This is an optimization exercise on Yosys and OpenROAD, whose aim is small area, a short achievable clock period and few clock cycles, not a production implementation.
At most, simulation tests tie the RTL to the original design; equivalence was not proved.
Not every run is shown, and edits may drop behaviour that the tests do not exercise.
For runs 5 to 11, only the layout was checked, not whether the RTL still works.
No activity file was given, so power comes from the tool's default toggle rates.

**flow/run.sh**
```bash
#!/bin/bash
# synth_recipe.tcl (not shown) runs the flow's synth.tcl, then flattens the netlist and writes it again
# the make line also repeats each setting of config.mk as NAME=value (left out here)
make -C /OpenROAD-flow-scripts/flow DESIGN_CONFIG=/design/flow/config.mk WORK_HOME=/design/flow/orfs CLKGATE_MAP_FILE= SYNTH_SCRIPT=/design/flow/synth_recipe.tcl finish
```
**flow/config.mk**
```make
export PLATFORM = sky130hd
export DESIGN_NAME = main
export DESIGN_NICKNAME = main
export VERILOG_FILES = /design/flow/design.v
export SDC_FILE = /design/flow/constraint.sdc
export NUM_CORES = 4
export LEC_CHECK = 0
export CAP_MARGIN = 20
export CORE_MARGIN = 2
export CORE_UTILIZATION = 40
export SETUP_SLACK_MARGIN = 3
export SLEW_MARGIN = 20
```
**flow/constraint.sdc**
```tcl
create_clock -name core_clock -period 8.0 [get_ports {clk}]
set_input_delay 1.6000 -clock core_clock [delete_from_list [all_inputs] [get_ports {clk}]]
set_output_delay 1.6000 -clock core_clock [all_outputs]
set_load 0.01 [all_outputs]
```
**flow/design.v**
```verilog
`timescale 1ns / 1ps
`timescale 1ns / 1ps
module modBigNumbers(input [35:0] s, input [35:0] c, input cin, input [3:0] x, input [33:0] y,
    input [3:0] xyl, input [3:0] u, input [31:0] number, output [35:0] so, output [35:0] co, output cout
    );
	wire [3:0] t = s[3:0] + c[3:0] + xyl + {3'd0, cin};
	reg [3:0] q;
	always @(*) begin
		case ({t, u[3:1]})
			7'h0: q = 4'h0;
			7'h1: q = 4'h0;
			7'h2: q = 4'h0;
			7'h3: q = 4'h0;
			7'h4: q = 4'h0;
			7'h5: q = 4'h0;
			7'h6: q = 4'h0;
			7'h7: q = 4'h0;
			7'h8: q = 4'h1;
			7'h9: q = 4'h3;
			7'ha: q = 4'h5;
			7'hb: q = 4'h7;
			7'hc: q = 4'h9;
			7'hd: q = 4'hb;
			7'he: q = 4'hd;
			7'hf: q = 4'hf;
			7'h10: q = 4'h2;
			7'h11: q = 4'h6;
			7'h12: q = 4'ha;
			7'h13: q = 4'he;
			7'h14: q = 4'h2;
			7'h15: q = 4'h6;
			7'h16: q = 4'ha;
			7'h17: q = 4'he;
			7'h18: q = 4'h3;
			7'h19: q = 4'h9;
			7'h1a: q = 4'hf;
			7'h1b: q = 4'h5;
			7'h1c: q = 4'hb;
			7'h1d: q = 4'h1;
			7'h1e: q = 4'h7;
			7'h1f: q = 4'hd;
			7'h20: q = 4'h4;
			7'h21: q = 4'hc;
			7'h22: q = 4'h4;
			7'h23: q = 4'hc;
			7'h24: q = 4'h4;
			7'h25: q = 4'hc;
			7'h26: q = 4'h4;
			7'h27: q = 4'hc;
			7'h28: q = 4'h5;
			7'h29: q = 4'hf;
			7'h2a: q = 4'h9;
			7'h2b: q = 4'h3;
			7'h2c: q = 4'hd;
			7'h2d: q = 4'h7;
			7'h2e: q = 4'h1;
			7'h2f: q = 4'hb;
			7'h30: q = 4'h6;
			7'h31: q = 4'h2;
			7'h32: q = 4'he;
			7'h33: q = 4'ha;
			7'h34: q = 4'h6;
			7'h35: q = 4'h2;
			7'h36: q = 4'he;
			7'h37: q = 4'ha;
			7'h38: q = 4'h7;
			7'h39: q = 4'h5;
			7'h3a: q = 4'h3;
			7'h3b: q = 4'h1;
			7'h3c: q = 4'hf;
			7'h3d: q = 4'hd;
			7'h3e: q = 4'hb;
			7'h3f: q = 4'h9;
			7'h40: q = 4'h8;
			7'h41: q = 4'h8;
			7'h42: q = 4'h8;
			7'h43: q = 4'h8;
			7'h44: q = 4'h8;
			7'h45: q = 4'h8;
			7'h46: q = 4'h8;
			7'h47: q = 4'h8;
			7'h48: q = 4'h9;
			7'h49: q = 4'hb;
			7'h4a: q = 4'hd;
			7'h4b: q = 4'hf;
			7'h4c: q = 4'h1;
			7'h4d: q = 4'h3;
			7'h4e: q = 4'h5;
			7'h4f: q = 4'h7;
			7'h50: q = 4'ha;
			7'h51: q = 4'he;
			7'h52: q = 4'h2;
			7'h53: q = 4'h6;
			7'h54: q = 4'ha;
			7'h55: q = 4'he;
			7'h56: q = 4'h2;
			7'h57: q = 4'h6;
			7'h58: q = 4'hb;
			7'h59: q = 4'h1;
			7'h5a: q = 4'h7;
			7'h5b: q = 4'hd;
			7'h5c: q = 4'h3;
			7'h5d: q = 4'h9;
			7'h5e: q = 4'hf;
			7'h5f: q = 4'h5;
			7'h60: q = 4'hc;
			7'h61: q = 4'h4;
			7'h62: q = 4'hc;
			7'h63: q = 4'h4;
			7'h64: q = 4'hc;
			7'h65: q = 4'h4;
			7'h66: q = 4'hc;
			7'h67: q = 4'h4;
			7'h68: q = 4'hd;
			7'h69: q = 4'h7;
			7'h6a: q = 4'h1;
			7'h6b: q = 4'hb;
			7'h6c: q = 4'h5;
			7'h6d: q = 4'hf;
			7'h6e: q = 4'h9;
			7'h6f: q = 4'h3;
			7'h70: q = 4'he;
			7'h71: q = 4'ha;
			7'h72: q = 4'h6;
			7'h73: q = 4'h2;
			7'h74: q = 4'he;
			7'h75: q = 4'ha;
			7'h76: q = 4'h6;
			7'h77: q = 4'h2;
			7'h78: q = 4'hf;
			7'h79: q = 4'hd;
			7'h7a: q = 4'hb;
			7'h7b: q = 4'h9;
			7'h7c: q = 4'h7;
			7'h7d: q = 4'h5;
			7'h7e: q = 4'h3;
			7'h7f: q = 4'h1;
			default: q = 4'h0;
		endcase
	end
	wire [38:0] yr0 = x[0] ? ({5'd0, y} << 0) : 39'd0;
	wire [38:0] yr1 = x[1] ? ({4'd0, y, 1'b0}) | {38'd0, cin} : {38'd0, cin};
	wire [38:0] yr2 = x[2] ? ({5'd0, y} << 2) : 39'd0;
	wire [38:0] yr3 = x[3] ? ({5'd0, y} << 3) : 39'd0;
	wire [38:0] nr0 = q[0] ? ({7'd0, number} << 0) : 39'd0;
	wire [38:0] nr1 = q[1] ? ({7'd0, number} << 1) : 39'd0;
	wire [38:0] nr2 = q[2] ? ({7'd0, number} << 2) : 39'd0;
	wire [38:0] nr3 = q[3] ? ({7'd0, number} << 3) : 39'd0;
	wire [38:0] v1 = {3'd0, s} ^ {3'd0, c} ^ yr0;
	wire [38:0] v2 = {(({3'd0, s} & {3'd0, c}) | ({3'd0, s} & yr0) | ({3'd0, c} & yr0)), 1'b0};
	wire [38:0] v3 = yr1 ^ yr2 ^ yr3;
	wire [38:0] v4 = {((yr1 & yr2) | (yr1 & yr3) | (yr2 & yr3)), 1'b0};
	wire [38:0] v5 = v1 ^ v2 ^ v3;
	wire [38:0] v6 = {((v1 & v2) | (v1 & v3) | (v2 & v3)), 1'b0};
	wire [38:0] v7 = v4 ^ v5 ^ v6;
	wire [38:0] v8 = {((v4 & v5) | (v4 & v6) | (v5 & v6)), 1'b0};
	wire [38:0] v9 = v7 ^ v8 ^ nr0;
	wire [38:0] v10 = {((v7 & v8) | (v7 & nr0) | (v8 & nr0)), 1'b0};
	wire [38:0] v11 = nr1 ^ nr2 ^ nr3;
	wire [38:0] v12 = {((nr1 & nr2) | (nr1 & nr3) | (nr2 & nr3)), 1'b0};
	wire [38:0] v13 = v9 ^ v10 ^ v11;
	wire [38:0] v14 = {((v9 & v10) | (v9 & v11) | (v10 & v11)), 1'b0};
	wire [38:0] v15 = v12 ^ v13 ^ v14;
	wire [38:0] v16 = {((v12 & v13) | (v12 & v14) | (v13 & v14)), 1'b0};
	wire [38:0] sf = v15;
	wire [38:0] cf = v16;
	assign cout = |{sf[3:0], cf[3:0]};
	assign so = {1'd0, sf[38:4]};
	assign co = {1'd0, cf[38:4]};
endmodule
module montInv(input [3:0] n, output reg [3:0] u);
	always @(*) begin
		case (n[3:1])
			3'h0: u = 4'hf;
			3'h1: u = 4'h5;
			3'h2: u = 4'h3;
			3'h3: u = 4'h9;
			3'h4: u = 4'h7;
			3'h5: u = 4'hd;
			3'h6: u = 4'hb;
			3'h7: u = 4'h1;
			default: u = 4'h0;
		endcase
	end
endmodule
`timescale 1ns / 1ps
module main(input clk, input rst, input start, input [31:0] n, input [63:0] exponent,
    output ready, output done, output [31:0] prime1
    );
	localparam ITER = 4;
	localparam K    = 36 / ITER;      
	reg st_idle, st_norm, st_dbl, st_mul, st_conv, st_fin, st_gcd;
	reg        done_r;
	reg [31:0] a;         
	reg [63:0] er;        
	reg [6:0]  bl;        
	reg [6:0]  cnt;
	reg        first;     
	reg [33:0] v;
	reg [35:0] S, C;      
	reg [ITER-1:0] xb;    
	reg [ITER-1:0] xyl;   
	reg [ITER-1:0] u;     
	assign ready  = st_idle;
	assign done   = done_r;
	assign prime1 = a;
	reg         cin;      
	wire [35:0] s_nx, c_nx;
	wire        cin_nx;
	modBigNumbers mont (.s(S), .c(C), .cin(cin), .x(xb), .y(v), .xyl(xyl), .u(u), .number(a),
		.so(s_nx), .co(c_nx), .cout(cin_nx));
	wire [ITER-1:0] u_nx;
	montInv minv (.n(n[ITER-1:0]), .u(u_nx));
	wire [36:0] pa = st_conv ? {1'b0, S} :
	                 (st_fin | first) ? 37'd0 :
	                 st_gcd  ? {1'b0, S} : {2'b00, v, 1'b0};
	wire [36:0] pb = st_conv ? {1'b0, C} :
	                 st_fin  ? {1'b1, ~{2'b00, v}} : ~{5'd0, a};
	wire        pc = st_conv ? cin : 1'b1;
	wire [37:0] sum2 = {pa, 1'b1} + {pb, pc};
	wire [36:0] sum  = sum2[37:1];
	wire        neg = sum[36];
	wire [33:0] v_dbl  = neg ? {v[32:0], 1'b0} : sum[33:0];
	wire [33:0] v_conv = er[63] ? {sum[32:0], 1'b0} : sum[33:0];
	wire        normdone = er[63] | (bl == 7'd5);
	wire [4:0]  P = er[63:59];
	wire [35:0] vpad = {2'b00, v};
	wire        b_eq_a = (S == {4'd0, a});
	reg  [31:0] mask;
	reg  [6:0]  cnt0;     
	integer     bi;
	always @(*) begin
		mask = 32'd0;
		cnt0 = 7'd36;
		for (bi = 0; bi < 32; bi = bi + 1)
			if (a[bi]) begin
				mask = {32{1'b1}} >> (31 - bi);
				cnt0 = 7'd35 - bi[6:0];
			end
	end
	wire [33:0] v_init = {2'b00, sum[31:0] & mask};
	wire        dbl_now = !first && cnt != 0;
	wire [6:0]  cnt_cur = first ? cnt0 : cnt;
	wire [ITER-1:0] xb_nx = st_conv ? v_conv[ITER-1:0] : st_mul ? vpad[ITER*(cnt+1) +: ITER] : v[ITER-1:0];
	wire [ITER-1:0] yl_nx = st_conv ? v_conv[ITER-1:0] : v[ITER-1:0];
	wire [ITER-1:0] xyl_nx = xb_nx * yl_nx;
	always @(posedge clk) begin
		xb  <= xb_nx;
		xyl <= xyl_nx;
		S   <= 36'd0;
		C   <= 36'd0;
		cin <= 1'b0;
		if (st_mul) begin
			S   <= s_nx;
			C   <= c_nx;
			cin <= cin_nx;
		end
		if (st_fin) S <= sum[35:0];       
		if (st_gcd) begin
			if (!S[0])
				S <= S[1] ? {1'b0, S[35:1]} : {2'b00, S[35:2]};
			else if (neg)                  
				S <= {4'd0, a};
			else
				S <= sum[1] ? sum[36:1] : {1'b0, sum[36:2]};
		end
		if (st_idle) begin
			a   <= n;
			u   <= u_nx;
			er  <= exponent;
			bl  <= 7'd64;
			first <= 1'b1;
		end
		if (st_norm) begin
			first <= 1'b0;
			if (first) begin
				v   <= v_init;
				cnt <= cnt0;
			end
			else if (cnt != 0) begin
				v   <= v_dbl;
				cnt <= cnt - 7'd1;
			end
			if (!normdone) begin
				er <= {er[62:0], 1'b0};
				bl <= bl - 7'd1;
			end
			else begin
				er  <= {er[58:0], 5'd0};
				bl  <= bl - 7'd5;
				cnt <= cnt_cur - {6'd0, dbl_now} + {2'b00, P};
			end
		end
		if (st_dbl) begin
			if (cnt != 0) begin
				v   <= v_dbl;
				cnt <= cnt - 7'd1;
			end
		end
		if (st_mul) begin
			cnt <= cnt + 7'd1;
		end
		if (st_conv) begin
			v   <= v_conv;
			er  <= {er[62:0], 1'b0};
			bl  <= bl - 7'd1;
			cnt <= 7'd0;
		end
		if (st_gcd && S[0] && !b_eq_a && neg)
			a <= S[31:0];
		done_r <= 1'b0;
		if (rst) begin
			st_idle <= 1'b1;
			st_norm <= 1'b0;
			st_dbl  <= 1'b0;
			st_mul  <= 1'b0;
			st_conv <= 1'b0;
			st_fin  <= 1'b0;
			st_gcd  <= 1'b0;
		end
		else begin
			if (st_idle && start) begin
				st_idle <= 1'b0;
				st_norm <= 1'b1;
			end
			if (st_norm && normdone) begin
				st_norm <= 1'b0;
				st_dbl  <= 1'b1;
			end
			if (st_dbl && cnt == 0) begin
				st_dbl <= 1'b0;
				if (bl == 0) st_fin <= 1'b1;
				else         st_mul <= 1'b1;
			end
			if (st_mul && cnt == K - 1) begin
				st_mul  <= 1'b0;
				st_conv <= 1'b1;
			end
			if (st_conv) begin
				st_conv <= 1'b0;
				if (bl == 7'd1) st_fin <= 1'b1;
				else            st_mul <= 1'b1;
			end
			if (st_fin) begin
				st_fin <= 1'b0;
				st_gcd <= 1'b1;
			end
			if (st_gcd && S[0] && b_eq_a) begin
				st_gcd  <= 1'b0;
				st_idle <= 1'b1;
				done_r  <= 1'b1;
			end
		end
	end
endmodule
```
Figure 1. Routing congestion map (run 1).
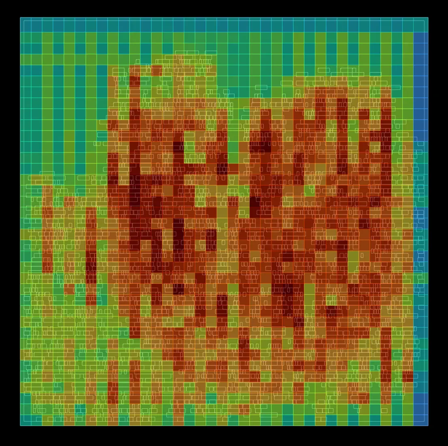
met3 GRT Util: 5.05%
met2 GRT Util: 48.6%
all-layer global routing usage: 29.9%
post-layout util: 46.2%

Figure 2. Register map, names as in the netlist (run 1).
The bar under the picture is 100 um long. Other sequential cells in the stronger grey, the rest of the logic in the fainter grey.
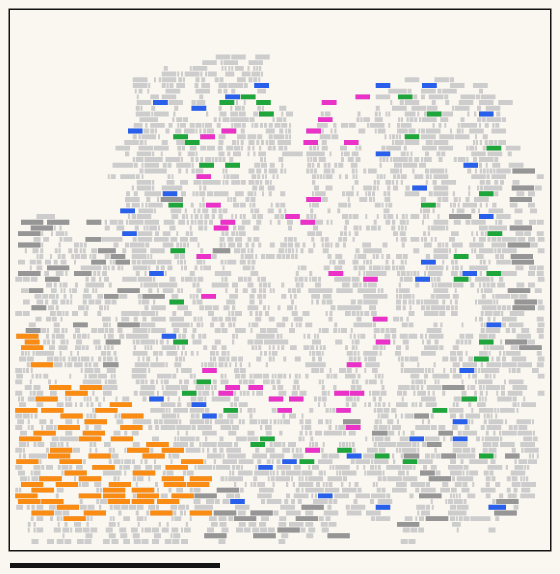
Key: v = magenta [sequential cells 34]; er = orange [sequential cells 64, where bottom left]; S = green [sequential cells 36]; C = blue [sequential cells 35]

==> impl_metrics.yaml, run 1 <==
outcome:
  status: "timing/DRC/antenna clean"
synthesis:
  synth_area_leader_cell: "fa_1"
  synth_edf_count: 105
  ys_warn_count: 3
  synth_top_family_by_area: "adder cells"
  synth_compound_area_share_pct: 16.3
  synthXorXnorAreaFrac_pct: 3.47
  synth_cells: 2955
  syn_area_per_cell_sq_um: 8.71
  synthFlopType: "dfxtp_1"
  ys_seq_elements: 236
  synth.mux.area_fraction_pct: 8.60
  synthAdderAreaFrac_pct: 24.8
  synth_simple_gate_area_share_pct: 17.0
  syn_area_sq_mm: 0.0257
flow_run:
  max_cap_viol_count: 0
critical_path:
  reg2reg_slack_ns: 2.99
  slowest_delay_ns: 0.60
  crit_family: "adder cells"
  crit_chain: "fa_1, ha_4, inv_2, fa_2, xor2_1, nand2_1, xor2_1, a21oi_2, xnor2_2, buf_6, buf_12, buf_16, nand2_4, fa_1, fa_2, inv_2, fa_1, a221oi_2, a221oi_2"
  cp_common_cell: "fa_1"
  path_class: "reg2reg"
  cp.depth: 19
  timing.rr.end: "S[27]"
  crit_fanout: 8
  path_buf_inv: 5
  reg2reg_depth: 19
  cp-startpoint: "C[0]"
  critPathLaunchType: "register"
layout:
  sh_seq_area_pct: 19.6
  n_all_buffers: 210
  mostFrequentLayoutCell: "nand2_1"
  top_area_cell_class: "multi-input combinational cells"
  inv_count: 250
  multi_input_area_share_pct: 62.7
  nets: 3425
  stdcell_count: 3855
  nClkBuffers: 36
  syn_to_final_growth_pct: 14.8
  largest_reg_flops: 64
  finish.instance_area_sq_mm: 0.0296
  area_share_clock_buf_inv_pct: 3.26
  regMostFlops: "er"
  layout_common_cells: "nand2_1, fa_1, inv_1, and2_1, o21ai_0"
route:
  drt_iter0_markers: 2527
  routed-via-count: 23509
  wl_um: 101000
  antenna_left: 0
  met1_length_um: 38700
  wl_per_cell_um: 26.1
  vias_per_cell: 6.10
  top_layer: "met4"
placement:
  hpwl_um: 65500
  gp_congestion: 0.970
  port_buffers: 132
  place_area_sq_mm: 0.0277
  dp_slack_ns: 2.31
  place_inst: 3771
sta:
  rsz0062_at_grt: "true"
  final_hold_viol_count: 0
  hold_ws_ns: 0.537
  min_period_over_period_pct: 62.6
  fin_skew_ns: 0.0159
  max_freq_mhz: 200
  finalSetupViolations: 0
  tightest_slew_ns: 1.17
  tns_ns: 0
  maxSlewHeadroom_pct: 21.7
min_path:
  hold_path_startpoint: "st_mul"
  hold_path_depth: 2
clock_network:
  cts_setup_buffers: 9
  cts_buffers: 31
  clk_latency_ns: 0.61
  cts_resized: 31
  clockBufferDepth: 3
  cts_tree: "done"
global_route:
  grt_overflow: 0
  grt_first_pass_wirelength_um: 151000
  antenna_found_initial: 2
power_and_ir_drop:
  seqPwrFrac_pct: 23.6
  pg_clk_mw: 1.39
  p_comb_share_pct: 60.2
  sequentialPower_mw: 2.03
  powerComb_mw: 5.19
  p_int_mw: 4.37
  pwr-share-clk_pct: 16.2
  p_leak_nw: 12.5
  ir_drop_mv: 0.190
  switching_share_pct: 49.3
  power_mw: 8.62
floorplan:
  ioPinCount: 133
  rows: 93
  start_util_pct: 40.2
  n_tap_cell: 855
  die_x_um: 258
Testbench counts for the RTL of run 1, summed over its fixed seeds: cycles 98,748.
Figure 3. CTS result over the die (run 1).
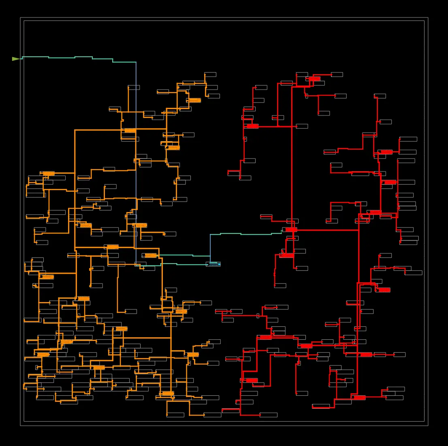
CTS root buf: clkbuf_16
H-tree depth: 1

Figure 4. I/O pins on the die edge (run 1).
Pins as bars across the die edge, other pins in grey.
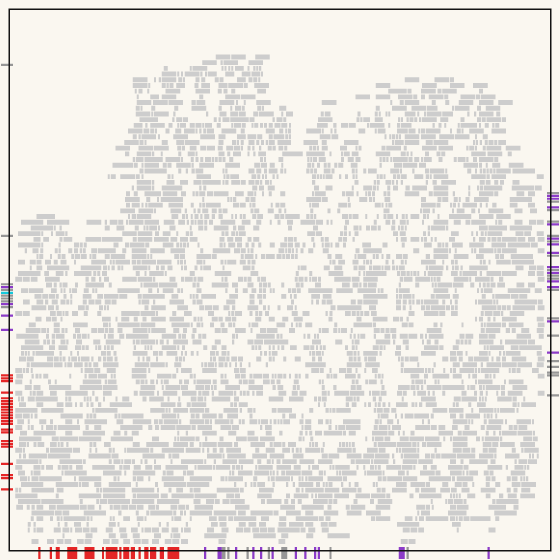
Key: n = purple [pins 32, direction input, edge 15 bottom, 13 right, 4 left]; exponent = red [pins 64, direction input, edge 41 bottom, 23 left]; start = cyan [pins 1, direction input, edge left]
All pins by edge: 66 bottom, 36 left, 31 right.

run 1: synth_stat cells (9+ instances only):
| cell type | count |
|---|---|
| nand4_1 | 11 |
| nor2b_1 | 19 |
| a21o_1 | 24 |
| ha_1 | 84 |
| dfxtp_1 | 131 |
| nor2_1 | 132 |
| and2_1 | 209 |
| mux2_1 | 25 |
| edfxtp_1 | 105 |
| a22oi_1 | 17 |
| nor4_1 | 16 |
| buf_2 | 14 |
| o21a_1 | 15 |
| o211ai_1 | 22 |
| and3_1 | 10 |
| buf_4 | 9 |
| mux2i_1 | 132 |
| xor2_1 | 44 |
| o22ai_1 | 12 |
| a221oi_1 | 41 |
| mux2_2 | 45 |
| o21ai_0 | 194 |
| buf_1 | 18 |
| buf_6 | 9 |
| o21bai_1 | 11 |
| xnor2_1 | 58 |
| inv_1 | 250 |
| a31oi_1 | 20 |
| nand2_1 | 418 |
| nor3_1 | 41 |
| a211oi_1 | 21 |
| a21oi_1 | 174 |
| a32oi_1 | 9 |
| fa_1 | 267 |
| clkbuf_1 | 172 |
| nand3_1 | 29 |
| o21ai_1 | 17 |
==> run 2, diff against run 1 <==
--- a/flow/config.mk
+++ b/flow/config.mk
@@ -8,5 +8,4 @@
 export CAP_MARGIN = 20
 export CORE_MARGIN = 2
 export CORE_UTILIZATION = 40
-export SETUP_SLACK_MARGIN = 3
 export SLEW_MARGIN = 20
==> impl_metrics.yaml, run 2 <==
clock_network:
  cts_root_buf: "clkbuf_16"
  clockBufferDepth: 3
  cts-htree-levels: 1
  clk_latency_ns: 0.62
  cts_setup_buffers: 0
  cts_buffers: 31
  cts_tree: "done"
  cts_resized: 0
synthesis:
  ys_warn_count: 3
  synth-async-reset-ratio_pct: 0
  synth_area_leader_cell: "fa_1"
  synthTopCellsByCount: "nand2_1, fa_1, inv_1"
  synthAdderAreaFrac_pct: 24.8
  synth_top_area_share_pct: 20.8
  ys_seq_elements: 236
  synth_edf_count: 105
  synthFlopType: "dfxtp_1"
  synth_simple_gate_area_share_pct: 17.0
  synth.mux.area_fraction_pct: 8.60
  synth_cells: 2955
  synth_compound_area_share_pct: 16.3
  synth_most_common_cell: "nand2_1"
  synth_top_family_by_area: "adder cells"
  synthXorXnorAreaFrac_pct: 3.47
  syn_area_per_cell_sq_um: 8.71
  syn_area_sq_mm: 0.0257
critical_path:
  timing.rr.end: "a[25]"
  crit_fanout: 35
  path_class: "reg2reg"
  critPathLaunchType: "register"
  end_kind: "register"
  cp-startpoint: "st_gcd"
  reg2reg_depth: 15
  reg2reg_slack_ns: 2.16
  crit_path_end: "a[25]"
power_and_ir_drop:
  power_mw: 8.24
  p_leak_nw: 12.2
  ir_drop_mv: 0.178
global_route:
  grt_use_met3_pct: 3.24
  grt.total_usage_pct: 29.0
  antenna_found_initial: 1
  grt_overflow: 0
  grt.met2_usage_pct: 48.4
  grt_first_pass_wirelength_um: 148000
layout:
  largest_reg_flops: 64
  finish.instance_area_sq_mm: 0.0287
  stdcell_count: 3831
  nets: 3401
  utilization_pct: 44.9
  regMostFlops: "er"
  fill_cells: 6235
  layout_common_cells: "nand2_1, fa_1, inv_1, and2_1, o21ai_0"
  inv_count: 250
  sh_seq_area_pct: 20.1
  nClkBuffers: 39
  top_area_cell_class: "multi-input combinational cells"
  area_share_clock_buf_inv_pct: 3.54
  top_regs: "er: 64 flops, S: 36 flops, C: 35 flops"
  multi_input_area_share_pct: 63.2
  syn_to_final_growth_pct: 11.6
  n_all_buffers: 187
  mostFrequentLayoutCell: "nand2_1"
route:
  drt_iter0_markers: 2442
  wl_per_cell_um: 25.4
  vias_per_cell: 6.00
  antenna_left: 0
  met1_length_um: 38900
  wl_um: 97500
  top_layer: "met4"
  routed-via-count: 23003
sta:
  maxSlewHeadroom_pct: 24.1
  tightest_slew_ns: 1.13
  rsz0062_at_grt: "false"
  hold_ws_ns: 0.568
  finalSetupViolations: 0
  final_hold_viol_count: 0
  min_period_over_period_pct: 73.0
  max_freq_mhz: 171
  fin_skew_ns: 0.0141
  tns_ns: 0
min_path:
  hold_path_startpoint: "er[0]"
  hold_path_depth: 2
floorplan:
  die_area_sq_mm: 0.0664
  die_x_um: 258
  rows: 93
  n_tap_cell: 855
  start_util_pct: 40.2
  ioPinCount: 133
placement:
  port_buffers: 132
  place_inst: 3773
  dp_slack_ns: 2.19
  place_area_sq_mm: 0.0277
  hpwl_um: 67400
  gp_congestion: 0.976
outcome:
  status: "timing/DRC/antenna clean"
flow_run:
  max_cap_viol_count: 0
==> run 2: changes by cell type in the layout (fill, tap and decap cells not counted), sizes merged <==
cell	previous run	this run
clkbuf	37	39
or2	5	4
bufinv	2	4
buf	73	55
clkinv	17	13
bufbuf	4	0
diode	1	0
==> run 2: report_power, final <==
group | total, mW | switching (mW) | internal [mW]
Clock | 1.46 | 0.614 | 0.847
Sequential | 2.03 | 0.574 | 1.46
Combinational | 4.74 | 2.85 | 1.89
==> run 2: critical path, stage by stage (launching register included) <==
cell       delay [ns]
dfxtp_2          0.74
or2_2            0.85
nand2_1          0.17
a21oi_1          0.20
ha_1             0.34
a21oi_1          0.30
o21ai_0          0.15
a211oi_1         0.30
a2bb2oi_1        0.32
a21oi_2          0.12
o21ai_0          0.33
a21boi_4         0.13
nor2_4           0.20
nand2_4          0.37
nand2_1          0.36
buf_4            0.50
==> run 2: cells by family after synthesis <==
group                    Yosys count
AO/OA/AOI/OAI                    660
XOR/XNOR                         102
adder cells (fa/ha/maj)          351
buffers and inverters            474
flip-flops                       236
multiplexers                     207
AND/OR/NAND/NOR                  925
Figure 5. I/O pins on the die edge (run 2).
Pins as bars across the die edge, other pins in grey.
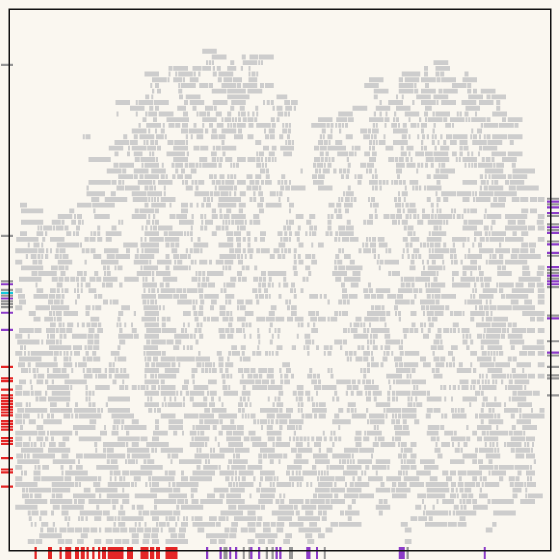
Key: start = cyan [pins 1, direction input, edge left]; n = purple [pins 32, direction input, edge 15 bottom, 13 right, 4 left]; exponent = red [pins 64, direction input, edge 41 bottom, 23 left]
All pins by edge: 66 bottom, 36 left, 31 right.

Figure 6. M1 wires (run 2).
The bar under the picture is 100 um long. Cells faint in the background.
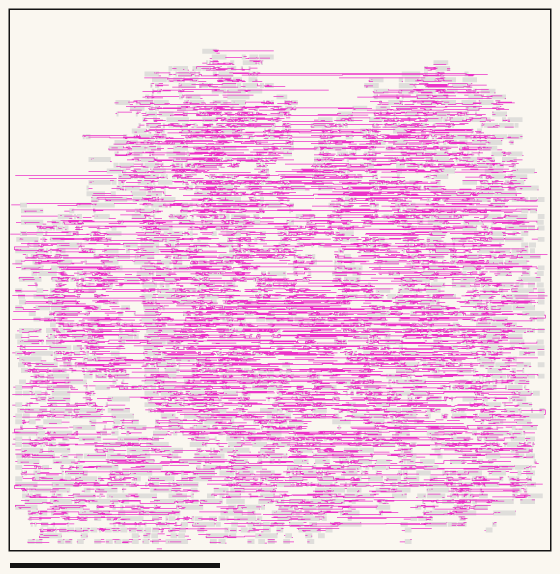
The wires run mostly horizontal. The layer carries 38.9 mm of wire. The layer holds 40% of the routed length.

Figure 7. Register map, names as in the netlist (run 2).
The bar under the picture is 100 um long. Other sequential cells in the stronger grey, the rest of the logic in the fainter grey.
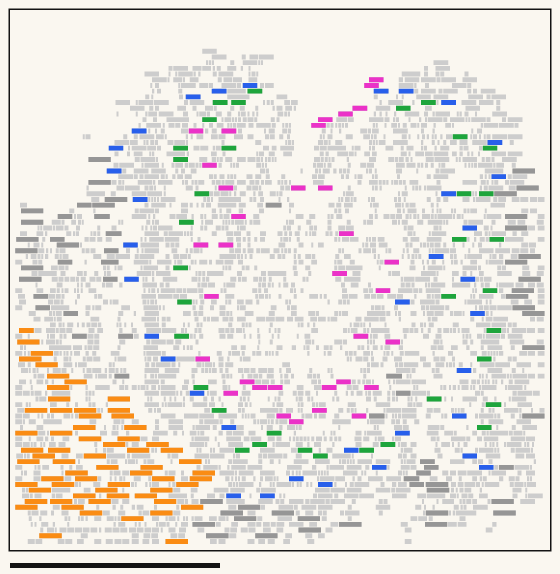
Key: S = green [sequential cells 36]; er = orange [sequential cells 64, where bottom left]; C = blue [sequential cells 35, where spread over the die]; v = magenta [sequential cells 34]

Figure 8. CTS result over the die (run 2).
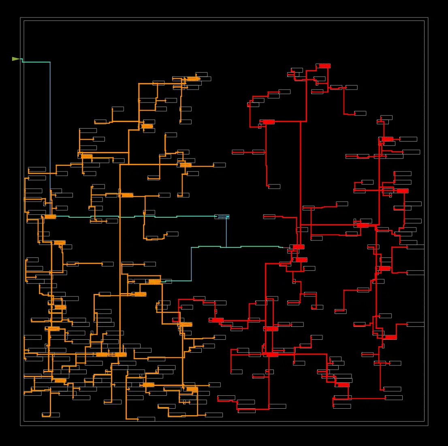

==> run 3, diff against run 2 <==
--- a/flow/config.mk
+++ b/flow/config.mk
@@ -8,4 +8,5 @@
 export CAP_MARGIN = 20
 export CORE_MARGIN = 2
 export CORE_UTILIZATION = 40
+export SETUP_SLACK_MARGIN = 2
 export SLEW_MARGIN = 20
Figure 9. CTS result over the die (run 3).
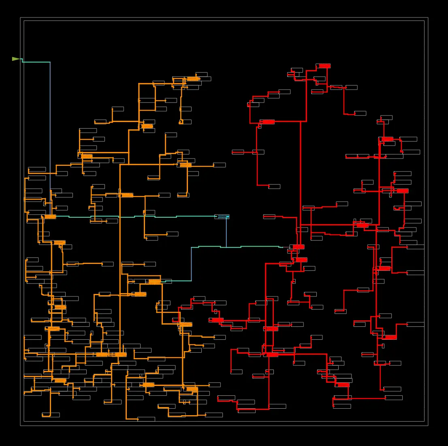
clock buffer count from CTS: 31
# clock sinks: 236

Figure 10. Routing congestion map (run 3).
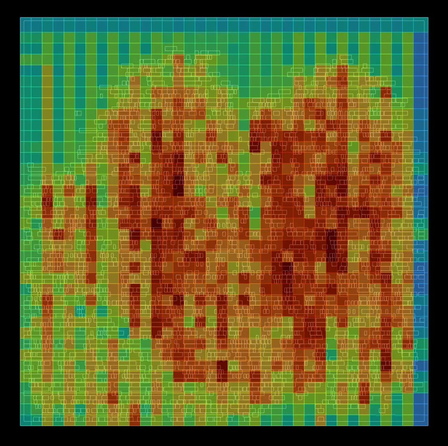
global route hottest layer: met2
global routing met1 resource utilization: 37.9%
met3 GRT Util: 3.24%
post-layout util: 44.9%
Avg WL per Cell: 25.4 um

==> impl_metrics.yaml, run 3 <==
outcome:
  status: "timing/DRC/antenna clean"
sta:
  max_freq_mhz: 176
  min_period_over_period_pct: 71.1
  tns_ns: 0
  rsz0062_at_grt: "false"
  finalSetupViolations: 0
  final_hold_viol_count: 0
  tightest_slew_ns: 1.14
  hold_ws_ns: 0.569
  maxSlewHeadroom_pct: 23.8
  fin_skew_ns: 0.0159
critical_path:
  path_class: "reg2reg"
  slowest_delay_ns: 0.58
  path_buf_inv: 3
  critPathLaunchType: "register"
  end_kind: "register"
  cp_common_cell: "fa_1"
  crit_fanout: 32
  crit_family: "adder cells"
  worst_path_max_delay_cell: "fa_1"
  crit_chain: "fa_1, ha_2, inv_1, fa_1, xor2_2, xor2_1, nand2_1, xor2_1, a21oi_1, xnor2_2, buf_4, nand2_1, fa_1, fa_1, inv_1, fa_1, a221oi_1, a21oi_1, o21a_1"
global_route:
  grt.met2_usage_pct: 48.4
  antenna_found_initial: 1
  grt_overflow: 0
  grt_first_pass_wirelength_um: 148000
  grt.total_usage_pct: 29.0
power_and_ir_drop:
  p_comb_share_pct: 57.5
  switching_share_pct: 49.0
  power_mw: 8.23
  p_leak_nw: 12.2
  pwr-share-clk_pct: 17.8
  p_int_mw: 4.20
  seqPwrFrac_pct: 24.7
flow_run:
  max_cap_viol_count: 0
route:
  wl_um: 97500
  drt_iter0_markers: 2372
  vias_per_cell: 6.00
  routed-via-count: 23010
synthesis:
  synth_edf_count: 105
  synth_simple_gate_area_share_pct: 17.0
  ys_warn_count: 3
  synthAdderAreaFrac_pct: 24.8
  syn_area_per_cell_sq_um: 8.71
  synth_most_common_cell: "nand2_1"
  synth_cells: 2955
  synth_compound_area_share_pct: 16.3
  synth_area_leader_cell: "fa_1"
  synthXorXnorAreaFrac_pct: 3.47
  synthTopCellsByCount: "nand2_1, fa_1, inv_1"
  synth.mux.area_fraction_pct: 8.60
  synth_top_area_share_pct: 20.8
  syn_area_sq_mm: 0.0257
  synth_top_family_by_area: "adder cells"
  synth-async-reset-ratio_pct: 0
  synthFlopType: "dfxtp_1"
layout:
  regMostFlops: "er"
  largest_reg_flops: 64
  stdcell_count: 3832
  fill_cells: 6233
  finish.instance_area_sq_mm: 0.0288
  nets: 3401
  top_regs: "er: 64 flops, S: 36 flops, C: 35 flops"
  syn_to_final_growth_pct: 11.7
  mostFrequentLayoutCell: "nand2_1"
clock_network:
  cts_root_buf: "clkbuf_16"
  clk_latency_ns: 0.62
  cts_setup_buffers: 0
  cts_tree: "done"
  clockBufferDepth: 3
  cts-htree-levels: 1
  cts_resized: 0
floorplan:
  die_area_sq_mm: 0.0664
  start_util_pct: 40.2
  die_x_um: 258
  core-area_sq_mm: 0.0640
  rows: 93
placement:
  place_inst: 3773
  gp_congestion: 0.976
  hpwl_um: 67400
  place_area_sq_mm: 0.0277
  dp_slack_ns: 2.19
Figure 11. Gate families picked out (run 3).
The bar under the picture is 100 um long.
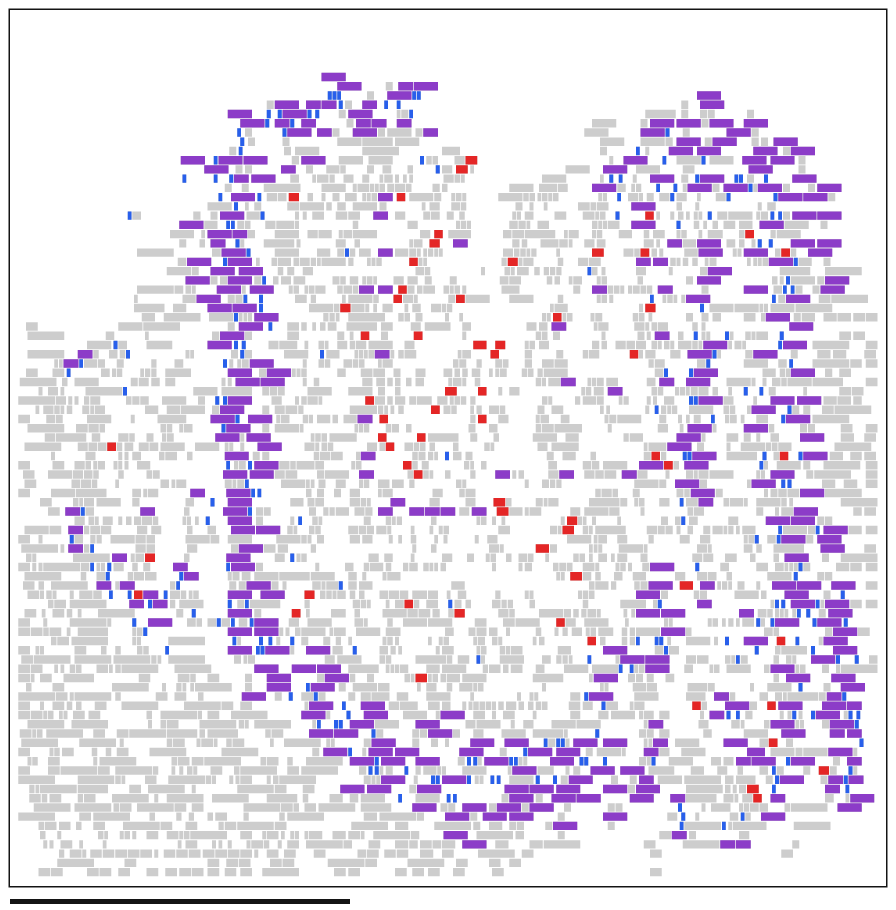
Key: inv cells = blue [cells 250, where spread over the die]; fa/ha/maj cells = purple [cells 351, where spread over the die]; non-inverting ao/oa cells = red [cells 63]

-- run 3: cell counts after synthesis --
No cell type changed its count.
-- run 3: area by class of cell --
type,instances,area [sq um],share of cell area (%)
well taps,855,1070,3.72
clock buffers,39,816,2.84
inverters,250,938,3.26
flip-flops and latches,236,5790,20.1
clock inverters,19,201,0.701
repair buffers,187,1760,6.13
diodes,1,2.50,0.00870
multi-input cells,2245,18200,63.2
-- run 3: worst paths after layout --
path                               to  slack [ns]  cells after the start  startpoint
worst max-delay path            S[23]        2.31                     19        C[0]
worst min-delay path            er[0]        0.57                      2       er[0]
worst max register to register  S[23]        2.31                     19        C[0]
worst min register to register  er[0]        0.57                      2       er[0]
-- run 3: power by group through the flow --
stage	registers, mW	clock network (mW)	logic (mW)
6_report	2.03	1.46	4.74
5_1_grt	2.04	1.52	5.33
4_1_cts	2.01	1.48	4.72
3_5_place_dp	2.03	0	4.68
3_3_place_gp	2.03	0	4.53
2_1_floorplan	1.61	0	3.59
-- run 3: metal layers --
layer	vias up	wire, um
met2	1241	46000
met5	-	0
met3	303	7390
li1	10025	-
met1	11441	39100
met4	0	4980
==> run 4, diff against run 3 <==
--- a/flow/config.mk
+++ b/flow/config.mk
@@ -8,5 +8,5 @@
 export CAP_MARGIN = 20
 export CORE_MARGIN = 2
 export CORE_UTILIZATION = 40
-export SETUP_SLACK_MARGIN = 2
+export SETUP_SLACK_MARGIN = 3.5
 export SLEW_MARGIN = 20
==> impl_metrics.yaml, run 4 <==
global_route:
  antenna_found_initial: 0
  grt.met2_usage_pct: 50.0
  grt.total_usage_pct: 30.9
min_path:
  hold_path_startpoint: "st_mul"
  hold-path-endpoint: "st_conv"
critical_path:
  crit_family: "adder cells"
  crit_fanout: 8
  timing.rr.end: "S[23]"
  cp_common_cell: "fa_1"
  cp-startpoint: "C[0]"
  slowest_delay_ns: 0.59
  rr_startpoint: "C[0]"
  cp.depth: 20
clock_network:
  cts_tree: "done"
  clk_latency_ns: 0.62
  clockBufferDepth: 3
  cts-htree-levels: 1
layout:
  top_regs: "er: 64 flops, S: 36 flops, C: 35 flops"
  finish.instance_area_sq_mm: 0.0309
  largest_reg_flops: 64
  utilization_pct: 48.3
  syn_to_final_growth_pct: 20.1
  nets: 3515
placement:
  dp_slack_ns: 2.57
  place_inst: 3776
power_and_ir_drop:
  pwr-share-clk_pct: 15.3
  pg_clk_mw: 1.42
  seqPwrFrac_pct: 21.1
  power_mw: 9.33
  p_comb_share_pct: 63.6
sta:
  maxSlewHeadroom_pct: 19.2
  tns_ns: 0
synthesis:
  synthTopCellsByCount: "nand2_1, fa_1, inv_1"
  syn_area_per_cell_sq_um: 8.71
  synth_top_area_share_pct: 20.8
  synth_most_common_cell: "nand2_1"
route:
  dr_wl_met2_um: 47800
  wl_met3_um: 10200
  wl_per_cell_um: 26.8
floorplan:
  die_x_um: 258
  core-area_sq_mm: 0.0640
  rows: 93
outcome:
  status: "timing/DRC/antenna clean"
-- run 4: cell types whose count changed in the layout (fill, tap and decap cells not counted), moves of 22 or more --
cell,delta
buf_4,+71
inv_1,-22
fa_2,+35
fa_1,-35
nand2_4,+28
a221oi_1,-25
inv_2,+22
nand2_1,-31
a221oi_2,+25
-- run 4: layout make-up --
cell class              count  area, sq um
fillers                  6076        33100
multi-input cells        2249        19100
flip-flops and latches    236         5810
repair buffers            297         3050
well taps                 855         1070
inverters                 250          938
clock buffers              48          890
clock inverters             9          101
-- run 4: repair_timing --
action,CTS,global route
pin swaps,121,98
gates resized for setup,150,122
setup endpoints to repair,171,169
cloned,9,4
setup buffers,42,56
-- run 4: cells by family after synthesis --
| group | Yosys count | share of synthesized area, % |
|---|---|---|
| flip-flops | 236 | 22.4 |
| adder cells (fa/ha/maj) | 351 | 24.8 |
| XOR/XNOR | 102 | 3.47 |
| AO/OA/AOI/OAI | 660 | 16.3 |
| multiplexers | 207 | 8.60 |
| buffers and inverters | 474 | 7.38 |
| AND/OR/NAND/NOR | 925 | 17.0 |
Figure 12. CTS result over the die (run 4).
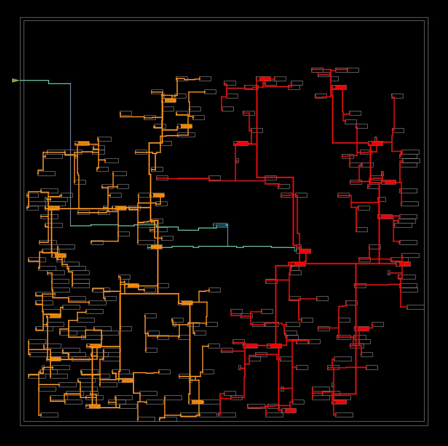
sequential cell count: 236

Figure 13. Register map, names as in the netlist (run 4).
The bar under the picture is 100 um long. Other sequential cells in the stronger grey, the rest of the logic in the fainter grey.
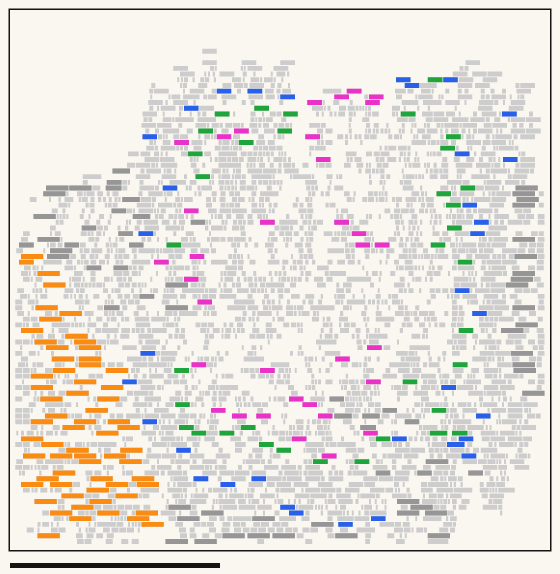
Key: er = orange [sequential cells 64, where bottom left]; C = blue [sequential cells 35, where spread over the die]; v = magenta [sequential cells 34]; S = green [sequential cells 36]
Another 67 sequential cells are not coloured.

Figure 14. Gate families picked out (run 4).
The bar under the picture is 100 um long.
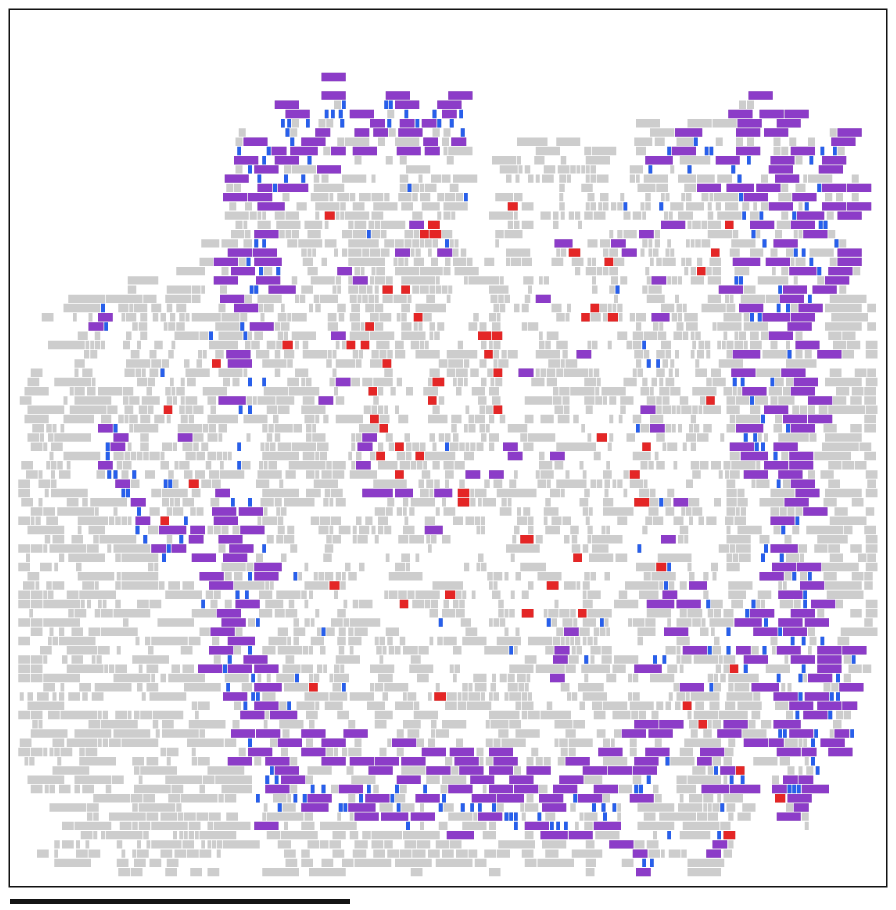
Key: fa/ha/maj cells = purple [cells 351, where spread over the die]; non-inverting ao/oa cells = red [cells 63]; inv cells = blue [cells 250, where spread over the die]
non-filler cells, final: 3,944
fraction of area in multi-input gates: 61.7%
commonest non-fill, non-tap cell in the layout: nand2_1

## Run 5: files that changed since run 4, shown whole
==> flow/design.v <==
`timescale 1ns / 1ps
`timescale 1ns / 1ps
module modBigNumbers(input [35:0] s, input [35:0] c, input cin, input [3:0] x, input [33:0] y,
    input [31:0] number, output [35:0] so, output [35:0] co, output cout
    );
	reg [3:0] t;
	reg [3:0] q;
	integer j;
	always @(*) begin
		t = s[3:0] + c[3:0] + {3'd0, cin};
		for (j = 0; j < 4; j = j + 1)
			if (x[j]) t = t + (y[3:0] << j);
		for (j = 0; j < 4; j = j + 1) begin
			q[j] = t[j];
			if (t[j]) t = t + (number[3:0] << j);
		end
	end
	wire [38:0] yr0 = x[0] ? ({5'd0, y} << 0) : 39'd0;
	wire [38:0] yr1 = x[1] ? ({4'd0, y, 1'b0}) | {38'd0, cin} : {38'd0, cin};
	wire [38:0] yr2 = x[2] ? ({5'd0, y} << 2) : 39'd0;
	wire [38:0] yr3 = x[3] ? ({5'd0, y} << 3) : 39'd0;
	wire [38:0] nr0 = q[0] ? ({7'd0, number} << 0) : 39'd0;
	wire [38:0] nr1 = q[1] ? ({7'd0, number} << 1) : 39'd0;
	wire [38:0] nr2 = q[2] ? ({7'd0, number} << 2) : 39'd0;
	wire [38:0] nr3 = q[3] ? ({7'd0, number} << 3) : 39'd0;
	wire [38:0] v1 = {3'd0, s} ^ {3'd0, c} ^ yr0;
	wire [38:0] v2 = {(({3'd0, s} & {3'd0, c}) | ({3'd0, s} & yr0) | ({3'd0, c} & yr0)), 1'b0};
	wire [38:0] v3 = yr1 ^ yr2 ^ yr3;
	wire [38:0] v4 = {((yr1 & yr2) | (yr1 & yr3) | (yr2 & yr3)), 1'b0};
	wire [38:0] v5 = v1 ^ v2 ^ v3;
	wire [38:0] v6 = {((v1 & v2) | (v1 & v3) | (v2 & v3)), 1'b0};
	wire [38:0] v7 = v4 ^ v5 ^ v6;
	wire [38:0] v8 = {((v4 & v5) | (v4 & v6) | (v5 & v6)), 1'b0};
	wire [38:0] v9 = nr0 ^ nr1 ^ nr2;
	wire [38:0] v10 = {((nr0 & nr1) | (nr0 & nr2) | (nr1 & nr2)), 1'b0};
	wire [38:0] v11 = nr3 ^ v7 ^ v8;
	wire [38:0] v12 = {((nr3 & v7) | (nr3 & v8) | (v7 & v8)), 1'b0};
	wire [38:0] v13 = v9 ^ v10 ^ v11;
	wire [38:0] v14 = {((v9 & v10) | (v9 & v11) | (v10 & v11)), 1'b0};
	wire [38:0] v15 = v12 ^ v13 ^ v14;
	wire [38:0] v16 = {((v12 & v13) | (v12 & v14) | (v13 & v14)), 1'b0};
	wire [38:0] sf = v15;
	wire [38:0] cf = v16;
	assign cout = |{sf[3:0], cf[3:0]};
	assign so = {1'd0, sf[38:4]};
	assign co = {1'd0, cf[38:4]};
endmodule
`timescale 1ns / 1ps
module main(input clk, input rst, input start, input [31:0] n, input [63:0] exponent,
    output ready, output done, output [31:0] prime1
    );
	localparam ITER = 4;
	localparam K    = 36 / ITER;      
	reg st_idle, st_norm, st_dbl, st_mul, st_conv, st_fin, st_gcd;
	reg        done_r;
	reg [31:0] a;         
	reg [63:0] er;        
	reg [6:0]  bl;        
	reg [6:0]  cnt;
	reg        first;     
	reg [33:0] v;
	reg [35:0] S, C;      
	reg [ITER-1:0] xb;    
	assign ready  = st_idle;
	assign done   = done_r;
	assign prime1 = a;
	reg         cin;      
	wire [35:0] s_nx, c_nx;
	wire        cin_nx;
	modBigNumbers mont (.s(S), .c(C), .cin(cin), .x(xb), .y(v), .number(a),
		.so(s_nx), .co(c_nx), .cout(cin_nx));
	wire [36:0] pa = st_conv ? {1'b0, S} :
	                 (st_fin | first) ? 37'd0 :
	                 st_gcd  ? {1'b0, S} : {2'b00, v, 1'b0};
	wire [36:0] pb = st_conv ? {1'b0, C} :
	                 st_fin  ? {1'b1, ~{2'b00, v}} : ~{5'd0, a};
	wire        pc = st_conv ? cin : 1'b1;
	wire [37:0] sum2 = {pa, 1'b1} + {pb, pc};
	wire [36:0] sum  = sum2[37:1];
	wire        neg = sum[36];
	wire [33:0] v_dbl  = neg ? {v[32:0], 1'b0} : sum[33:0];
	wire [33:0] v_conv = er[63] ? {sum[32:0], 1'b0} : sum[33:0];
	wire        normdone = er[63] | (bl == 7'd5);
	wire [4:0]  P = er[63:59];
	wire [35:0] vpad = {2'b00, v};
	wire        b_eq_a = (S == {4'd0, a});
	reg  [31:0] mask;
	reg  [6:0]  cnt0;     
	integer     bi;
	always @(*) begin
		mask = 32'd0;
		cnt0 = 7'd36;
		for (bi = 0; bi < 32; bi = bi + 1)
			if (a[bi]) begin
				mask = {32{1'b1}} >> (31 - bi);
				cnt0 = 7'd35 - bi[6:0];
			end
	end
	wire [33:0] v_init = {2'b00, sum[31:0] & mask};
	wire        dbl_now = !first && cnt != 0;
	wire [6:0]  cnt_cur = first ? cnt0 : cnt;
	always @(posedge clk) begin
		S   <= 36'd0;
		C   <= 36'd0;
		cin <= 1'b0;
		if (st_mul) begin
			S   <= s_nx;
			C   <= c_nx;
			cin <= cin_nx;
		end
		if (st_fin) S <= sum[35:0];       
		if (st_gcd) begin
			if (!S[0])
				S <= S[1] ? {1'b0, S[35:1]} : {2'b00, S[35:2]};
			else if (neg)                  
				S <= {4'd0, a};
			else
				S <= sum[1] ? sum[36:1] : {1'b0, sum[36:2]};
		end
		if (st_idle) begin
			a   <= n;
			er  <= exponent;
			bl  <= 7'd64;
			first <= 1'b1;
		end
		if (st_norm) begin
			first <= 1'b0;
			if (first) begin
				v   <= v_init;
				cnt <= cnt0;
			end
			else if (cnt != 0) begin
				v   <= v_dbl;
				cnt <= cnt - 7'd1;
			end
			if (!normdone) begin
				er <= {er[62:0], 1'b0};
				bl <= bl - 7'd1;
			end
			else begin
				er  <= {er[58:0], 5'd0};
				bl  <= bl - 7'd5;
				cnt <= cnt_cur - {6'd0, dbl_now} + {2'b00, P};
			end
		end
		if (st_dbl) begin
			if (cnt != 0) begin
				v   <= v_dbl;
				cnt <= cnt - 7'd1;
			end
			else
				xb <= v[ITER-1:0];
		end
		if (st_mul) begin
			xb  <= vpad[ITER*(cnt+1) +: ITER];
			cnt <= cnt + 7'd1;
		end
		if (st_conv) begin
			v   <= v_conv;
			er  <= {er[62:0], 1'b0};
			bl  <= bl - 7'd1;
			cnt <= 7'd0;
			xb  <= v_conv[ITER-1:0];
		end
		if (st_gcd && S[0] && !b_eq_a && neg)
			a <= S[31:0];
		done_r <= 1'b0;
		if (rst) begin
			st_idle <= 1'b1;
			st_norm <= 1'b0;
			st_dbl  <= 1'b0;
			st_mul  <= 1'b0;
			st_conv <= 1'b0;
			st_fin  <= 1'b0;
			st_gcd  <= 1'b0;
		end
		else begin
			if (st_idle && start) begin
				st_idle <= 1'b0;
				st_norm <= 1'b1;
			end
			if (st_norm && normdone) begin
				st_norm <= 1'b0;
				st_dbl  <= 1'b1;
			end
			if (st_dbl && cnt == 0) begin
				st_dbl <= 1'b0;
				if (bl == 0) st_fin <= 1'b1;
				else         st_mul <= 1'b1;
			end
			if (st_mul && cnt == K - 1) begin
				st_mul  <= 1'b0;
				st_conv <= 1'b1;
			end
			if (st_conv) begin
				st_conv <= 1'b0;
				if (bl == 7'd1) st_fin <= 1'b1;
				else            st_mul <= 1'b1;
			end
			if (st_fin) begin
				st_fin <= 1'b0;
				st_gcd <= 1'b1;
			end
			if (st_gcd && S[0] && b_eq_a) begin
				st_gcd  <= 1'b0;
				st_idle <= 1'b1;
				done_r  <= 1'b1;
			end
		end
	end
endmodule
==> flow/config.mk <==
export PLATFORM = sky130hd
export DESIGN_NAME = main
export DESIGN_NICKNAME = main
export VERILOG_FILES = /design/flow/design.v
export SDC_FILE = /design/flow/constraint.sdc
export NUM_CORES = 4
export LEC_CHECK = 0
export CAP_MARGIN = 20
export CORE_MARGIN = 2
export CORE_UTILIZATION = 40
export SLEW_MARGIN = 20
==> impl_metrics.yaml, run 5 <==
layout:
  top_area_cell_class: "multi-input combinational cells"
  finish.instance_area_sq_mm: 0.0292
  nClkBuffers: 44
  top_regs: "er: 64 flops, S: 36 flops, C: 35 flops"
  n_all_buffers: 203
  multi_input_area_sq_mm: 0.0186
  nMultiInputCombCells: 2279
  sh_seq_area_pct: 19.4
  register_area_sq_mm: 0.00566
  nonClkBufAreaFrac_pct: 6.56
  largest_reg_flops: 64
  mostFrequentLayoutCell: "nand2_1"
  nets: 3441
  syn_to_final_growth_pct: 13.5
  area_share_clock_buf_inv_pct: 3.73
  final_layout_size_suffix_gt1_share_pct: 9.70
  inv_count: 248
  fill_cells: 6252
route:
  drc: 0
  dr_wl_met2_um: 41700
  wl_met3_um: 7150
  routed-via-count: 22647
power_and_ir_drop:
  top_power_group: "combinational logic"
  power_mw: 11.0
  seqPwrFrac_pct: 16.8
  powerComb_mw: 7.67
  pwr-share-clk_pct: 13.6
  ir_drop_mv: 0.544
  pg_clk_mw: 1.50
  power.density_mw_per_mm2: 377
  p_sw_mw: 5.40
  switching_share_pct: 49.0
  p_comb_share_pct: 69.6
min_path:
  hold-path-endpoint: "er[0]"
  hold_path_startpoint: "er[0]"
  hold_path_depth: 2
synthesis:
  synth_area_leaders: "fa_1, edfxtp_1, dfxtp_1"
  synth_cells: 2974
  synth_top_area_share_pct: 20.9
  syn_nets: 3420
  synthTopCellsByCount: "nand2_1, fa_1, inv_1"
  ys_seq_elements: 229
  synth_most_common_cell: "nand2_1"
  syn_area_per_cell_sq_um: 8.66
global_route:
  grt_overflow: 0
  grt_first_pass_wirelength_um: 139000
  antenna_found_initial: 1
clock_network:
  clk_latency_ns: 0.60
  cts_buffers: 34
  cts_root_buf: "clkbuf_16"
  clockBufferDepth: 3
  cts_tree: "done"
  cts_setup_buffers: 5
  cts_num_sinks: 229
  cts_resized: 12
outcome:
  status: "timing/DRC/antenna clean"
placement:
  dp_slack_ns: 0.0229
  gp_congestion: 0.989
  place_area_sq_mm: 0.0278
  place_inst: 3803
floorplan:
  die_x_um: 258
  core-area_sq_mm: 0.0640
  die_area_sq_mm: 0.0664
  n_tap_cell: 855
  die_h_um: 258
  rows: 93
sta:
  finalSetupViolations: 0
  max_freq_mhz: 127
  min_period_over_period_pct: 98.1
  maxSlewHeadroom_pct: 22.6
  layout_setup_ws_ns: 0.149
  slew_viol_final: 0
  fin_skew_ns: 0.0533
  tns_ns: 0
flow_run:
  max_cap_viol_count: 0
critical_path:
  reg2reg_slack_ns: 0.15
  crit_fanout: 7
  slowest_delay_ns: 0.55
  crit_family: "adder cells"
  timing.rr.end: "S[18]"
  critPathLaunchType: "register"
  worstPathArrival_ns: 8.34
  rr_startpoint: "S[0]"
==> run 5: cell types whose count changed after synthesis, moves of 15 or more <==
cell,change
a21oi_1,-15
mux2_2,+25
mux2i_1,-18
a211oi_1,+26
nor2_1,+48
nor2b_1,+20
a221oi_1,-21
nand2_1,-35
mux2_1,-17
==> run 5: logic make-up after synthesis <==
| family | count (synthesis) | synth area share [%] |
|---|---|---|
| multiplexers | 199 | 8.46 |
| adder cells (fa/ha/maj) | 347 | 24.7 |
| AND/OR/NAND/NOR | 958 | 17.7 |
| XOR/XNOR | 103 | 3.50 |
| AO/OA/AOI/OAI | 672 | 16.7 |
| buffers and inverters | 466 | 7.03 |
| flip-flops | 229 | 21.9 |
==> run 5: layer usage <==
metal	up-vias	GRT usage (%)
met5	-	0
met4	2	10.6
met3	197	4.97
li1	10163	-
met1	11245	35.5
met2	1040	43.7
==> run 5: worst max path at each step <==
| stage | depth (start not counted) | start | to |
|---|---|---|---|
| global route | 32 | S[0] | S[18] |
| floorplan | 33 | S[1] | S[27] |
| detailed placement | 31 | C[0] | S[23] |
| CTS | 32 | C[0] | S[25] |
| finish | 32 | S[0] | S[18] |
| global placement | 31 | C[0] | S[27] |
Figure 15. Gate families picked out (run 5).
The bar under the picture is 100 um long.
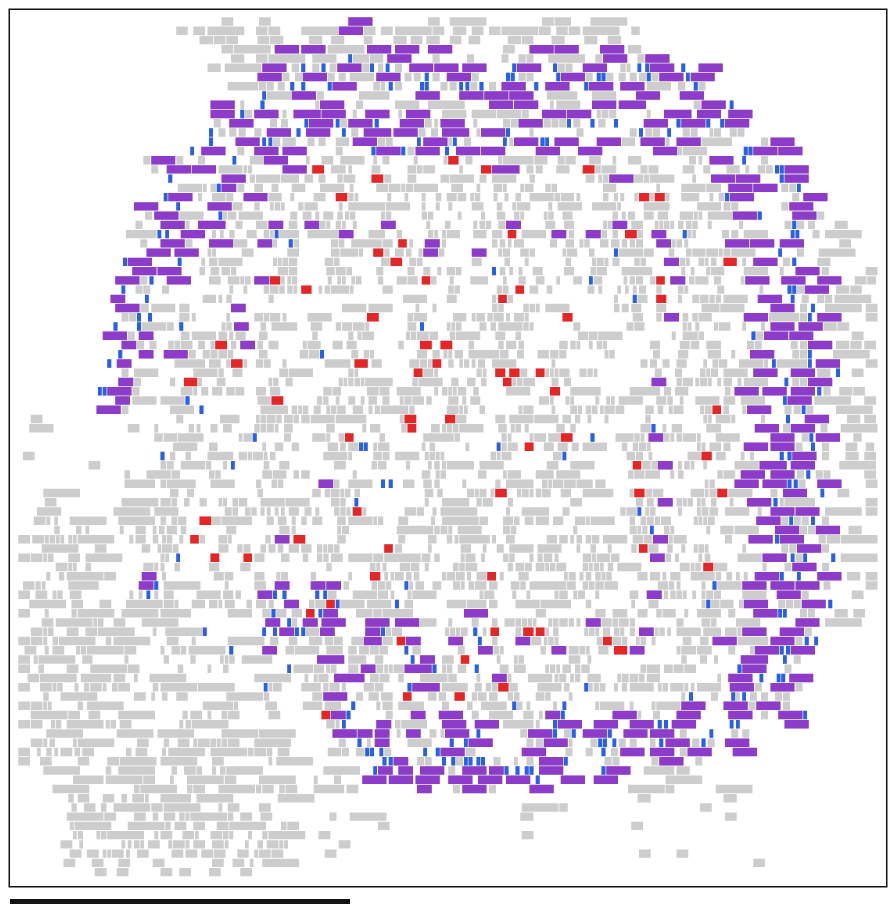
fraction of area in multi-input gates: 63.5%
non-filler cells, final: 3,876

Figure 16. CTS result over the die (run 5).
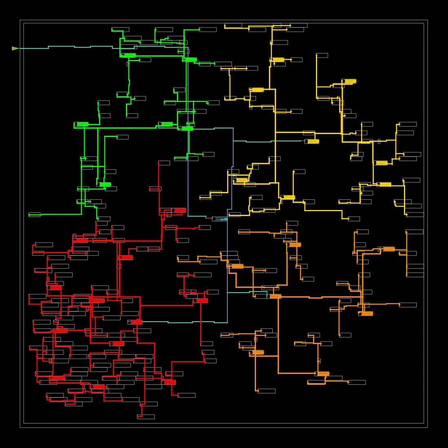
sequential cell count: 229
H-tree depth: 2

Figure 17. Routing congestion map (run 5).
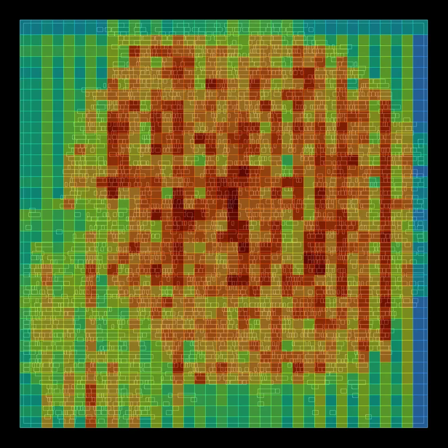
met2 GRT Util: 43.7%
Avg WL per Cell: 23.4 um
post-layout util: 45.7%
all-layer global routing usage: 26.9%
global routing met1 resource utilization: 35.5%

==> run 6, diff against run 5 <==
--- a/flow/config.mk
+++ b/flow/config.mk
@@ -8,4 +8,5 @@
 export CAP_MARGIN = 20
 export CORE_MARGIN = 2
 export CORE_UTILIZATION = 40
+export SETUP_SLACK_MARGIN = 4
 export SLEW_MARGIN = 20
Figure 18. I/O pins on the die edge (run 6).
Pins as bars across the die edge, other pins in grey.
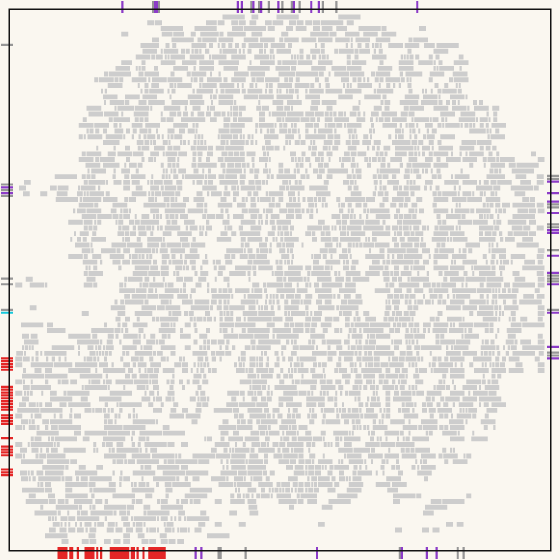
Key: exponent = red [pins 64, direction input, edge 38 bottom, 26 left]; n = purple [pins 32, direction input, edge 12 right, 12 top, 6 bottom, 2 left]; start = cyan [pins 1, direction input, edge left]
All pins by edge: 50 bottom, 36 left, 25 right, 22 top.

Figure 19. CTS result over the die (run 6).
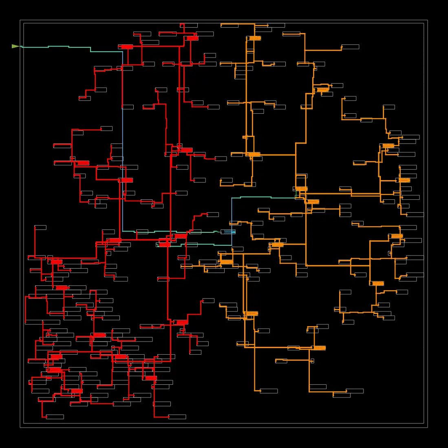
H-tree depth: 1
# clock sinks: 229

==> impl_metrics.yaml, run 6 <==
outcome:
  status: "timing/DRC/antenna clean"
sta:
  maxSlewHeadroom_pct: 21.5
  finalSetupViolations: 0
  fin_skew_ns: 0.0252
  max_freq_mhz: 128
  tns_ns: 0
  layout_setup_ws_ns: 0.177
global_route:
  top_usage_layer: "met2"
  grt_use_met3_pct: 6.89
  grt_use_met1_pct: 40.1
  grt.met2_usage_pct: 47.6
  grt_first_pass_wirelength_um: 154000
clock_network:
  clk_latency_ns: 0.64
  cts_tree: "done"
  cts_resized: 295
  cts_buffers: 31
  cts_setup_buffers: 148
power_and_ir_drop:
  p_comb_share_pct: 72.1
  pg_clk_mw: 1.57
  power.density_mw_per_mm2: 368
  powerComb_mw: 8.85
  ir_drop_mv: 0.373
  p_sw_mw: 5.88
  top_power_group: "combinational logic"
layout:
  largest_reg_flops: 64
  syn_to_final_growth_pct: 29.7
  stdcell_count: 4074
  final_layout_size_suffix_gt1_share_pct: 22.9
  top_regs: "er: 64 flops, S: 36 flops, C: 35 flops"
critical_path:
  critPathLaunchType: "register"
  crit_family: "adder cells"
  worstPathArrival_ns: 8.34
  slowest_delay_ns: 0.54
floorplan:
  rows: 93
  die_area_sq_mm: 0.0664
  die_x_um: 258
route:
  routed-via-count: 24621
  drc: 0
  wl_met3_um: 10800
placement:
  gp_congestion: 0.966
  dp_slack_ns: 0.136
synthesis:
  syn_area_per_cell_sq_um: 8.66
  synth_most_common_cell: "nand2_1"
  synth_top_area_share_pct: 20.9
  synth_cells: 2974
  synth_area_leaders: "fa_1, edfxtp_1, dfxtp_1"
  syn_nets: 3420
  ys_seq_elements: 229
min_path:
  hold_path_startpoint: "er[0]"
flow_run:
  max_cap_viol_count: 0
Figure 20. Register map, names as in the netlist (run 6).
The bar under the picture is 100 um long. Other sequential cells in the stronger grey, the rest of the logic in the fainter grey.
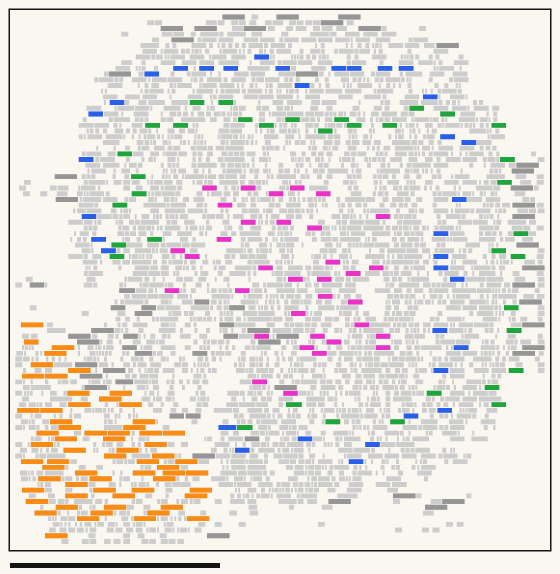
Reg area: 0.00567 sq mm
Seq power: 1.85 mW

==> run 6: layout make-up <==
class / instances / area (sq um) / area share [%]
flip-flops and latches: 229 / 5670 / 17.0
clock inverters: 22 / 277 / 0.828
multi-input cells: 2284 / 20100 / 60.3
clock buffers: 36 / 835 / 2.50
well taps: 855 / 1070 / 3.20
repair buffers: 400 / 4460 / 13.4
inverters: 248 / 932 / 2.79
==> run 6: kinds of logic after synthesis <==
logic type | Yosys count | synth area share [%]
adders and majority gates | 347 | 24.7
buffers and inverters | 466 | 7.03
DFF | 229 | 21.9
and+or+nand+nor | 958 | 17.7
xor gates and xnor gates | 103 | 3.50
muxes | 199 | 8.46
AOI/OAI and AO/OA | 672 | 16.7
==> run 6: worst paths after layout <==
| path | end | slack (ns) | cells past startpoint |
|---|---|---|---|
| hold / removal | er[0] | 0.55 | 2 |
| setup / recovery | S[11] | 0.18 | 33 |
| setup reg to reg | S[11] | 0.18 | 33 |
| hold reg to reg | er[0] | 0.55 | 2 |
==> run 6: worst min-delay path, stage by stage (launching register included) <==
cell	delay, ns
dfxtp_1	0.35
mux2i_1	0.08
nor2_1	0.08
Figure 21. Routing congestion map (run 6).
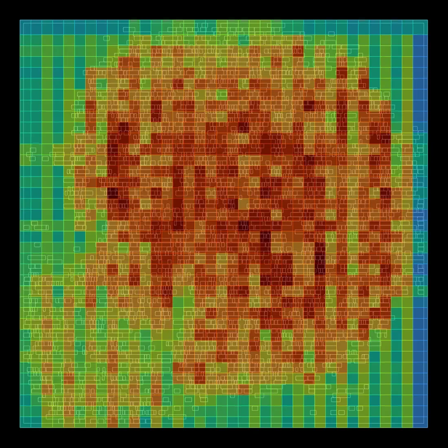

==> run 7: a larger rewrite; changed files in full <==
==> flow/design.v <==
`timescale 1ns / 1ps
`timescale 1ns / 1ps
module modBigNumbers(input [35:0] s, input [35:0] c, input xi, input [33:0] y, input [31:0] number,
    output [35:0] so, output [35:0] co
    );
	wire [35:0] xy = xi ? {2'b00, y} : 36'd0;
	wire        q  = s[0] ^ c[0] ^ (xi & y[0]);
	wire [35:0] qn = q ? {4'b0000, number} : 36'd0;
	wire [35:0] t1 = s ^ c ^ xy;
	wire [36:0] c1 = {((s & c) | (s & xy) | (c & xy)), 1'b0};
	wire [36:0] t1e = {1'b0, t1};
	wire [36:0] qne = {1'b0, qn};
	wire [36:0] t2 = t1e ^ c1 ^ qne;
	wire [37:0] c2 = {((t1e & c1) | (t1e & qne) | (c1 & qne)), 1'b0};
	assign so = t2[36:1];
	assign co = c2[36:1];
endmodule
`timescale 1ns / 1ps
module main(input clk, input rst, input start, input [31:0] n, input [63:0] exponent,
    output ready, output done, output [31:0] prime1
    );
	localparam ITER = 4;
	localparam K    = 36 / ITER;      
	reg st_idle, st_norm, st_dbl, st_mul, st_conv, st_fin, st_gcd;
	reg        done_r;
	reg [31:0] a;         
	reg [63:0] er;        
	reg [6:0]  bl;        
	reg [6:0]  cnt;
	reg [33:0] v;
	reg [35:0] S, C;      
	reg [ITER-1:0] xb;    
	assign ready  = st_idle;
	assign done   = done_r;
	assign prime1 = a;
	wire [35:0] ss [0:ITER];
	wire [35:0] cc [0:ITER];
	assign ss[0] = S;
	assign cc[0] = C;
	genvar gi;
	generate for (gi = 0; gi < ITER; gi = gi + 1) begin : it
		modBigNumbers step (.s(ss[gi]), .c(cc[gi]), .xi(xb[gi]), .y(v), .number(a),
			.so(ss[gi+1]), .co(cc[gi+1]));
	end endgenerate
	wire [36:0] pa = st_conv ? {1'b0, S} :
	                 st_fin  ? 37'd0 :
	                 st_gcd  ? {1'b0, S} : {2'b00, v, 1'b0};
	wire [36:0] pb = st_conv ? {1'b0, C} :
	                 st_fin  ? {1'b1, ~{2'b00, v}} : ~{5'd0, a};
	wire        pc = !st_conv;
	wire [37:0] sum2 = {pa, 1'b1} + {pb, pc};
	wire [36:0] sum  = sum2[37:1];
	wire        neg = sum[36];
	wire [33:0] v_dbl  = neg ? {v[32:0], 1'b0} : sum[33:0];
	wire [33:0] v_conv = er[63] ? {sum[32:0], 1'b0} : sum[33:0];
	wire        normdone = er[63] | (bl == 7'd5);
	wire [4:0]  P = er[63:59];
	wire [35:0] vpad = {2'b00, v};
	wire        b_eq_a = (S == {4'd0, a});
	always @(posedge clk) begin
		S <= 36'd0;
		C <= 36'd0;
		if (st_mul) begin
			S <= ss[ITER];
			C <= cc[ITER];
		end
		if (st_fin) S <= sum[35:0];       
		if (st_gcd) begin
			if (!S[0])
				S <= S[1] ? {1'b0, S[35:1]} : {2'b00, S[35:2]};
			else if (neg)                  
				S <= {4'd0, a};
			else
				S <= sum[1] ? sum[36:1] : {1'b0, sum[36:2]};
		end
		if (st_idle) begin
			a   <= n;
			er  <= exponent;
			bl  <= 7'd64;
			v   <= 34'd1;
			cnt <= 7'd36;
		end
		if (st_norm) begin
			if (cnt != 0) begin
				v   <= v_dbl;
				cnt <= cnt - 7'd1;
			end
			if (!normdone) begin
				er <= {er[62:0], 1'b0};
				bl <= bl - 7'd1;
			end
			else begin
				er  <= {er[58:0], 5'd0};
				bl  <= bl - 7'd5;
				cnt <= cnt - {6'd0, cnt != 0} + {2'b00, P};
			end
		end
		if (st_dbl) begin
			if (cnt != 0) begin
				v   <= v_dbl;
				cnt <= cnt - 7'd1;
			end
			else
				xb <= v[ITER-1:0];
		end
		if (st_mul) begin
			xb  <= vpad[ITER*(cnt+1) +: ITER];
			cnt <= cnt + 7'd1;
		end
		if (st_conv) begin
			v   <= v_conv;
			er  <= {er[62:0], 1'b0};
			bl  <= bl - 7'd1;
			cnt <= 7'd0;
			xb  <= v_conv[ITER-1:0];
		end
		if (st_gcd && S[0] && !b_eq_a && neg)
			a <= S[31:0];
		done_r <= 1'b0;
		if (rst) begin
			st_idle <= 1'b1;
			st_norm <= 1'b0;
			st_dbl  <= 1'b0;
			st_mul  <= 1'b0;
			st_conv <= 1'b0;
			st_fin  <= 1'b0;
			st_gcd  <= 1'b0;
		end
		else begin
			if (st_idle && start) begin
				st_idle <= 1'b0;
				st_norm <= 1'b1;
			end
			if (st_norm && normdone) begin
				st_norm <= 1'b0;
				st_dbl  <= 1'b1;
			end
			if (st_dbl && cnt == 0) begin
				st_dbl <= 1'b0;
				if (bl == 0) st_fin <= 1'b1;
				else         st_mul <= 1'b1;
			end
			if (st_mul && cnt == K - 1) begin
				st_mul  <= 1'b0;
				st_conv <= 1'b1;
			end
			if (st_conv) begin
				st_conv <= 1'b0;
				if (bl == 7'd1) st_fin <= 1'b1;
				else            st_mul <= 1'b1;
			end
			if (st_fin) begin
				st_fin <= 1'b0;
				st_gcd <= 1'b1;
			end
			if (st_gcd && S[0] && b_eq_a) begin
				st_gcd  <= 1'b0;
				st_idle <= 1'b1;
				done_r  <= 1'b1;
			end
		end
	end
endmodule
==> flow/config.mk <==
export PLATFORM = sky130hd
export DESIGN_NAME = main
export DESIGN_NICKNAME = main
export VERILOG_FILES = /design/flow/design.v
export SDC_FILE = /design/flow/constraint.sdc
export NUM_CORES = 4
export LEC_CHECK = 0
export CAP_MARGIN = 20
export CORE_MARGIN = 2
export CORE_UTILIZATION = 40
export SLEW_MARGIN = 20
Figure 22. Routing congestion map (run 7).
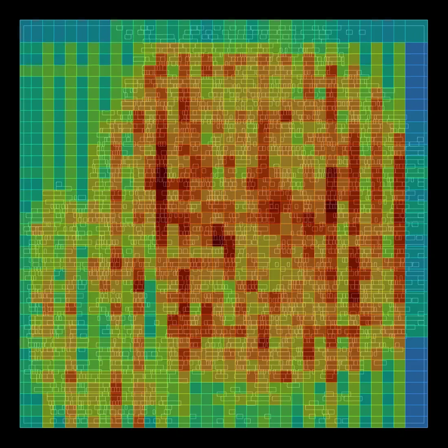
all-layer global routing usage: 24.5%
global routing met1 resource utilization: 33.2%
Avg WL per Cell: 21.7 um
met3 GRT Util: 2.54%
post-layout util: 45.3%

Figure 23. Register map, names as in the netlist (run 7).
The bar under the picture is 50 um long. Other sequential cells in the stronger grey, the rest of the logic in the fainter grey.
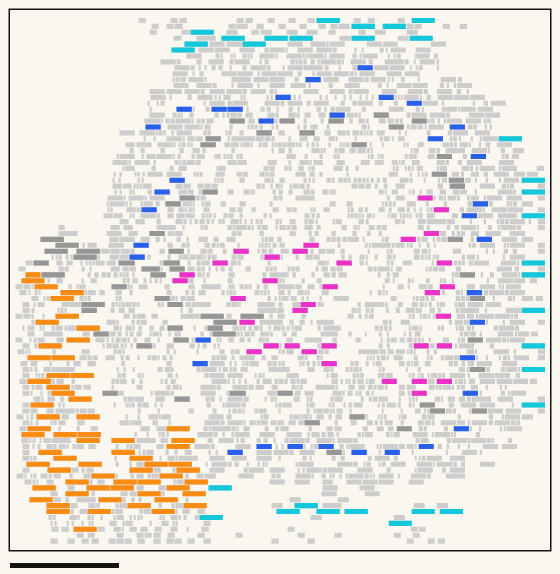
Key: er = orange [sequential cells 64, where bottom left]; v = magenta [sequential cells 34]; C = blue [sequential cells 36]; a = cyan [sequential cells 32]
Reg area: 0.00563 sq mm
fraction of area in registers: 21.1%
Seq power: 1.69 mW

Figure 24. M1 wires (run 7).
The bar under the picture is 50 um long. Cells faint in the background.
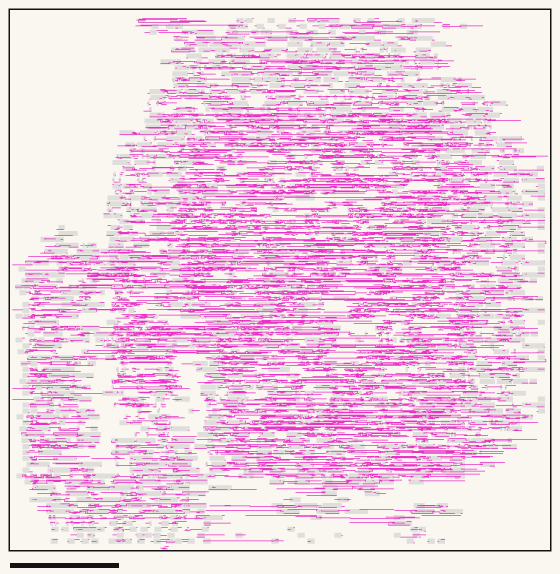
The layer holds 43% of the routed length. The wires run mostly horizontal. The layer carries 32.2 mm of wire.
vias: 19,737
DRT Wirelength: 74,800 um

==> impl_metrics.yaml, run 7 <==
sta:
  tns_ns: 0
  maxSlewHeadroom_pct: 20.2
  layout_setup_ws_ns: 0.789
  fin_skew_ns: 0.0171
  tightest_slew_ns: 1.19
  finalSetupViolations: 0
  max_freq_mhz: 139
  slew_viol_final: 0
synthesis:
  synth_top_area_share_pct: 22.2
  synth_cells: 2638
  synthFlopType: "dfxtp_1"
  ys_warn_count: 1
  synth_cell_types: 84
  synth-async-reset-ratio_pct: 0
  synth_most_common_cell: "nand2_1"
  ys_seq_elements: 228
  syn_area_per_cell_sq_um: 9.05
  synth_edf_count: 106
  syn_area_sq_mm: 0.0239
  synth_area_leaders: "fa_1, edfxtp_1, dfxtp_1"
  syn_nets: 3077
critical_path:
  reg2reg_slack_ns: 0.79
  path_class: "reg2reg"
  crit_chain: "buf_4, nand2_1, fa_1, nor2b_1, fa_1, inv_1, fa_1, nor2b_1, fa_1, inv_1, fa_1, nand2b_1, fa_1, fa_1, buf_4, nor2b_1, fa_1, a221o_1, a221o_1"
  worstPathArrival_ns: 7.70
  rr_startpoint: "xb[0]"
  slowest_delay_ns: 0.99
  cp.depth: 19
  reg2reg_depth: 19
  crit_required_ns: 8.48
  critPathLaunchType: "register"
  end_kind: "register"
  timing.rr.end: "S[29]"
  crit_family: "adder cells"
  crit_path_end: "S[29]"
clock_network:
  cts_num_sinks: 228
  cts_buffers: 30
  clockBufferDepth: 3
  cts_tree: "done"
  cts_resized: 0
  cts_setup_buffers: 0
  cts-htree-levels: 1
  clk_latency_ns: 0.60
  cts_root_buf: "clkbuf_16"
layout:
  nets: 3091
  mostFrequentLayoutCell: "nand2_1"
  largest_reg_flops: 64
  final_layout_size_suffix_gt1_share_pct: 7.36
  multi_input_area_sq_mm: 0.0167
  top_regs: "er: 64 flops, C: 36 flops, S: 36 flops"
  syn_to_final_growth_pct: 11.9
global_route:
  top_usage_layer: "met2"
  grt.met2_usage_pct: 41.4
  grt_first_pass_wirelength_um: 118000
  grt_max_degree: 129
  grt_pass1_vias: 20322
floorplan:
  die_area_sq_mm: 0.0616
  core-area_sq_mm: 0.0590
  die_x_um: 248
  rows: 89
  die_h_um: 248
power_and_ir_drop:
  top_power_group: "combinational logic"
  pg_clk_mw: 1.41
  powerComb_mw: 6.56
  power.density_mw_per_mm2: 361
  ir_drop_mv: 0.302
  p_comb_share_pct: 67.9
  p_sw_mw: 4.86
  switching_share_pct: 50.3
  p_leak_nw: 10.2
placement:
  dp_slack_ns: 0.794
  gp_congestion: 0.964
  hpwl_um: 53600
route:
  drc: 0
  wl_met3_um: 4470
  antenna_left: 0
  first_pass_iters: 6
min_path:
  hold_path_depth: 2
  hold_path_startpoint: "er[0]"
  hold-path-endpoint: "er[0]"
outcome:
  status: "timing/DRC/antenna clean"
flow_run:
  max_cap_viol_count: 0
-- run 7: changes by cell type in the layout (fill, tap and decap cells not counted), sizes merged, moves of 12 or more --
cell,change
inv,-46
nand2b,+85
nor2,-79
nor3,-15
xnor2,-26
a211oi,-19
a221oi,+21
buf,-225
o31ai,-12
and2,-126
o22ai,-16
-- run 7: cell families after synthesis --
family / share of synthesized area [%]
and+or+nand+nor: 16.6
AOI/OAI and AO/OA: 15.1
buffers and inverters: 6.50
adders and majority gates: 26.2
DFF: 23.6
muxes: 9.00
xor gates and xnor gates: 3.08
-- run 7: area by class of cell --
class	count	share of cell area (%)
clock buffers	40	3.03
clock inverters	16	0.647
inverters	202	2.84
multi-input cells	2020	62.7
flip-flops and latches	228	21.1
well taps	773	3.62
repair buffers	170	6.08
-- run 7: per-stage QoR --
step	power (mW)	cells	area, sq um
detailed placement	8.21	3392	25700
finish	9.65	3449	26700
global placement	8.08	3392	25700
global route	10.7	3449	26700
floorplan	6.43	2638	23900
CTS	9.73	3448	26700
==> run 8, diff against run 7 <==
--- a/flow/config.mk
+++ b/flow/config.mk
@@ -8,4 +8,5 @@
 export CAP_MARGIN = 20
 export CORE_MARGIN = 2
 export CORE_UTILIZATION = 40
+export SETUP_SLACK_MARGIN = 3
 export SLEW_MARGIN = 20
Figure 25. M1 wires (run 8).
The bar under the picture is 50 um long. Cells faint in the background.
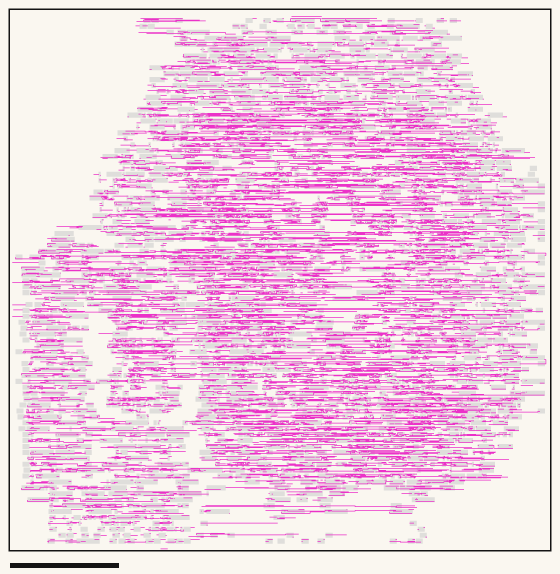
The layer holds 41% of the routed length. The layer carries 33.0 mm of wire. The wires run mostly horizontal. The longest straight run is 104 um. 2,842 nets have wire on it.
DRT Wirelength: 79,800 um
vias: 19,988

Figure 26. Gate families picked out (run 8).
The bar under the picture is 50 um long.
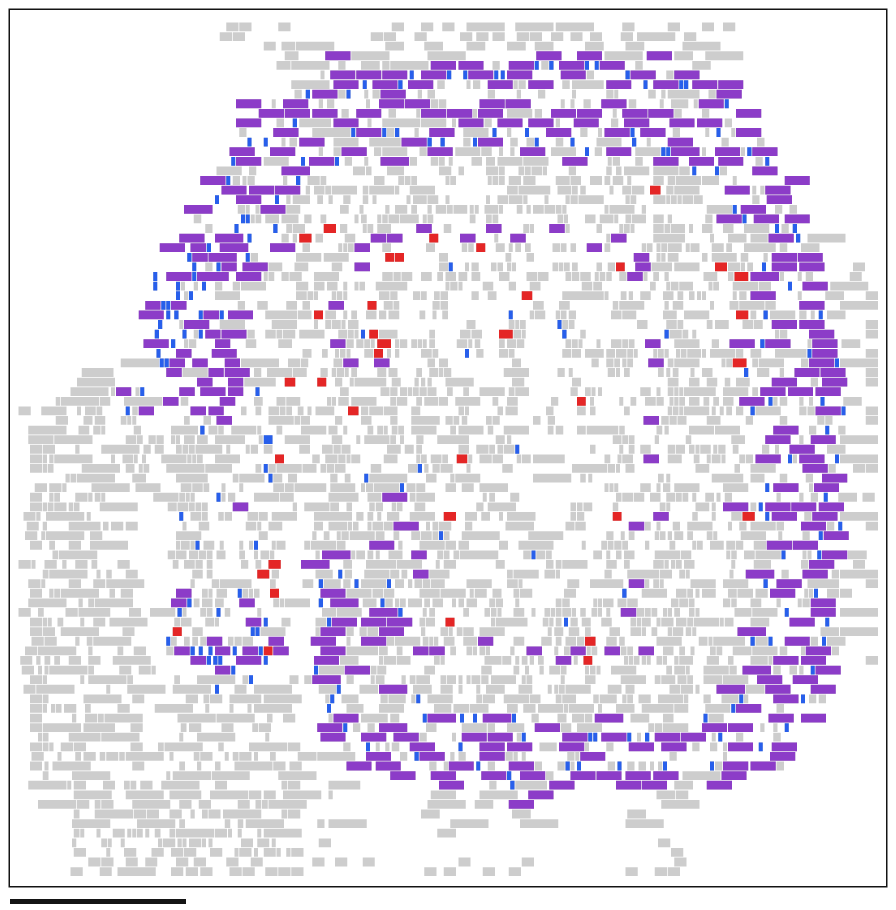
Key: non-inverting ao/oa cells = red [cells 36]; fa/ha/maj cells = purple [cells 340, where spread over the die]; inv cells = blue [cells 202, where spread over the die]
fraction of area in multi-input gates: 61.7%
non-filler cells, final: 3,489

==> impl_metrics.yaml, run 8 <==
placement:
  gp_congestion: 0.951
  place_inst: 3393
  dp_slack_ns: 1.01
  place_area_sq_mm: 0.0257
  hpwl_um: 54200
sta:
  layout_setup_ws_ns: 1.71
  maxSlewHeadroom_pct: 22.2
  max_freq_mhz: 159
  tns_ns: 0
  tightest_slew_ns: 1.16
  period_minus_slack_ns: 6.29
  finalSetupViolations: 0
  fin_skew_ns: 0.0260
  slew_viol_final: 0
layout:
  area_share_clock_buf_inv_pct: 4.09
  nMultiInputCombCells: 2021
  register_area_sq_mm: 0.00564
  largest_reg_flops: 64
  sh_seq_area_pct: 20.3
  top_regs: "er: 64 flops, C: 36 flops, S: 36 flops"
  multi_input_area_sq_mm: 0.0171
  seq_cells: 228
  nClkBuffers: 48
  n_all_buffers: 203
  top_area_cell_class: "multi-input combinational cells"
  utilization_pct: 47.1
  nonClkBufAreaFrac_pct: 7.71
  syn_to_final_growth_pct: 16.4
  nets: 3129
  mostFrequentLayoutCell: "nand2_1"
  finish.instance_area_sq_mm: 0.0278
  inv_count: 202
synthesis:
  syn_area_sq_mm: 0.0239
  synth_simple_gate_area_share_pct: 16.6
  syn_area_per_cell_sq_um: 9.05
  synth_edf_count: 106
  syn_nets: 3077
  ys_seq_elements: 228
  synth.mux.area_fraction_pct: 9.00
  synth_area_leaders: "fa_1, edfxtp_1, dfxtp_1"
  synthAdderAreaFrac_pct: 26.2
  synth_cell_types: 84
  synth_cells: 2638
  synthXorXnorAreaFrac_pct: 3.08
  synthFlopType: "dfxtp_1"
  synth_top_family_by_area: "adder cells"
  synth_seq_area_share_pct: 23.6
  ys_warn_count: 1
  synth_most_common_cell: "nand2_1"
  synth_top_area_share_pct: 22.2
  synthTopCellsByCount: "nand2_1, fa_1, o21ai_0"
  synth_compound_area_share_pct: 15.1
  synth-async-reset-ratio_pct: 0
power_and_ir_drop:
  switching_share_pct: 48.7
  power.density_mw_per_mm2: 440
  power_mw: 12.2
  pg_clk_mw: 1.59
  p_sw_mw: 5.95
  p_comb_share_pct: 73.1
  sequentialPower_mw: 1.69
  p_leak_nw: 10.7
  ir_drop_mv: 1.01
  top_power_group: "combinational logic"
  powerComb_mw: 8.92
  p_int_mw: 6.26
global_route:
  grt_max_degree: 129
  grt.total_usage_pct: 26.2
  grt_pass1_vias: 20643
  grt_first_pass_wirelength_um: 124000
floorplan:
  start_util_pct: 40.4
  die_x_um: 248
  core-area_sq_mm: 0.0590
  rows: 89
  n_tap_cell: 773
  die_area_sq_mm: 0.0616
  die_h_um: 248
critical_path:
  crit_required_ns: 8.44
  timing.rr.end: "S[29]"
  cp.depth: 19
  critPathLaunchType: "register"
  reg2reg_slack_ns: 1.71
  rr_startpoint: "xb[0]"
  reg2reg_depth: 19
  end_kind: "register"
  crit_chain: "buf_12, and2_4, fa_1, fa_1, inv_1, fa_2, nor2b_2, fa_1, inv_1, fa_2, nand2b_4, fa_1, fa_2, buf_12, buf_4, nor2b_4, fa_1, a221o_1, a221o_1"
  worstPathArrival_ns: 6.72
  crit_path_end: "S[29]"
  crit_family: "adder cells"
  path_class: "reg2reg"
  slowest_delay_ns: 0.64
clock_network:
  clockBufferDepth: 3
  cts-htree-levels: 2
  cts_resized: 104
  cts_num_sinks: 228
  clk_latency_ns: 0.56
  cts_tree: "done"
  cts_root_buf: "clkbuf_16"
  cts_buffers: 34
  cts_setup_buffers: 16
flow_run:
  max_cap_viol_count: 0
route:
  wl_per_cell_um: 22.9
  antenna_left: 0
  drc: 0
  first_pass_iters: 6
min_path:
  hold_path_depth: 2
  hold-path-endpoint: "er[0]"
  hold_path_startpoint: "er[0]"
outcome:
  status: "timing/DRC/antenna clean"
Figure 27. I/O pins on the die edge (run 8).
Pins as bars across the die edge, other pins in grey.
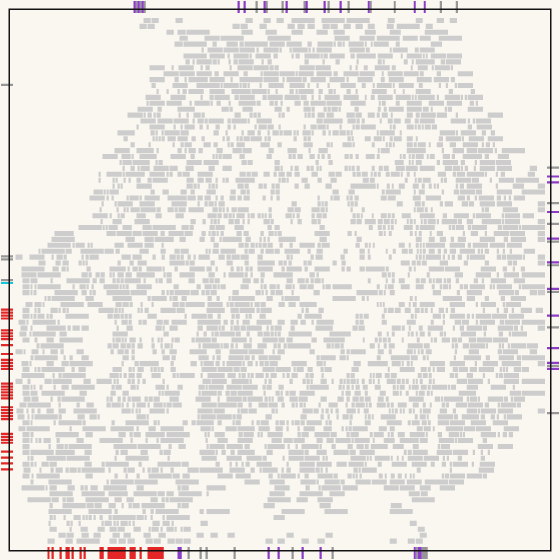
Key: start = cyan [pins 1, direction input, edge left]; n = purple [pins 32, direction input, edge 13 top, 10 right, 9 bottom]; exponent = red [pins 64, direction input, edge 33 left, 31 bottom]

[run 8: cell types whose count changed in the layout (fill, tap and decap cells not counted), moves of 5 or more]
cell       before  now
nor2b_2         0    9
nor2b_4         0   16
buf_4          36   47
clkbuf_16      30   35
fa_1          265  243
buf_12          1   12
clkinv_2        7    2
a221oi_1       43   30
o21ai_1         2   11
nor2b_1        46   21
o21ai_0       200  191
fa_2            0   22
a221oi_2        0   13
[run 8: metal layers]
metal / routed length [um] / track usage [%]
met1: 33000 / 34.1
met2: 38000 / 44.0
met3: 5860 / 4.37
met4: 2960 / 8.89
met5: 0 / 0
[run 8: worst register-to-register path, cell delays in order, from the launching register on]
cell	delay, ns
edfxtp_1	0.49
buf_12	0.18
and2_4	0.15
fa_1	0.45
fa_1	0.50
inv_1	0.05
fa_2	0.59
nor2b_2	0.07
fa_1	0.52
inv_1	0.06
fa_2	0.55
nand2b_4	0.13
fa_1	0.43
fa_2	0.64
buf_12	0.19
buf_4	0.14
nor2b_4	0.04
fa_1	0.43
a221o_1	0.32
a221o_1	0.26
[run 8: logic make-up after synthesis]
kind of cell,Yosys count
compound gates,578
buf+inv,390
simple gates,831
mux,187
fa+ha+maj,340
xor+xnor,84
flops,228
==> run 9, diff against run 8 <==
--- a/flow/config.mk
+++ b/flow/config.mk
@@ -5,6 +5,7 @@
 export SDC_FILE = /design/flow/constraint.sdc
 export NUM_CORES = 4
 export LEC_CHECK = 0
+export ABC_CLOCK_PERIOD_IN_PS = 4000
 export CAP_MARGIN = 20
 export CORE_MARGIN = 2
 export CORE_UTILIZATION = 40
Figure 28. Register map, names as in the netlist (run 9).
The bar under the picture is 50 um long. Other sequential cells in the stronger grey, the rest of the logic in the fainter grey.
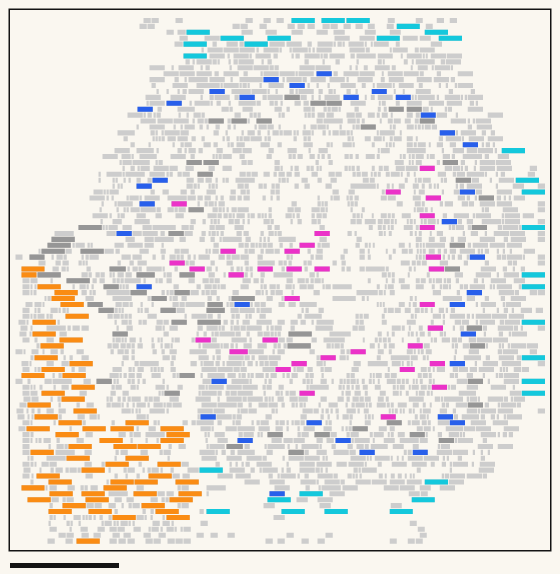
Key: C = blue [sequential cells 36]; er = orange [sequential cells 64, where bottom left]; v = magenta [sequential cells 34]; a = cyan [sequential cells 32]

Figure 29. CTS result over the die (run 9).
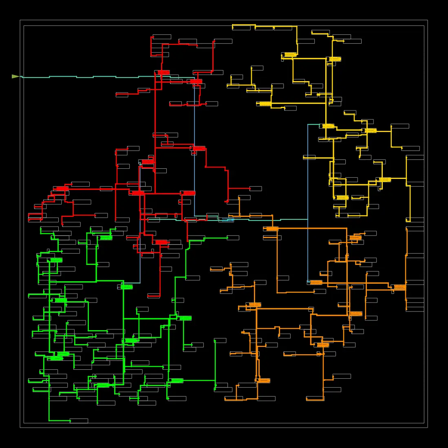
clock buffer count from CTS: 34
# clock sinks: 228
sequential cell count: 228
H-tree depth: 2

==> impl_metrics.yaml, run 9 <==
outcome:
  status: "timing/DRC/antenna clean"
sta:
  tightest_slew_ns: 1.16
  period_minus_slack_ns: 6.29
  slew_viol_final: 0
  fin_skew_ns: 0.0260
  tns_ns: 0
  maxSlewHeadroom_pct: 22.2
  max_freq_mhz: 159
critical_path:
  worstPathArrival_ns: 6.72
  end_kind: "register"
  reg2reg_slack_ns: 1.71
  reg2reg_depth: 19
  path_class: "reg2reg"
  rr_startpoint: "xb[0]"
  timing.rr.end: "S[29]"
  critPathLaunchType: "register"
synthesis:
  synth_cell_types: 84
  synth_top_area_share_pct: 22.2
  synth_area_leaders: "fa_1, edfxtp_1, dfxtp_1"
  synth_edf_count: 106
  ys_warn_count: 1
  synthXorXnorAreaFrac_pct: 3.08
  syn_nets: 3077
  synth-async-reset-ratio_pct: 0
  ys_seq_elements: 228
  synthFlopType: "dfxtp_1"
  synth.mux.area_fraction_pct: 9.00
  synthAdderAreaFrac_pct: 26.2
  synthTopCellsByCount: "nand2_1, fa_1, o21ai_0"
  synth_most_common_cell: "nand2_1"
  synth_cells: 2638
  synth_compound_area_share_pct: 15.1
  syn_area_sq_mm: 0.0239
  synth_seq_area_share_pct: 23.6
  synth_simple_gate_area_share_pct: 16.6
placement:
  hpwl_um: 54200
  place_inst: 3393
  place_area_sq_mm: 0.0257
  dp_slack_ns: 1.01
  gp_congestion: 0.951
floorplan:
  die_x_um: 248
  start_util_pct: 40.4
  die_h_um: 248
  n_tap_cell: 773
  die_area_sq_mm: 0.0616
  rows: 89
  core-area_sq_mm: 0.0590
global_route:
  top_usage_layer: "met2"
  grt.total_usage_pct: 26.2
  grt_max_degree: 129
  grt_pass1_vias: 20643
  grt_first_pass_wirelength_um: 124000
layout:
  nMultiInputCombCells: 2021
  nets: 3129
  multi_input_area_sq_mm: 0.0171
  top_area_cell_class: "multi-input combinational cells"
  nonClkBufAreaFrac_pct: 7.71
  syn_to_final_growth_pct: 16.4
  n_all_buffers: 203
  sh_seq_area_pct: 20.3
  inv_count: 202
  multi_input_area_share_pct: 61.7
  stdcell_count: 3489
  nClkBuffers: 48
  largest_reg_flops: 64
  finish.instance_area_sq_mm: 0.0278
  mostFrequentLayoutCell: "nand2_1"
route:
  drc: 0
  first_pass_iters: 6
  routed-via-count: 19988
  wl_per_cell_um: 22.9
  wl_um: 79800
  wl_met3_um: 5860
  met1_length_um: 33000
  dr_wl_met2_um: 38000
  antenna_left: 0
min_path:
  hold_path_startpoint: "er[0]"
  hold_path_depth: 2
  hold-path-endpoint: "er[0]"
clock_network:
  cts_tree: "done"
  clockBufferDepth: 3
  cts_root_buf: "clkbuf_16"
  clk_latency_ns: 0.56
power_and_ir_drop:
  p_leak_nw: 10.7
  power.density_mw_per_mm2: 440
flow_run:
  max_cap_viol_count: 0
Figure 30. Routing congestion map (run 9).
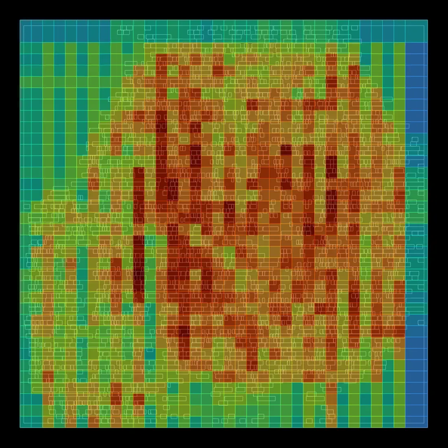
post-layout util: 47.1%
met3 GRT Util: 4.37%
global routing met1 resource utilization: 34.1%
met2 GRT Util: 44.0%

run 9: cell counts in the layout (fill, tap and decap cells not counted):
No cell type changed its count.
run 9: worst max-delay path by stage:
| stage | start | to | slack, ns | cells past startpoint |
|---|---|---|---|---|
| 2_1_floorplan | xb[0] | S[29] | 1.80 | 20 |
| 3_3_place_gp | v[0] | S[14] | 1.16 | 21 |
| 3_5_place_dp | S[0] | S[14] | 1.01 | 21 |
| 4_1_cts | xb[0] | S[29] | 1.85 | 19 |
| 5_1_grt | xb[0] | S[23] | 1.60 | 21 |
| 6_report | xb[0] | S[29] | 1.71 | 19 |
run 9: repair_timing:
item                                    CTS  global route
buffers inserted                         16            11
pin swaps                                37             9
gates cloned                              5             1
endpoints found under the setup margin  146           132
resized for setup                       104            23
run 9: worst max-delay path, delay by kind of cell, from the launching register on:
family	cells	cell delay [ns]
simple gates	4	0.39
compound gates	2	0.58
buf+inv	5	0.61
fa+ha+maj	8	4.11
flops	1	0.49
run 9: power breakdown:
group / total [mW] / internal, mW / switching, mW
clock network: 1.59 / 0.972 / 0.622
logic: 8.92 / 3.91 / 5.02
registers: 1.69 / 1.38 / 0.314
==> run 10: a larger rewrite; changed files in full <==
==> flow/design.v <==
`timescale 1ns / 1ps
`timescale 1ns / 1ps
module modBigNumbers(input [35:0] s, input [35:0] c, input xi, input [33:0] y, input [31:0] number,
    output [35:0] so, output [35:0] co
    );
	wire [35:0] xy = xi ? {2'b00, y} : 36'd0;
	wire        q  = s[0] ^ c[0] ^ (xi & y[0]);
	wire [35:0] qn = q ? {4'b0000, number} : 36'd0;
	wire [35:0] t1 = s ^ c ^ xy;
	wire [36:0] c1 = {((s & c) | (s & xy) | (c & xy)), 1'b0};
	wire [36:0] t1e = {1'b0, t1};
	wire [36:0] qne = {1'b0, qn};
	wire [36:0] t2 = t1e ^ c1 ^ qne;
	wire [37:0] c2 = {((t1e & c1) | (t1e & qne) | (c1 & qne)), 1'b0};
	assign so = t2[36:1];
	assign co = c2[36:1];
endmodule
`timescale 1ns / 1ps
module main(input clk, input rst, input start, input [31:0] n, input [63:0] exponent,
    output ready, output done, output [31:0] prime1
    );
	localparam ITER = 2;
	localparam K    = 36 / ITER;      
	localparam S_IDLE = 3'd0;
	localparam S_NORM = 3'd1;
	localparam S_DBL  = 3'd2;
	localparam S_MUL  = 3'd3;
	localparam S_CONV = 3'd4;
	localparam S_FIN  = 3'd5;
	localparam S_GCD  = 3'd6;
	reg [2:0]  state;
	reg        ready_r, done_r;
	reg [31:0] a;         
	reg [63:0] er;        
	reg [6:0]  bl;        
	reg [6:0]  cnt;
	reg [33:0] v;
	reg [35:0] S, C;      
	reg [ITER-1:0] xb;    
	assign ready  = ready_r;
	assign done   = done_r;
	assign prime1 = a;
	wire [35:0] ss [0:ITER];
	wire [35:0] cc [0:ITER];
	assign ss[0] = S;
	assign cc[0] = C;
	genvar gi;
	generate for (gi = 0; gi < ITER; gi = gi + 1) begin : it
		modBigNumbers step (.s(ss[gi]), .c(cc[gi]), .xi(xb[gi]), .y(v), .number(a),
			.so(ss[gi+1]), .co(cc[gi+1]));
	end endgenerate
	reg  [36:0] pa, pb;
	reg         pc;
	wire [36:0] sum = pa + pb + {37'd0, pc};
	always @(*) begin
		case (state)
			S_CONV:  begin pa = {1'b0, S};           pb = {1'b0, C};           pc = 1'b0; end
			S_FIN:   begin pa = 37'd0;               pb = {1'b1, ~{2'b00, v}}; pc = 1'b1; end
			S_GCD:   begin pa = {1'b0, S};           pb = ~{5'd0, a};          pc = 1'b1; end
			default: begin pa = {2'b00, v, 1'b0};    pb = ~{5'd0, a};          pc = 1'b1; end  
		endcase
	end
	wire        neg = sum[36];
	wire [33:0] v_dbl  = neg ? {v[32:0], 1'b0} : sum[33:0];
	wire [33:0] v_conv = er[63] ? {sum[32:0], 1'b0} : sum[33:0];
	wire        normdone = er[63] | (bl == 7'd5);
	wire [4:0]  P = er[63:59];
	wire [35:0] vpad = {2'b00, v};
	always @(posedge clk) begin
		if (rst) begin
			state   <= S_IDLE;
			ready_r <= 1'b1;
			done_r  <= 1'b0;
		end
		else begin
			done_r <= 1'b0;
			case (state)
				S_IDLE: begin
					a  <= n;
					er <= exponent;
					bl <= 7'd64;
					v  <= 34'd1;
					cnt <= 7'd36;
					if (start) begin
						ready_r <= 1'b0;
						state   <= S_NORM;
					end
				end
				S_NORM: begin
					if (cnt != 0) begin
						v   <= v_dbl;
						cnt <= cnt - 7'd1;
					end
					if (!normdone) begin
						er <= {er[62:0], 1'b0};
						bl <= bl - 7'd1;
					end
					else begin
						er  <= {er[58:0], 5'd0};
						bl  <= bl - 7'd5;
						cnt <= cnt - {6'd0, cnt != 0} + {2'b00, P};
						state <= S_DBL;
					end
				end
				S_DBL: begin
					if (cnt != 0) begin
						v   <= v_dbl;
						cnt <= cnt - 7'd1;
					end
					else begin
						S  <= 37'd0;
						C  <= 37'd0;
						xb <= v[ITER-1:0];
						state <= (bl == 0) ? S_FIN : S_MUL;
					end
				end
				S_MUL: begin
					S   <= ss[ITER];
					C   <= cc[ITER];
					xb  <= vpad[ITER*(cnt+1) +: ITER];
					cnt <= cnt + 7'd1;
					if (cnt == K - 1) state <= S_CONV;
				end
				S_CONV: begin
					v   <= v_conv;
					er  <= {er[62:0], 1'b0};
					bl  <= bl - 7'd1;
					S   <= 37'd0;
					C   <= 37'd0;
					cnt <= 7'd0;
					xb  <= v_conv[ITER-1:0];
					state <= (bl == 7'd1) ? S_FIN : S_MUL;
				end
				S_FIN: begin
					S <= sum[35:0];       
					state <= S_GCD;
				end
				S_GCD: begin
					if (S == 37'd0) begin
						done_r  <= 1'b1;
						ready_r <= 1'b1;
						state   <= S_IDLE;
					end
					else if (!S[0]) begin
						S <= S[1] ? {1'b0, S[35:1]} : {2'b00, S[35:2]};
					end
					else if (neg) begin           
						a <= S[31:0];
						S <= {4'd0, a};
					end
					else begin
						S <= sum[1] ? sum[36:1] : {1'b0, sum[36:2]};
					end
				end
				default: state <= S_IDLE;
			endcase
		end
	end
endmodule
==> flow/config.mk <==
export PLATFORM = sky130hd
export DESIGN_NAME = main
export DESIGN_NICKNAME = main
export VERILOG_FILES = /design/flow/design.v
export SDC_FILE = /design/flow/constraint.sdc
export NUM_CORES = 4
export LEC_CHECK = 0
export CAP_MARGIN = 20
export CORE_MARGIN = 2
export CORE_UTILIZATION = 40
export SLEW_MARGIN = 20
Figure 31. Gate families picked out (run 10).
The bar under the picture is 50 um long.
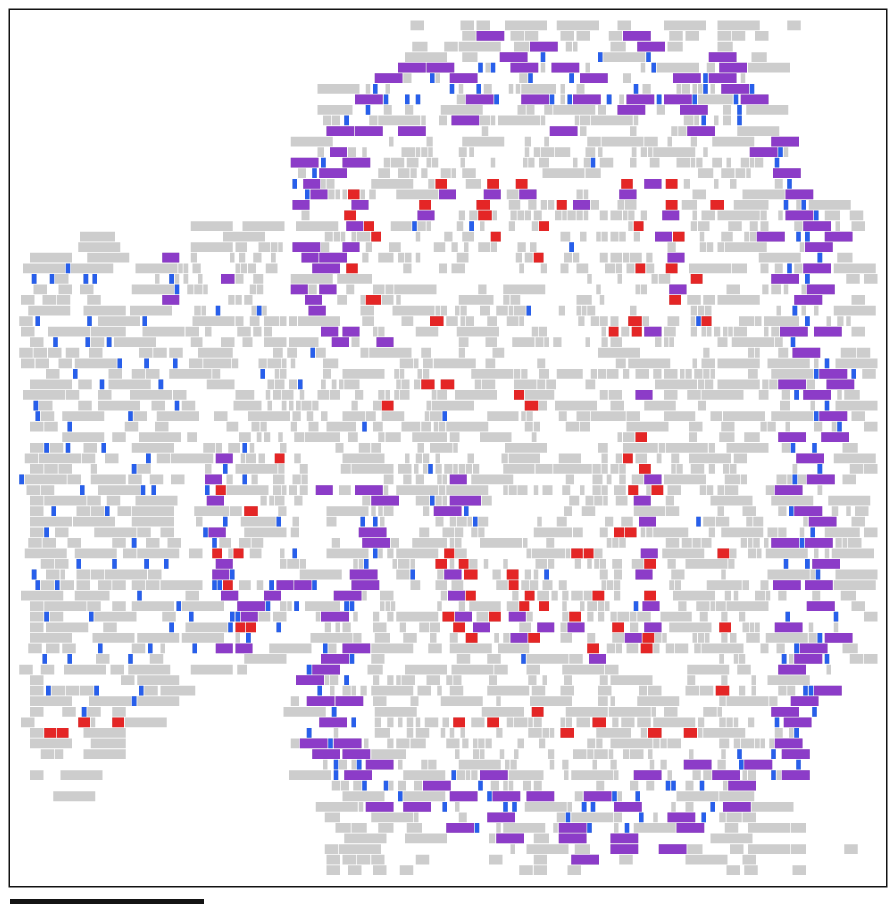
Key: fa/ha/maj cells = purple [cells 198]; inv cells = blue [cells 227, where spread over the die]; non-inverting ao/oa cells = red [cells 90]
non-filler cells, final: 2,760
commonest non-fill, non-tap cell in the layout: inv_1

Figure 32. Register map, names as in the netlist (run 10).
The bar under the picture is 50 um long. Other sequential cells in the stronger grey, the rest of the logic in the fainter grey.
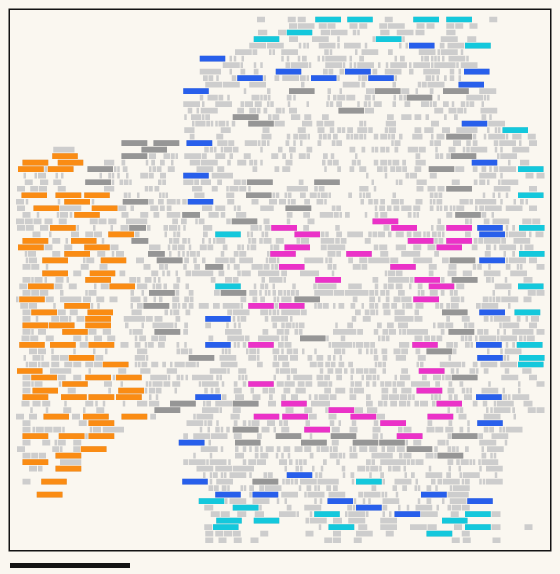
Key: v = magenta [sequential cells 34]; C = blue [sequential cells 36]; er = orange [sequential cells 64]; a = cyan [sequential cells 32]
Another 57 sequential cells are not coloured.
Reg area: 0.00665 sq mm
Seq power: 2.20 mW
fraction of area in registers: 29.6%
post-layout util: 46.1%

Figure 33. Routing congestion map (run 10).
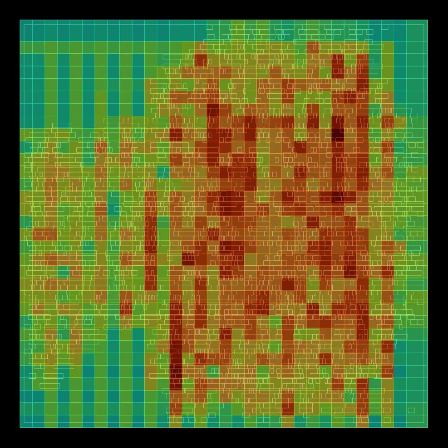
Avg WL per Cell: 23.4 um
global routing met1 resource utilization: 33.3%
met3 GRT Util: 4.87%
all-layer global routing usage: 25.5%

==> impl_metrics.yaml, run 10 <==
critical_path:
  critPathLaunchType: "register"
  crit_path_end: "S[33]"
  end_kind: "register"
  timing.rr.end: "S[33]"
  reg2reg_depth: 17
  reg2reg_slack_ns: 1.79
  worstPathArrival_ns: 6.59
  path_class: "reg2reg"
  cp-startpoint: "state[2]"
  worst_path_max_delay_cell: "dfxtp_1"
  crit_fanout: 72
  rr_startpoint: "state[2]"
  crit_chain: "nor2b_4, nand2_1, buf_4, inv_1, fa_1, inv_1, fa_2, a21o_1, a311o_1, a32oi_4, o31ai_2, a21o_1, o211ai_4, buf_4, nand2_4, or3_1, o311ai_1"
layout:
  syn_to_final_growth_pct: 14.3
  layout_common_cells: "inv_1, edfxtp_1, nand2_1, fa_1, clkdlybuf4s50_1"
  nets: 2370
  top_regs: "er: 64 flops, C: 36 flops, S: 36 flops"
  finish.instance_area_sq_mm: 0.0225
  regMostFlops: "er"
  largest_reg_flops: 64
synthesis:
  synth-async-reset-ratio_pct: 0
  syn_area_per_cell_sq_um: 9.76
  ys_warn_count: 1
  synth.mux.area_fraction_pct: 7.21
  synth_cells: 2013
  synth_seq_area_share_pct: 33.8
  syn_nets: 2309
  synthTopCellsByCount: "inv_1, edfxtp_1, nand2_1"
  synthFlopType: "edfxtp_1"
  synth_simple_gate_area_share_pct: 12.7
  synth_compound_area_share_pct: 19.2
  synth_area_leaders: "edfxtp_1, fa_1, inv_1"
  synth_top_area_share_pct: 33.3
  synth_most_common_cell: "inv_1"
  ys_seq_elements: 223
  synthAdderAreaFrac_pct: 17.7
  syn_area_sq_mm: 0.0197
  synth_area_leader_cell: "edfxtp_1"
  synth_cell_types: 78
  synthXorXnorAreaFrac_pct: 2.22
  synth_edf_count: 218
power_and_ir_drop:
  seqPwrFrac_pct: 22.2
  p_int_mw: 4.92
  pwr-share-clk_pct: 12.7
  p_comb_share_pct: 65.0
  power.density_mw_per_mm2: 441
  switching_share_pct: 50.3
  top_power_group: "combinational logic"
  pg_clk_mw: 1.26
  p_leak_nw: 9.20
  p_sw_mw: 4.98
  powerComb_mw: 6.44
  power_mw: 9.90
sta:
  tns_ns: 0
  final_hold_viol_count: 0
  tightest_slew_ns: 1.13
  slew_viol_final: 0
  period_minus_slack_ns: 6.21
  maxSlewHeadroom_pct: 24.7
  fin_skew_ns: 0.0278
  finalSetupViolations: 0
  max_freq_mhz: 161
global_route:
  grt_pass1_vias: 16955
  grt_max_degree: 73
  antenna_found_initial: 1
  grt_first_pass_wirelength_um: 100000
clock_network:
  cts_setup_buffers: 0
  cts_tree: "done"
  clockBufferDepth: 3
  cts-htree-levels: 1
  cts_root_buf: "clkbuf_16"
  clk_latency_ns: 0.59
  cts_num_sinks: 223
  cts_buffers: 29
  cts_resized: 0
placement:
  port_buffers: 132
  place_area_sq_mm: 0.0216
  hpwl_um: 44900
  place_inst: 2707
  dp_slack_ns: 1.97
  gp_congestion: 0.934
floorplan:
  rows: 81
  core-area_sq_mm: 0.0487
  die_x_um: 226
  die_area_sq_mm: 0.0509
  die_h_um: 226
  start_util_pct: 40.3
route:
  vias_per_cell: 6.02
  first_pass_iters: 9
  drc: 0
  antenna_left: 0
  wl_um: 64700
  routed-via-count: 16610
min_path:
  hold_path_depth: 2
  hold_path_startpoint: "ready_r"
  hold-path-endpoint: "ready_r"
flow_run:
  max_cap_viol_count: 0
outcome:
  status: "timing/DRC/antenna clean"
## run 10: changes by cell type in the layout (fill, tap and decap cells not counted), moves of 32 or more
| cell | delta |
|---|---|
| o21ai_0 | -89 |
| and2_1 | -42 |
| dfxtp_1 | -113 |
| nand2_1 | -183 |
| edfxtp_1 | +112 |
| fa_1 | -110 |
| nand2b_1 | -86 |
| a22o_1 | +32 |
| a222oi_1 | +70 |
## run 10: routing by layer
layer	GRT usage, %	share of wire (%)
met5	0	0.042
met4	7.67	2.8
met3	4.87	8.1
met2	42.8	48
met1	33.3	41
## run 10: worst max-delay path, delay by kind of cell, from the launching register on
kind | cells | cell delay, ns
compound gates | 7 | 1.57
simple gates | 4 | 1.53
buf+inv | 4 | 1.42
flops | 1 | 0.83
fa+ha+maj | 2 | 0.63
## run 10: cells by family after synthesis
logic type | Yosys count
xor gates and xnor gates | 48
AOI/OAI and AO/OA | 534
DFF | 223
buffers and inverters | 360
muxes | 124
and+or+nand+nor | 526
adders and majority gates | 198
## run 10: area by class of cell
type	count	area, sq um
fillers	4723	26300
multi-input cells	1430	11700
flip-flops and latches	223	6650
repair buffers	163	1550
inverters	227	852
well taps	664	831
clock buffers	33	741
clock inverters	20	130
==> run 11, diff against run 10 <==
==> flow/design.v (replaced) <==
`timescale 1ns / 1ps
module GCD(input [31:0] a, input [31:0] b, input reset, input clk, output reg [31:0] gcd, output reg isDone
    );
	reg [31:0] nextInputA;
	reg [31:0] nextInputB;
	reg [31:0] inputA;
	reg [31:0] inputB;
	reg [31:0] nextExponent;
	reg [31:0] exponent;
	reg [31:0] nextGcd;
	reg nextIsDone;
	always @(posedge clk) begin
		inputA <= nextInputA;
		inputB <= nextInputB;
		exponent <= nextExponent;
		isDone <= nextIsDone;
		gcd <= nextGcd;
	end
	always @(*) begin
		nextInputA = inputA;
		nextInputB = inputB;
		nextIsDone = isDone;
		nextExponent = exponent;
		nextGcd = gcd;
		if (reset == 1) begin
			nextInputA = 0;
			nextInputB = 0;
			nextExponent = 0;
			nextIsDone = 0;
		end
		else begin
			if (inputA == 0) begin
				nextInputA = a;
				nextInputB = (b == 0) ? a : b;
			end
			else begin
				if ((inputA == inputB) & isDone == 0 & inputA > 0) begin
					nextGcd = inputA << exponent;
					nextIsDone = 1;
				end
				else begin
					if ((inputA[0] == 0) & (inputB [0] == 0)) begin
						nextExponent = exponent + 1;
						nextInputA = inputA >> 1;
						nextInputB = inputB >> 1;
					end
					else begin
						nextExponent = exponent;
						if (inputA[0] == 0) begin
							nextInputA = inputA >> 1;
						end
						else begin
							if (inputB[0] ==  0) begin
								nextInputB = inputB >> 1;
							end
							else begin
								if (inputA > inputB) begin
									nextInputA = (inputA - inputB) >> 1;
								end
								else begin
									nextInputB = (inputB - inputA) >> 1;
								end
							end
						end
					end
				end
			end
		end
	end
endmodule
`timescale 1ns / 1ps
module modBigNumbers(input reset, input clk, input start, input [63:0] exponent, input [31:0] number,
    output reg [31:0] result, output reg isDone
    );
	localparam S_IDLE = 2'd0;
	localparam S_MUL  = 2'd1;  
	localparam S_SQR  = 2'd2;  
	reg [1:0]  state;
	reg [5:0]  bitIndex;
	reg [4:0]  step;
	reg [63:0] exp_r;
	reg [31:0] base;
	reg [31:0] mulX;
	reg [31:0] mulY;
	reg [31:0] acc;
	wire [33:0] n34   = {2'b00, number};
	wire [33:0] t     = {1'b0, acc, 1'b0} + (mulY[31] ? {2'b00, mulX} : 34'd0);
	wire [33:0] t_n   = t - n34;
	wire [33:0] t_2n  = t - {n34[32:0], 1'b0};
	wire [31:0] red   = !t_2n[33] ? t_2n[31:0] : (!t_n[33] ? t_n[31:0] : t[31:0]);
	always @(posedge clk) begin
		if (reset) begin
			state  <= S_IDLE;
			isDone <= 0;
		end
		else begin
			isDone <= 0;
			case (state)
				S_IDLE: begin
					if (start) begin
						result   <= 32'd1;
						base     <= 32'd2;
						exp_r    <= exponent;
						bitIndex <= 0;
						step     <= 0;
						acc      <= 0;
						mulX     <= exponent[0] ? 32'd1 : 32'd2;
						mulY     <= 32'd2;
						state    <= exponent[0] ? S_MUL : S_SQR;
					end
				end
				S_MUL: begin
					acc  <= red;
					mulY <= mulY << 1;
					step <= step + 1;
					if (step == 5'd31) begin
						result <= red;
						acc    <= 0;
						mulX   <= base;
						mulY   <= base;
						state  <= S_SQR;
					end
				end
				S_SQR: begin
					acc  <= red;
					mulY <= mulY << 1;
					step <= step + 1;
					if (step == 5'd31) begin
						base  <= red;
						acc   <= 0;
						exp_r <= exp_r >> 1;
						bitIndex <= bitIndex + 1;
						if (bitIndex == 6'd63) begin
							isDone <= 1;
							state  <= S_IDLE;
						end
						else begin
							mulX  <= exp_r[1] ? result : red;
							mulY  <= red;
							state <= exp_r[1] ? S_MUL : S_SQR;
						end
					end
				end
				default: state <= S_IDLE;
			endcase
		end
	end
endmodule
`timescale 1ns / 1ps
module main(input clk, input rst, input start, input [31:0] n, input [63:0] exponent,
    output ready, output done, output [31:0] prime1
    );
	localparam S_IDLE = 2'd0;
	localparam S_MOD  = 2'd1;
	localparam S_GCD  = 2'd2;
	reg [1:0]  state;
	reg [31:0] n_r;
	wire        isModCalculatorDone;
	wire        isGcdCalculatorDone;
	wire [31:0] modResult;
	wire startMod = (state == S_IDLE) & start;
	wire resetGcd = rst | (state != S_GCD);
	modBigNumbers modCalculator (.reset(rst), .clk(clk), .start(startMod), .exponent(exponent), .number(n_r),
		.result(modResult), .isDone(isModCalculatorDone));
	GCD gcdCalculator (.a(n_r), .b(modResult - 32'd1), .reset(resetGcd), .clk(clk), .gcd(prime1),
		.isDone(isGcdCalculatorDone));
	assign ready = (state == S_IDLE);
	assign done  = (state == S_GCD) & isGcdCalculatorDone;
	always @(posedge clk) begin
		if (rst) begin
			state <= S_IDLE;
		end
		else begin
			case (state)
				S_IDLE: if (start) begin
					n_r   <= n;
					state <= S_MOD;
				end
				S_MOD: if (isModCalculatorDone) state <= S_GCD;
				S_GCD: if (isGcdCalculatorDone) state <= S_IDLE;
				default: state <= S_IDLE;
			endcase
		end
	end
endmodule
Figure 34. M1 wires (run 11).
The bar under the picture is 100 um long. Cells faint in the background.
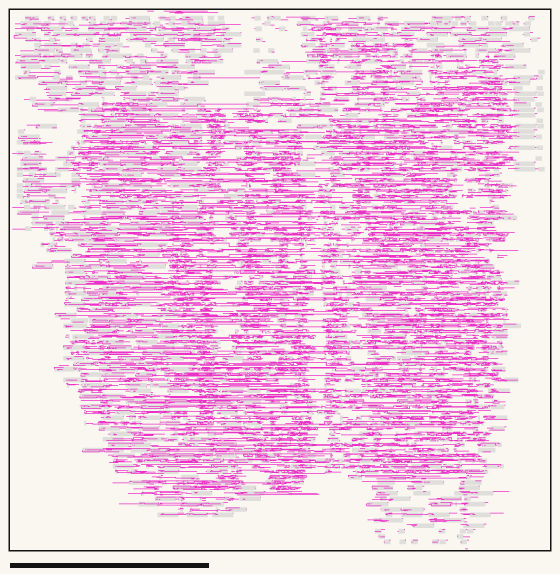
The layer holds 43% of the routed length. 3,302 nets have wire on it. The layer carries 40.0 mm of wire.
global routing met1 resource utilization: 32.6%
vias: 24,751

Figure 35. Gate families picked out (run 11).
The bar under the picture is 100 um long.
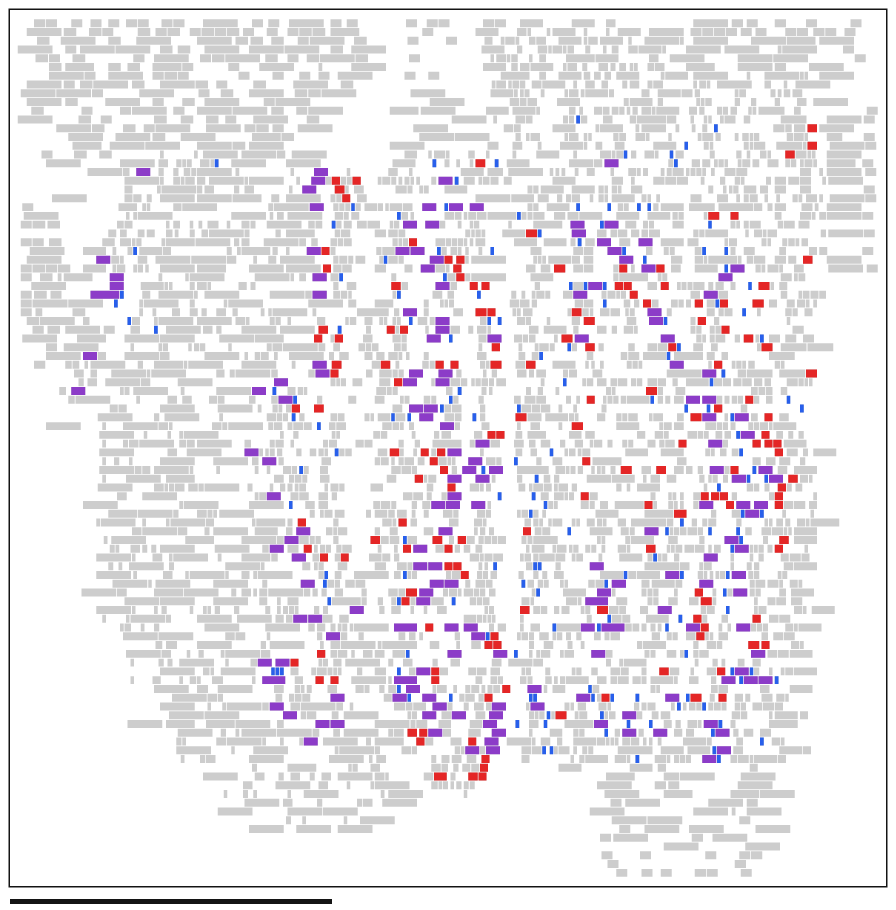
non-filler cells, final: 4,188
fraction of area in multi-input gates: 50.7%
commonest non-fill, non-tap cell in the layout: nor2_1

Figure 36. Register map, names as in the netlist (run 11).
The bar under the picture is 100 um long. Other sequential cells in the stronger grey, the rest of the logic in the fainter grey.
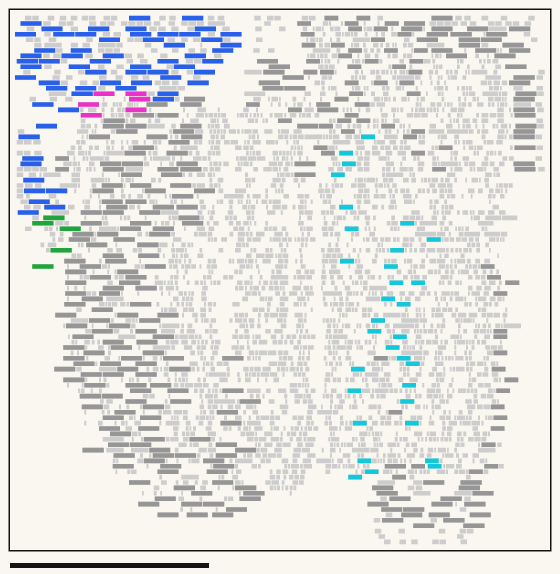
post-layout util: 45.7%
Reg area: 0.0110 sq mm
Seq power: 3.20 mW
fraction of area in registers: 33.8%

==> impl_metrics.yaml, run 11 <==
clock_network:
  clk_latency_ns: 0.62
  cts_root_buf: "clkbuf_16"
  cts_num_sinks: 400
  cts-htree-levels: 2
  cts_tree: "done"
  cts_setup_buffers: 0
route:
  first_pass_iters: 9
  dr_wl_met2_um: 42800
  wl_per_cell_um: 22.1
  wl_um: 92300
  top_layer: "met4"
  antenna_left: 0
  met1_length_um: 40000
min_path:
  hold_path_depth: 2
  hold_path_startpoint: "gcdCalculator.inputB[10]"
synthesis:
  synth_compound_area_share_pct: 21.6
  synth_seq_area_share_pct: 38.3
  synthTopCellsByCount: "nor2_1, edfxtp_1, a21oi_1"
  synth_area_leaders: "edfxtp_1, ha_1, dfxtp_1"
  synthAdderAreaFrac_pct: 7.71
  synth.mux.area_fraction_pct: 6.01
  synth_top_area_share_pct: 31.1
  synthFlopType: "edfxtp_1"
  synth_simple_gate_area_share_pct: 15.8
  syn_area_sq_mm: 0.0287
  synth_cell_types: 85
  synth_most_common_cell: "nor2_1"
  synth_area_leader_cell: "edfxtp_1"
  syn_nets: 3449
floorplan:
  start_util_pct: 40.3
  rows: 98
  die_area_sq_mm: 0.0740
critical_path:
  reg2reg_depth: 23
  rr_startpoint: "modCalculator.mulY[31]"
  worstPathArrival_ns: 7.71
  crit_family: "compound AO/OA/AOI/OAI gates"
  path_class: "reg2reg"
  reg2reg_slack_ns: 0.63
  critPathLaunchType: "register"
  crit_chain: "and2_1, ha_1, inv_1, fa_1, nand2b_1, a21oi_1, o31ai_1, a21oi_1, or2_2, a21oi_1, xnor2_1, ha_1, and3_1, and4_1, or3b_1, a22oi_1, a21oi_1, o21ai_1, xor2_4, buf_4, o21ai_0, o22ai_1, o21ai_0"
  timing.rr.end: "modCalculator.mulY[20]"
  end_kind: "register"
layout:
  multi_input_area_sq_mm: 0.0165
  regMostFlops: "modCalculator.exp_r"
  fill_cells: 6836
  nets: 3480
  syn_to_final_growth_pct: 13.2
  largest_reg_flops: 63
flow_run:
  max_cap_viol_count: 0
placement:
  dp_slack_ns: 0.783
  place_inst: 4108
  hpwl_um: 68700
  gp_congestion: 0.988
global_route:
  antenna_found_initial: 1
  grt_max_degree: 79
  grt_use_met3_pct: 2.84
  grt_first_pass_wirelength_um: 141000
  top_usage_layer: "met2"
sta:
  maxSlewHeadroom_pct: 27.8
  tns_ns: 0
  slew_viol_final: 0
  final_hold_viol_count: 0
power_and_ir_drop:
  power_mw: 12.8
  power.density_mw_per_mm2: 394
outcome:
  status: "timing/DRC/antenna clean"
[run 11: cell types whose count changed in the layout (fill, tap and decap cells not counted), sizes merged, moves of 57 or more]
cell,previous run,this run
nor2,111,347
fa,134,5
a21oi,128,252
ha,63,169
o21ai,110,209
dfxtp,5,102
xnor2,24,113
edfxtp,218,298
inv,227,168
a21o,25,82
[run 11: final cells by class]
cell class	count	share of cell area, %
well taps	950	3.65
multi-input cells	2412	50.7
inverters	167	1.93
repair buffers	179	5.15
clock inverters	18	0.900
clock buffers	62	3.88
flip-flops and latches	400	33.8
[run 11: how the worst max path moves through the flow]
stage,endpoint,start,slack [ns]
after floorplan,modCalculator.base[0],rst,0.54
after global placement,modCalculator.mulY[20],modCalculator.mulY[31],0.81
after detailed placement,modCalculator.mulY[20],modCalculator.mulY[31],0.78
after CTS,modCalculator.mulY[20],modCalculator.mulY[31],0.79
after global routing,modCalculator.mulY[20],modCalculator.mulY[31],0.27
final,modCalculator.mulY[20],modCalculator.mulY[31],0.63
[run 11: power by group]
group | switching [mW] | total (mW) | internal (mW)
combinational | 4.77 | 7.42 | 2.65
sequential | 0.301 | 3.20 | 2.90
clock | 0.905 | 2.21 | 1.31

-- re-timing with driven ports --
In the flow no input, the clock included, has a driving cell. The finished layouts below were timed again as built, in two steps. Step 1 (the two cells are an assumption about what drives the block):
set clk [get_ports {clk}]
set_driving_cell -lib_cell sky130_fd_sc_hd__clkbuf_16 $clk
set_driving_cell -lib_cell sky130_fd_sc_hd__buf_2 [delete_from_list [all_inputs] $clk]
Step 2, shift: input delay + t, output delay - t, t = (earliest + latest rising clock arrival at the registers) / 2. This alone moves slack from input paths to output paths. Three values: ideal ports, drivers, drivers and shift; two values: the first two.
run	shift t [ns]	setup slack, ns	worst slew at a driven data input, ns
run 1	0.674	2.994 / 2.994 / 2.994	0.06
run 2	0.675	2.156 / 2.156 / 2.156	0.06
run 3	0.675	2.311 / 2.311 / 2.311	0.06
run 4	0.671	3.051 / 3.051 / 3.051	0.04
run 5	0.631	0.149 / 0.149 / 0.149	0.06
run 6	0.691	0.177 / 0.177 / 0.177	0.05
run 7	0.651	0.789 / 0.789 / 0.789	0.04
run 8	0.606	1.713 / 1.713 / 1.713	0.05
run 9	0.606	1.713 / 1.713 / 1.713	0.05
run 10	0.634	1.791 / 1.791 / 1.791	0.06
run 11	0.665	0.630 / 0.630 / 0.630	0.05
After both steps setup and hold are still met in every run listed.
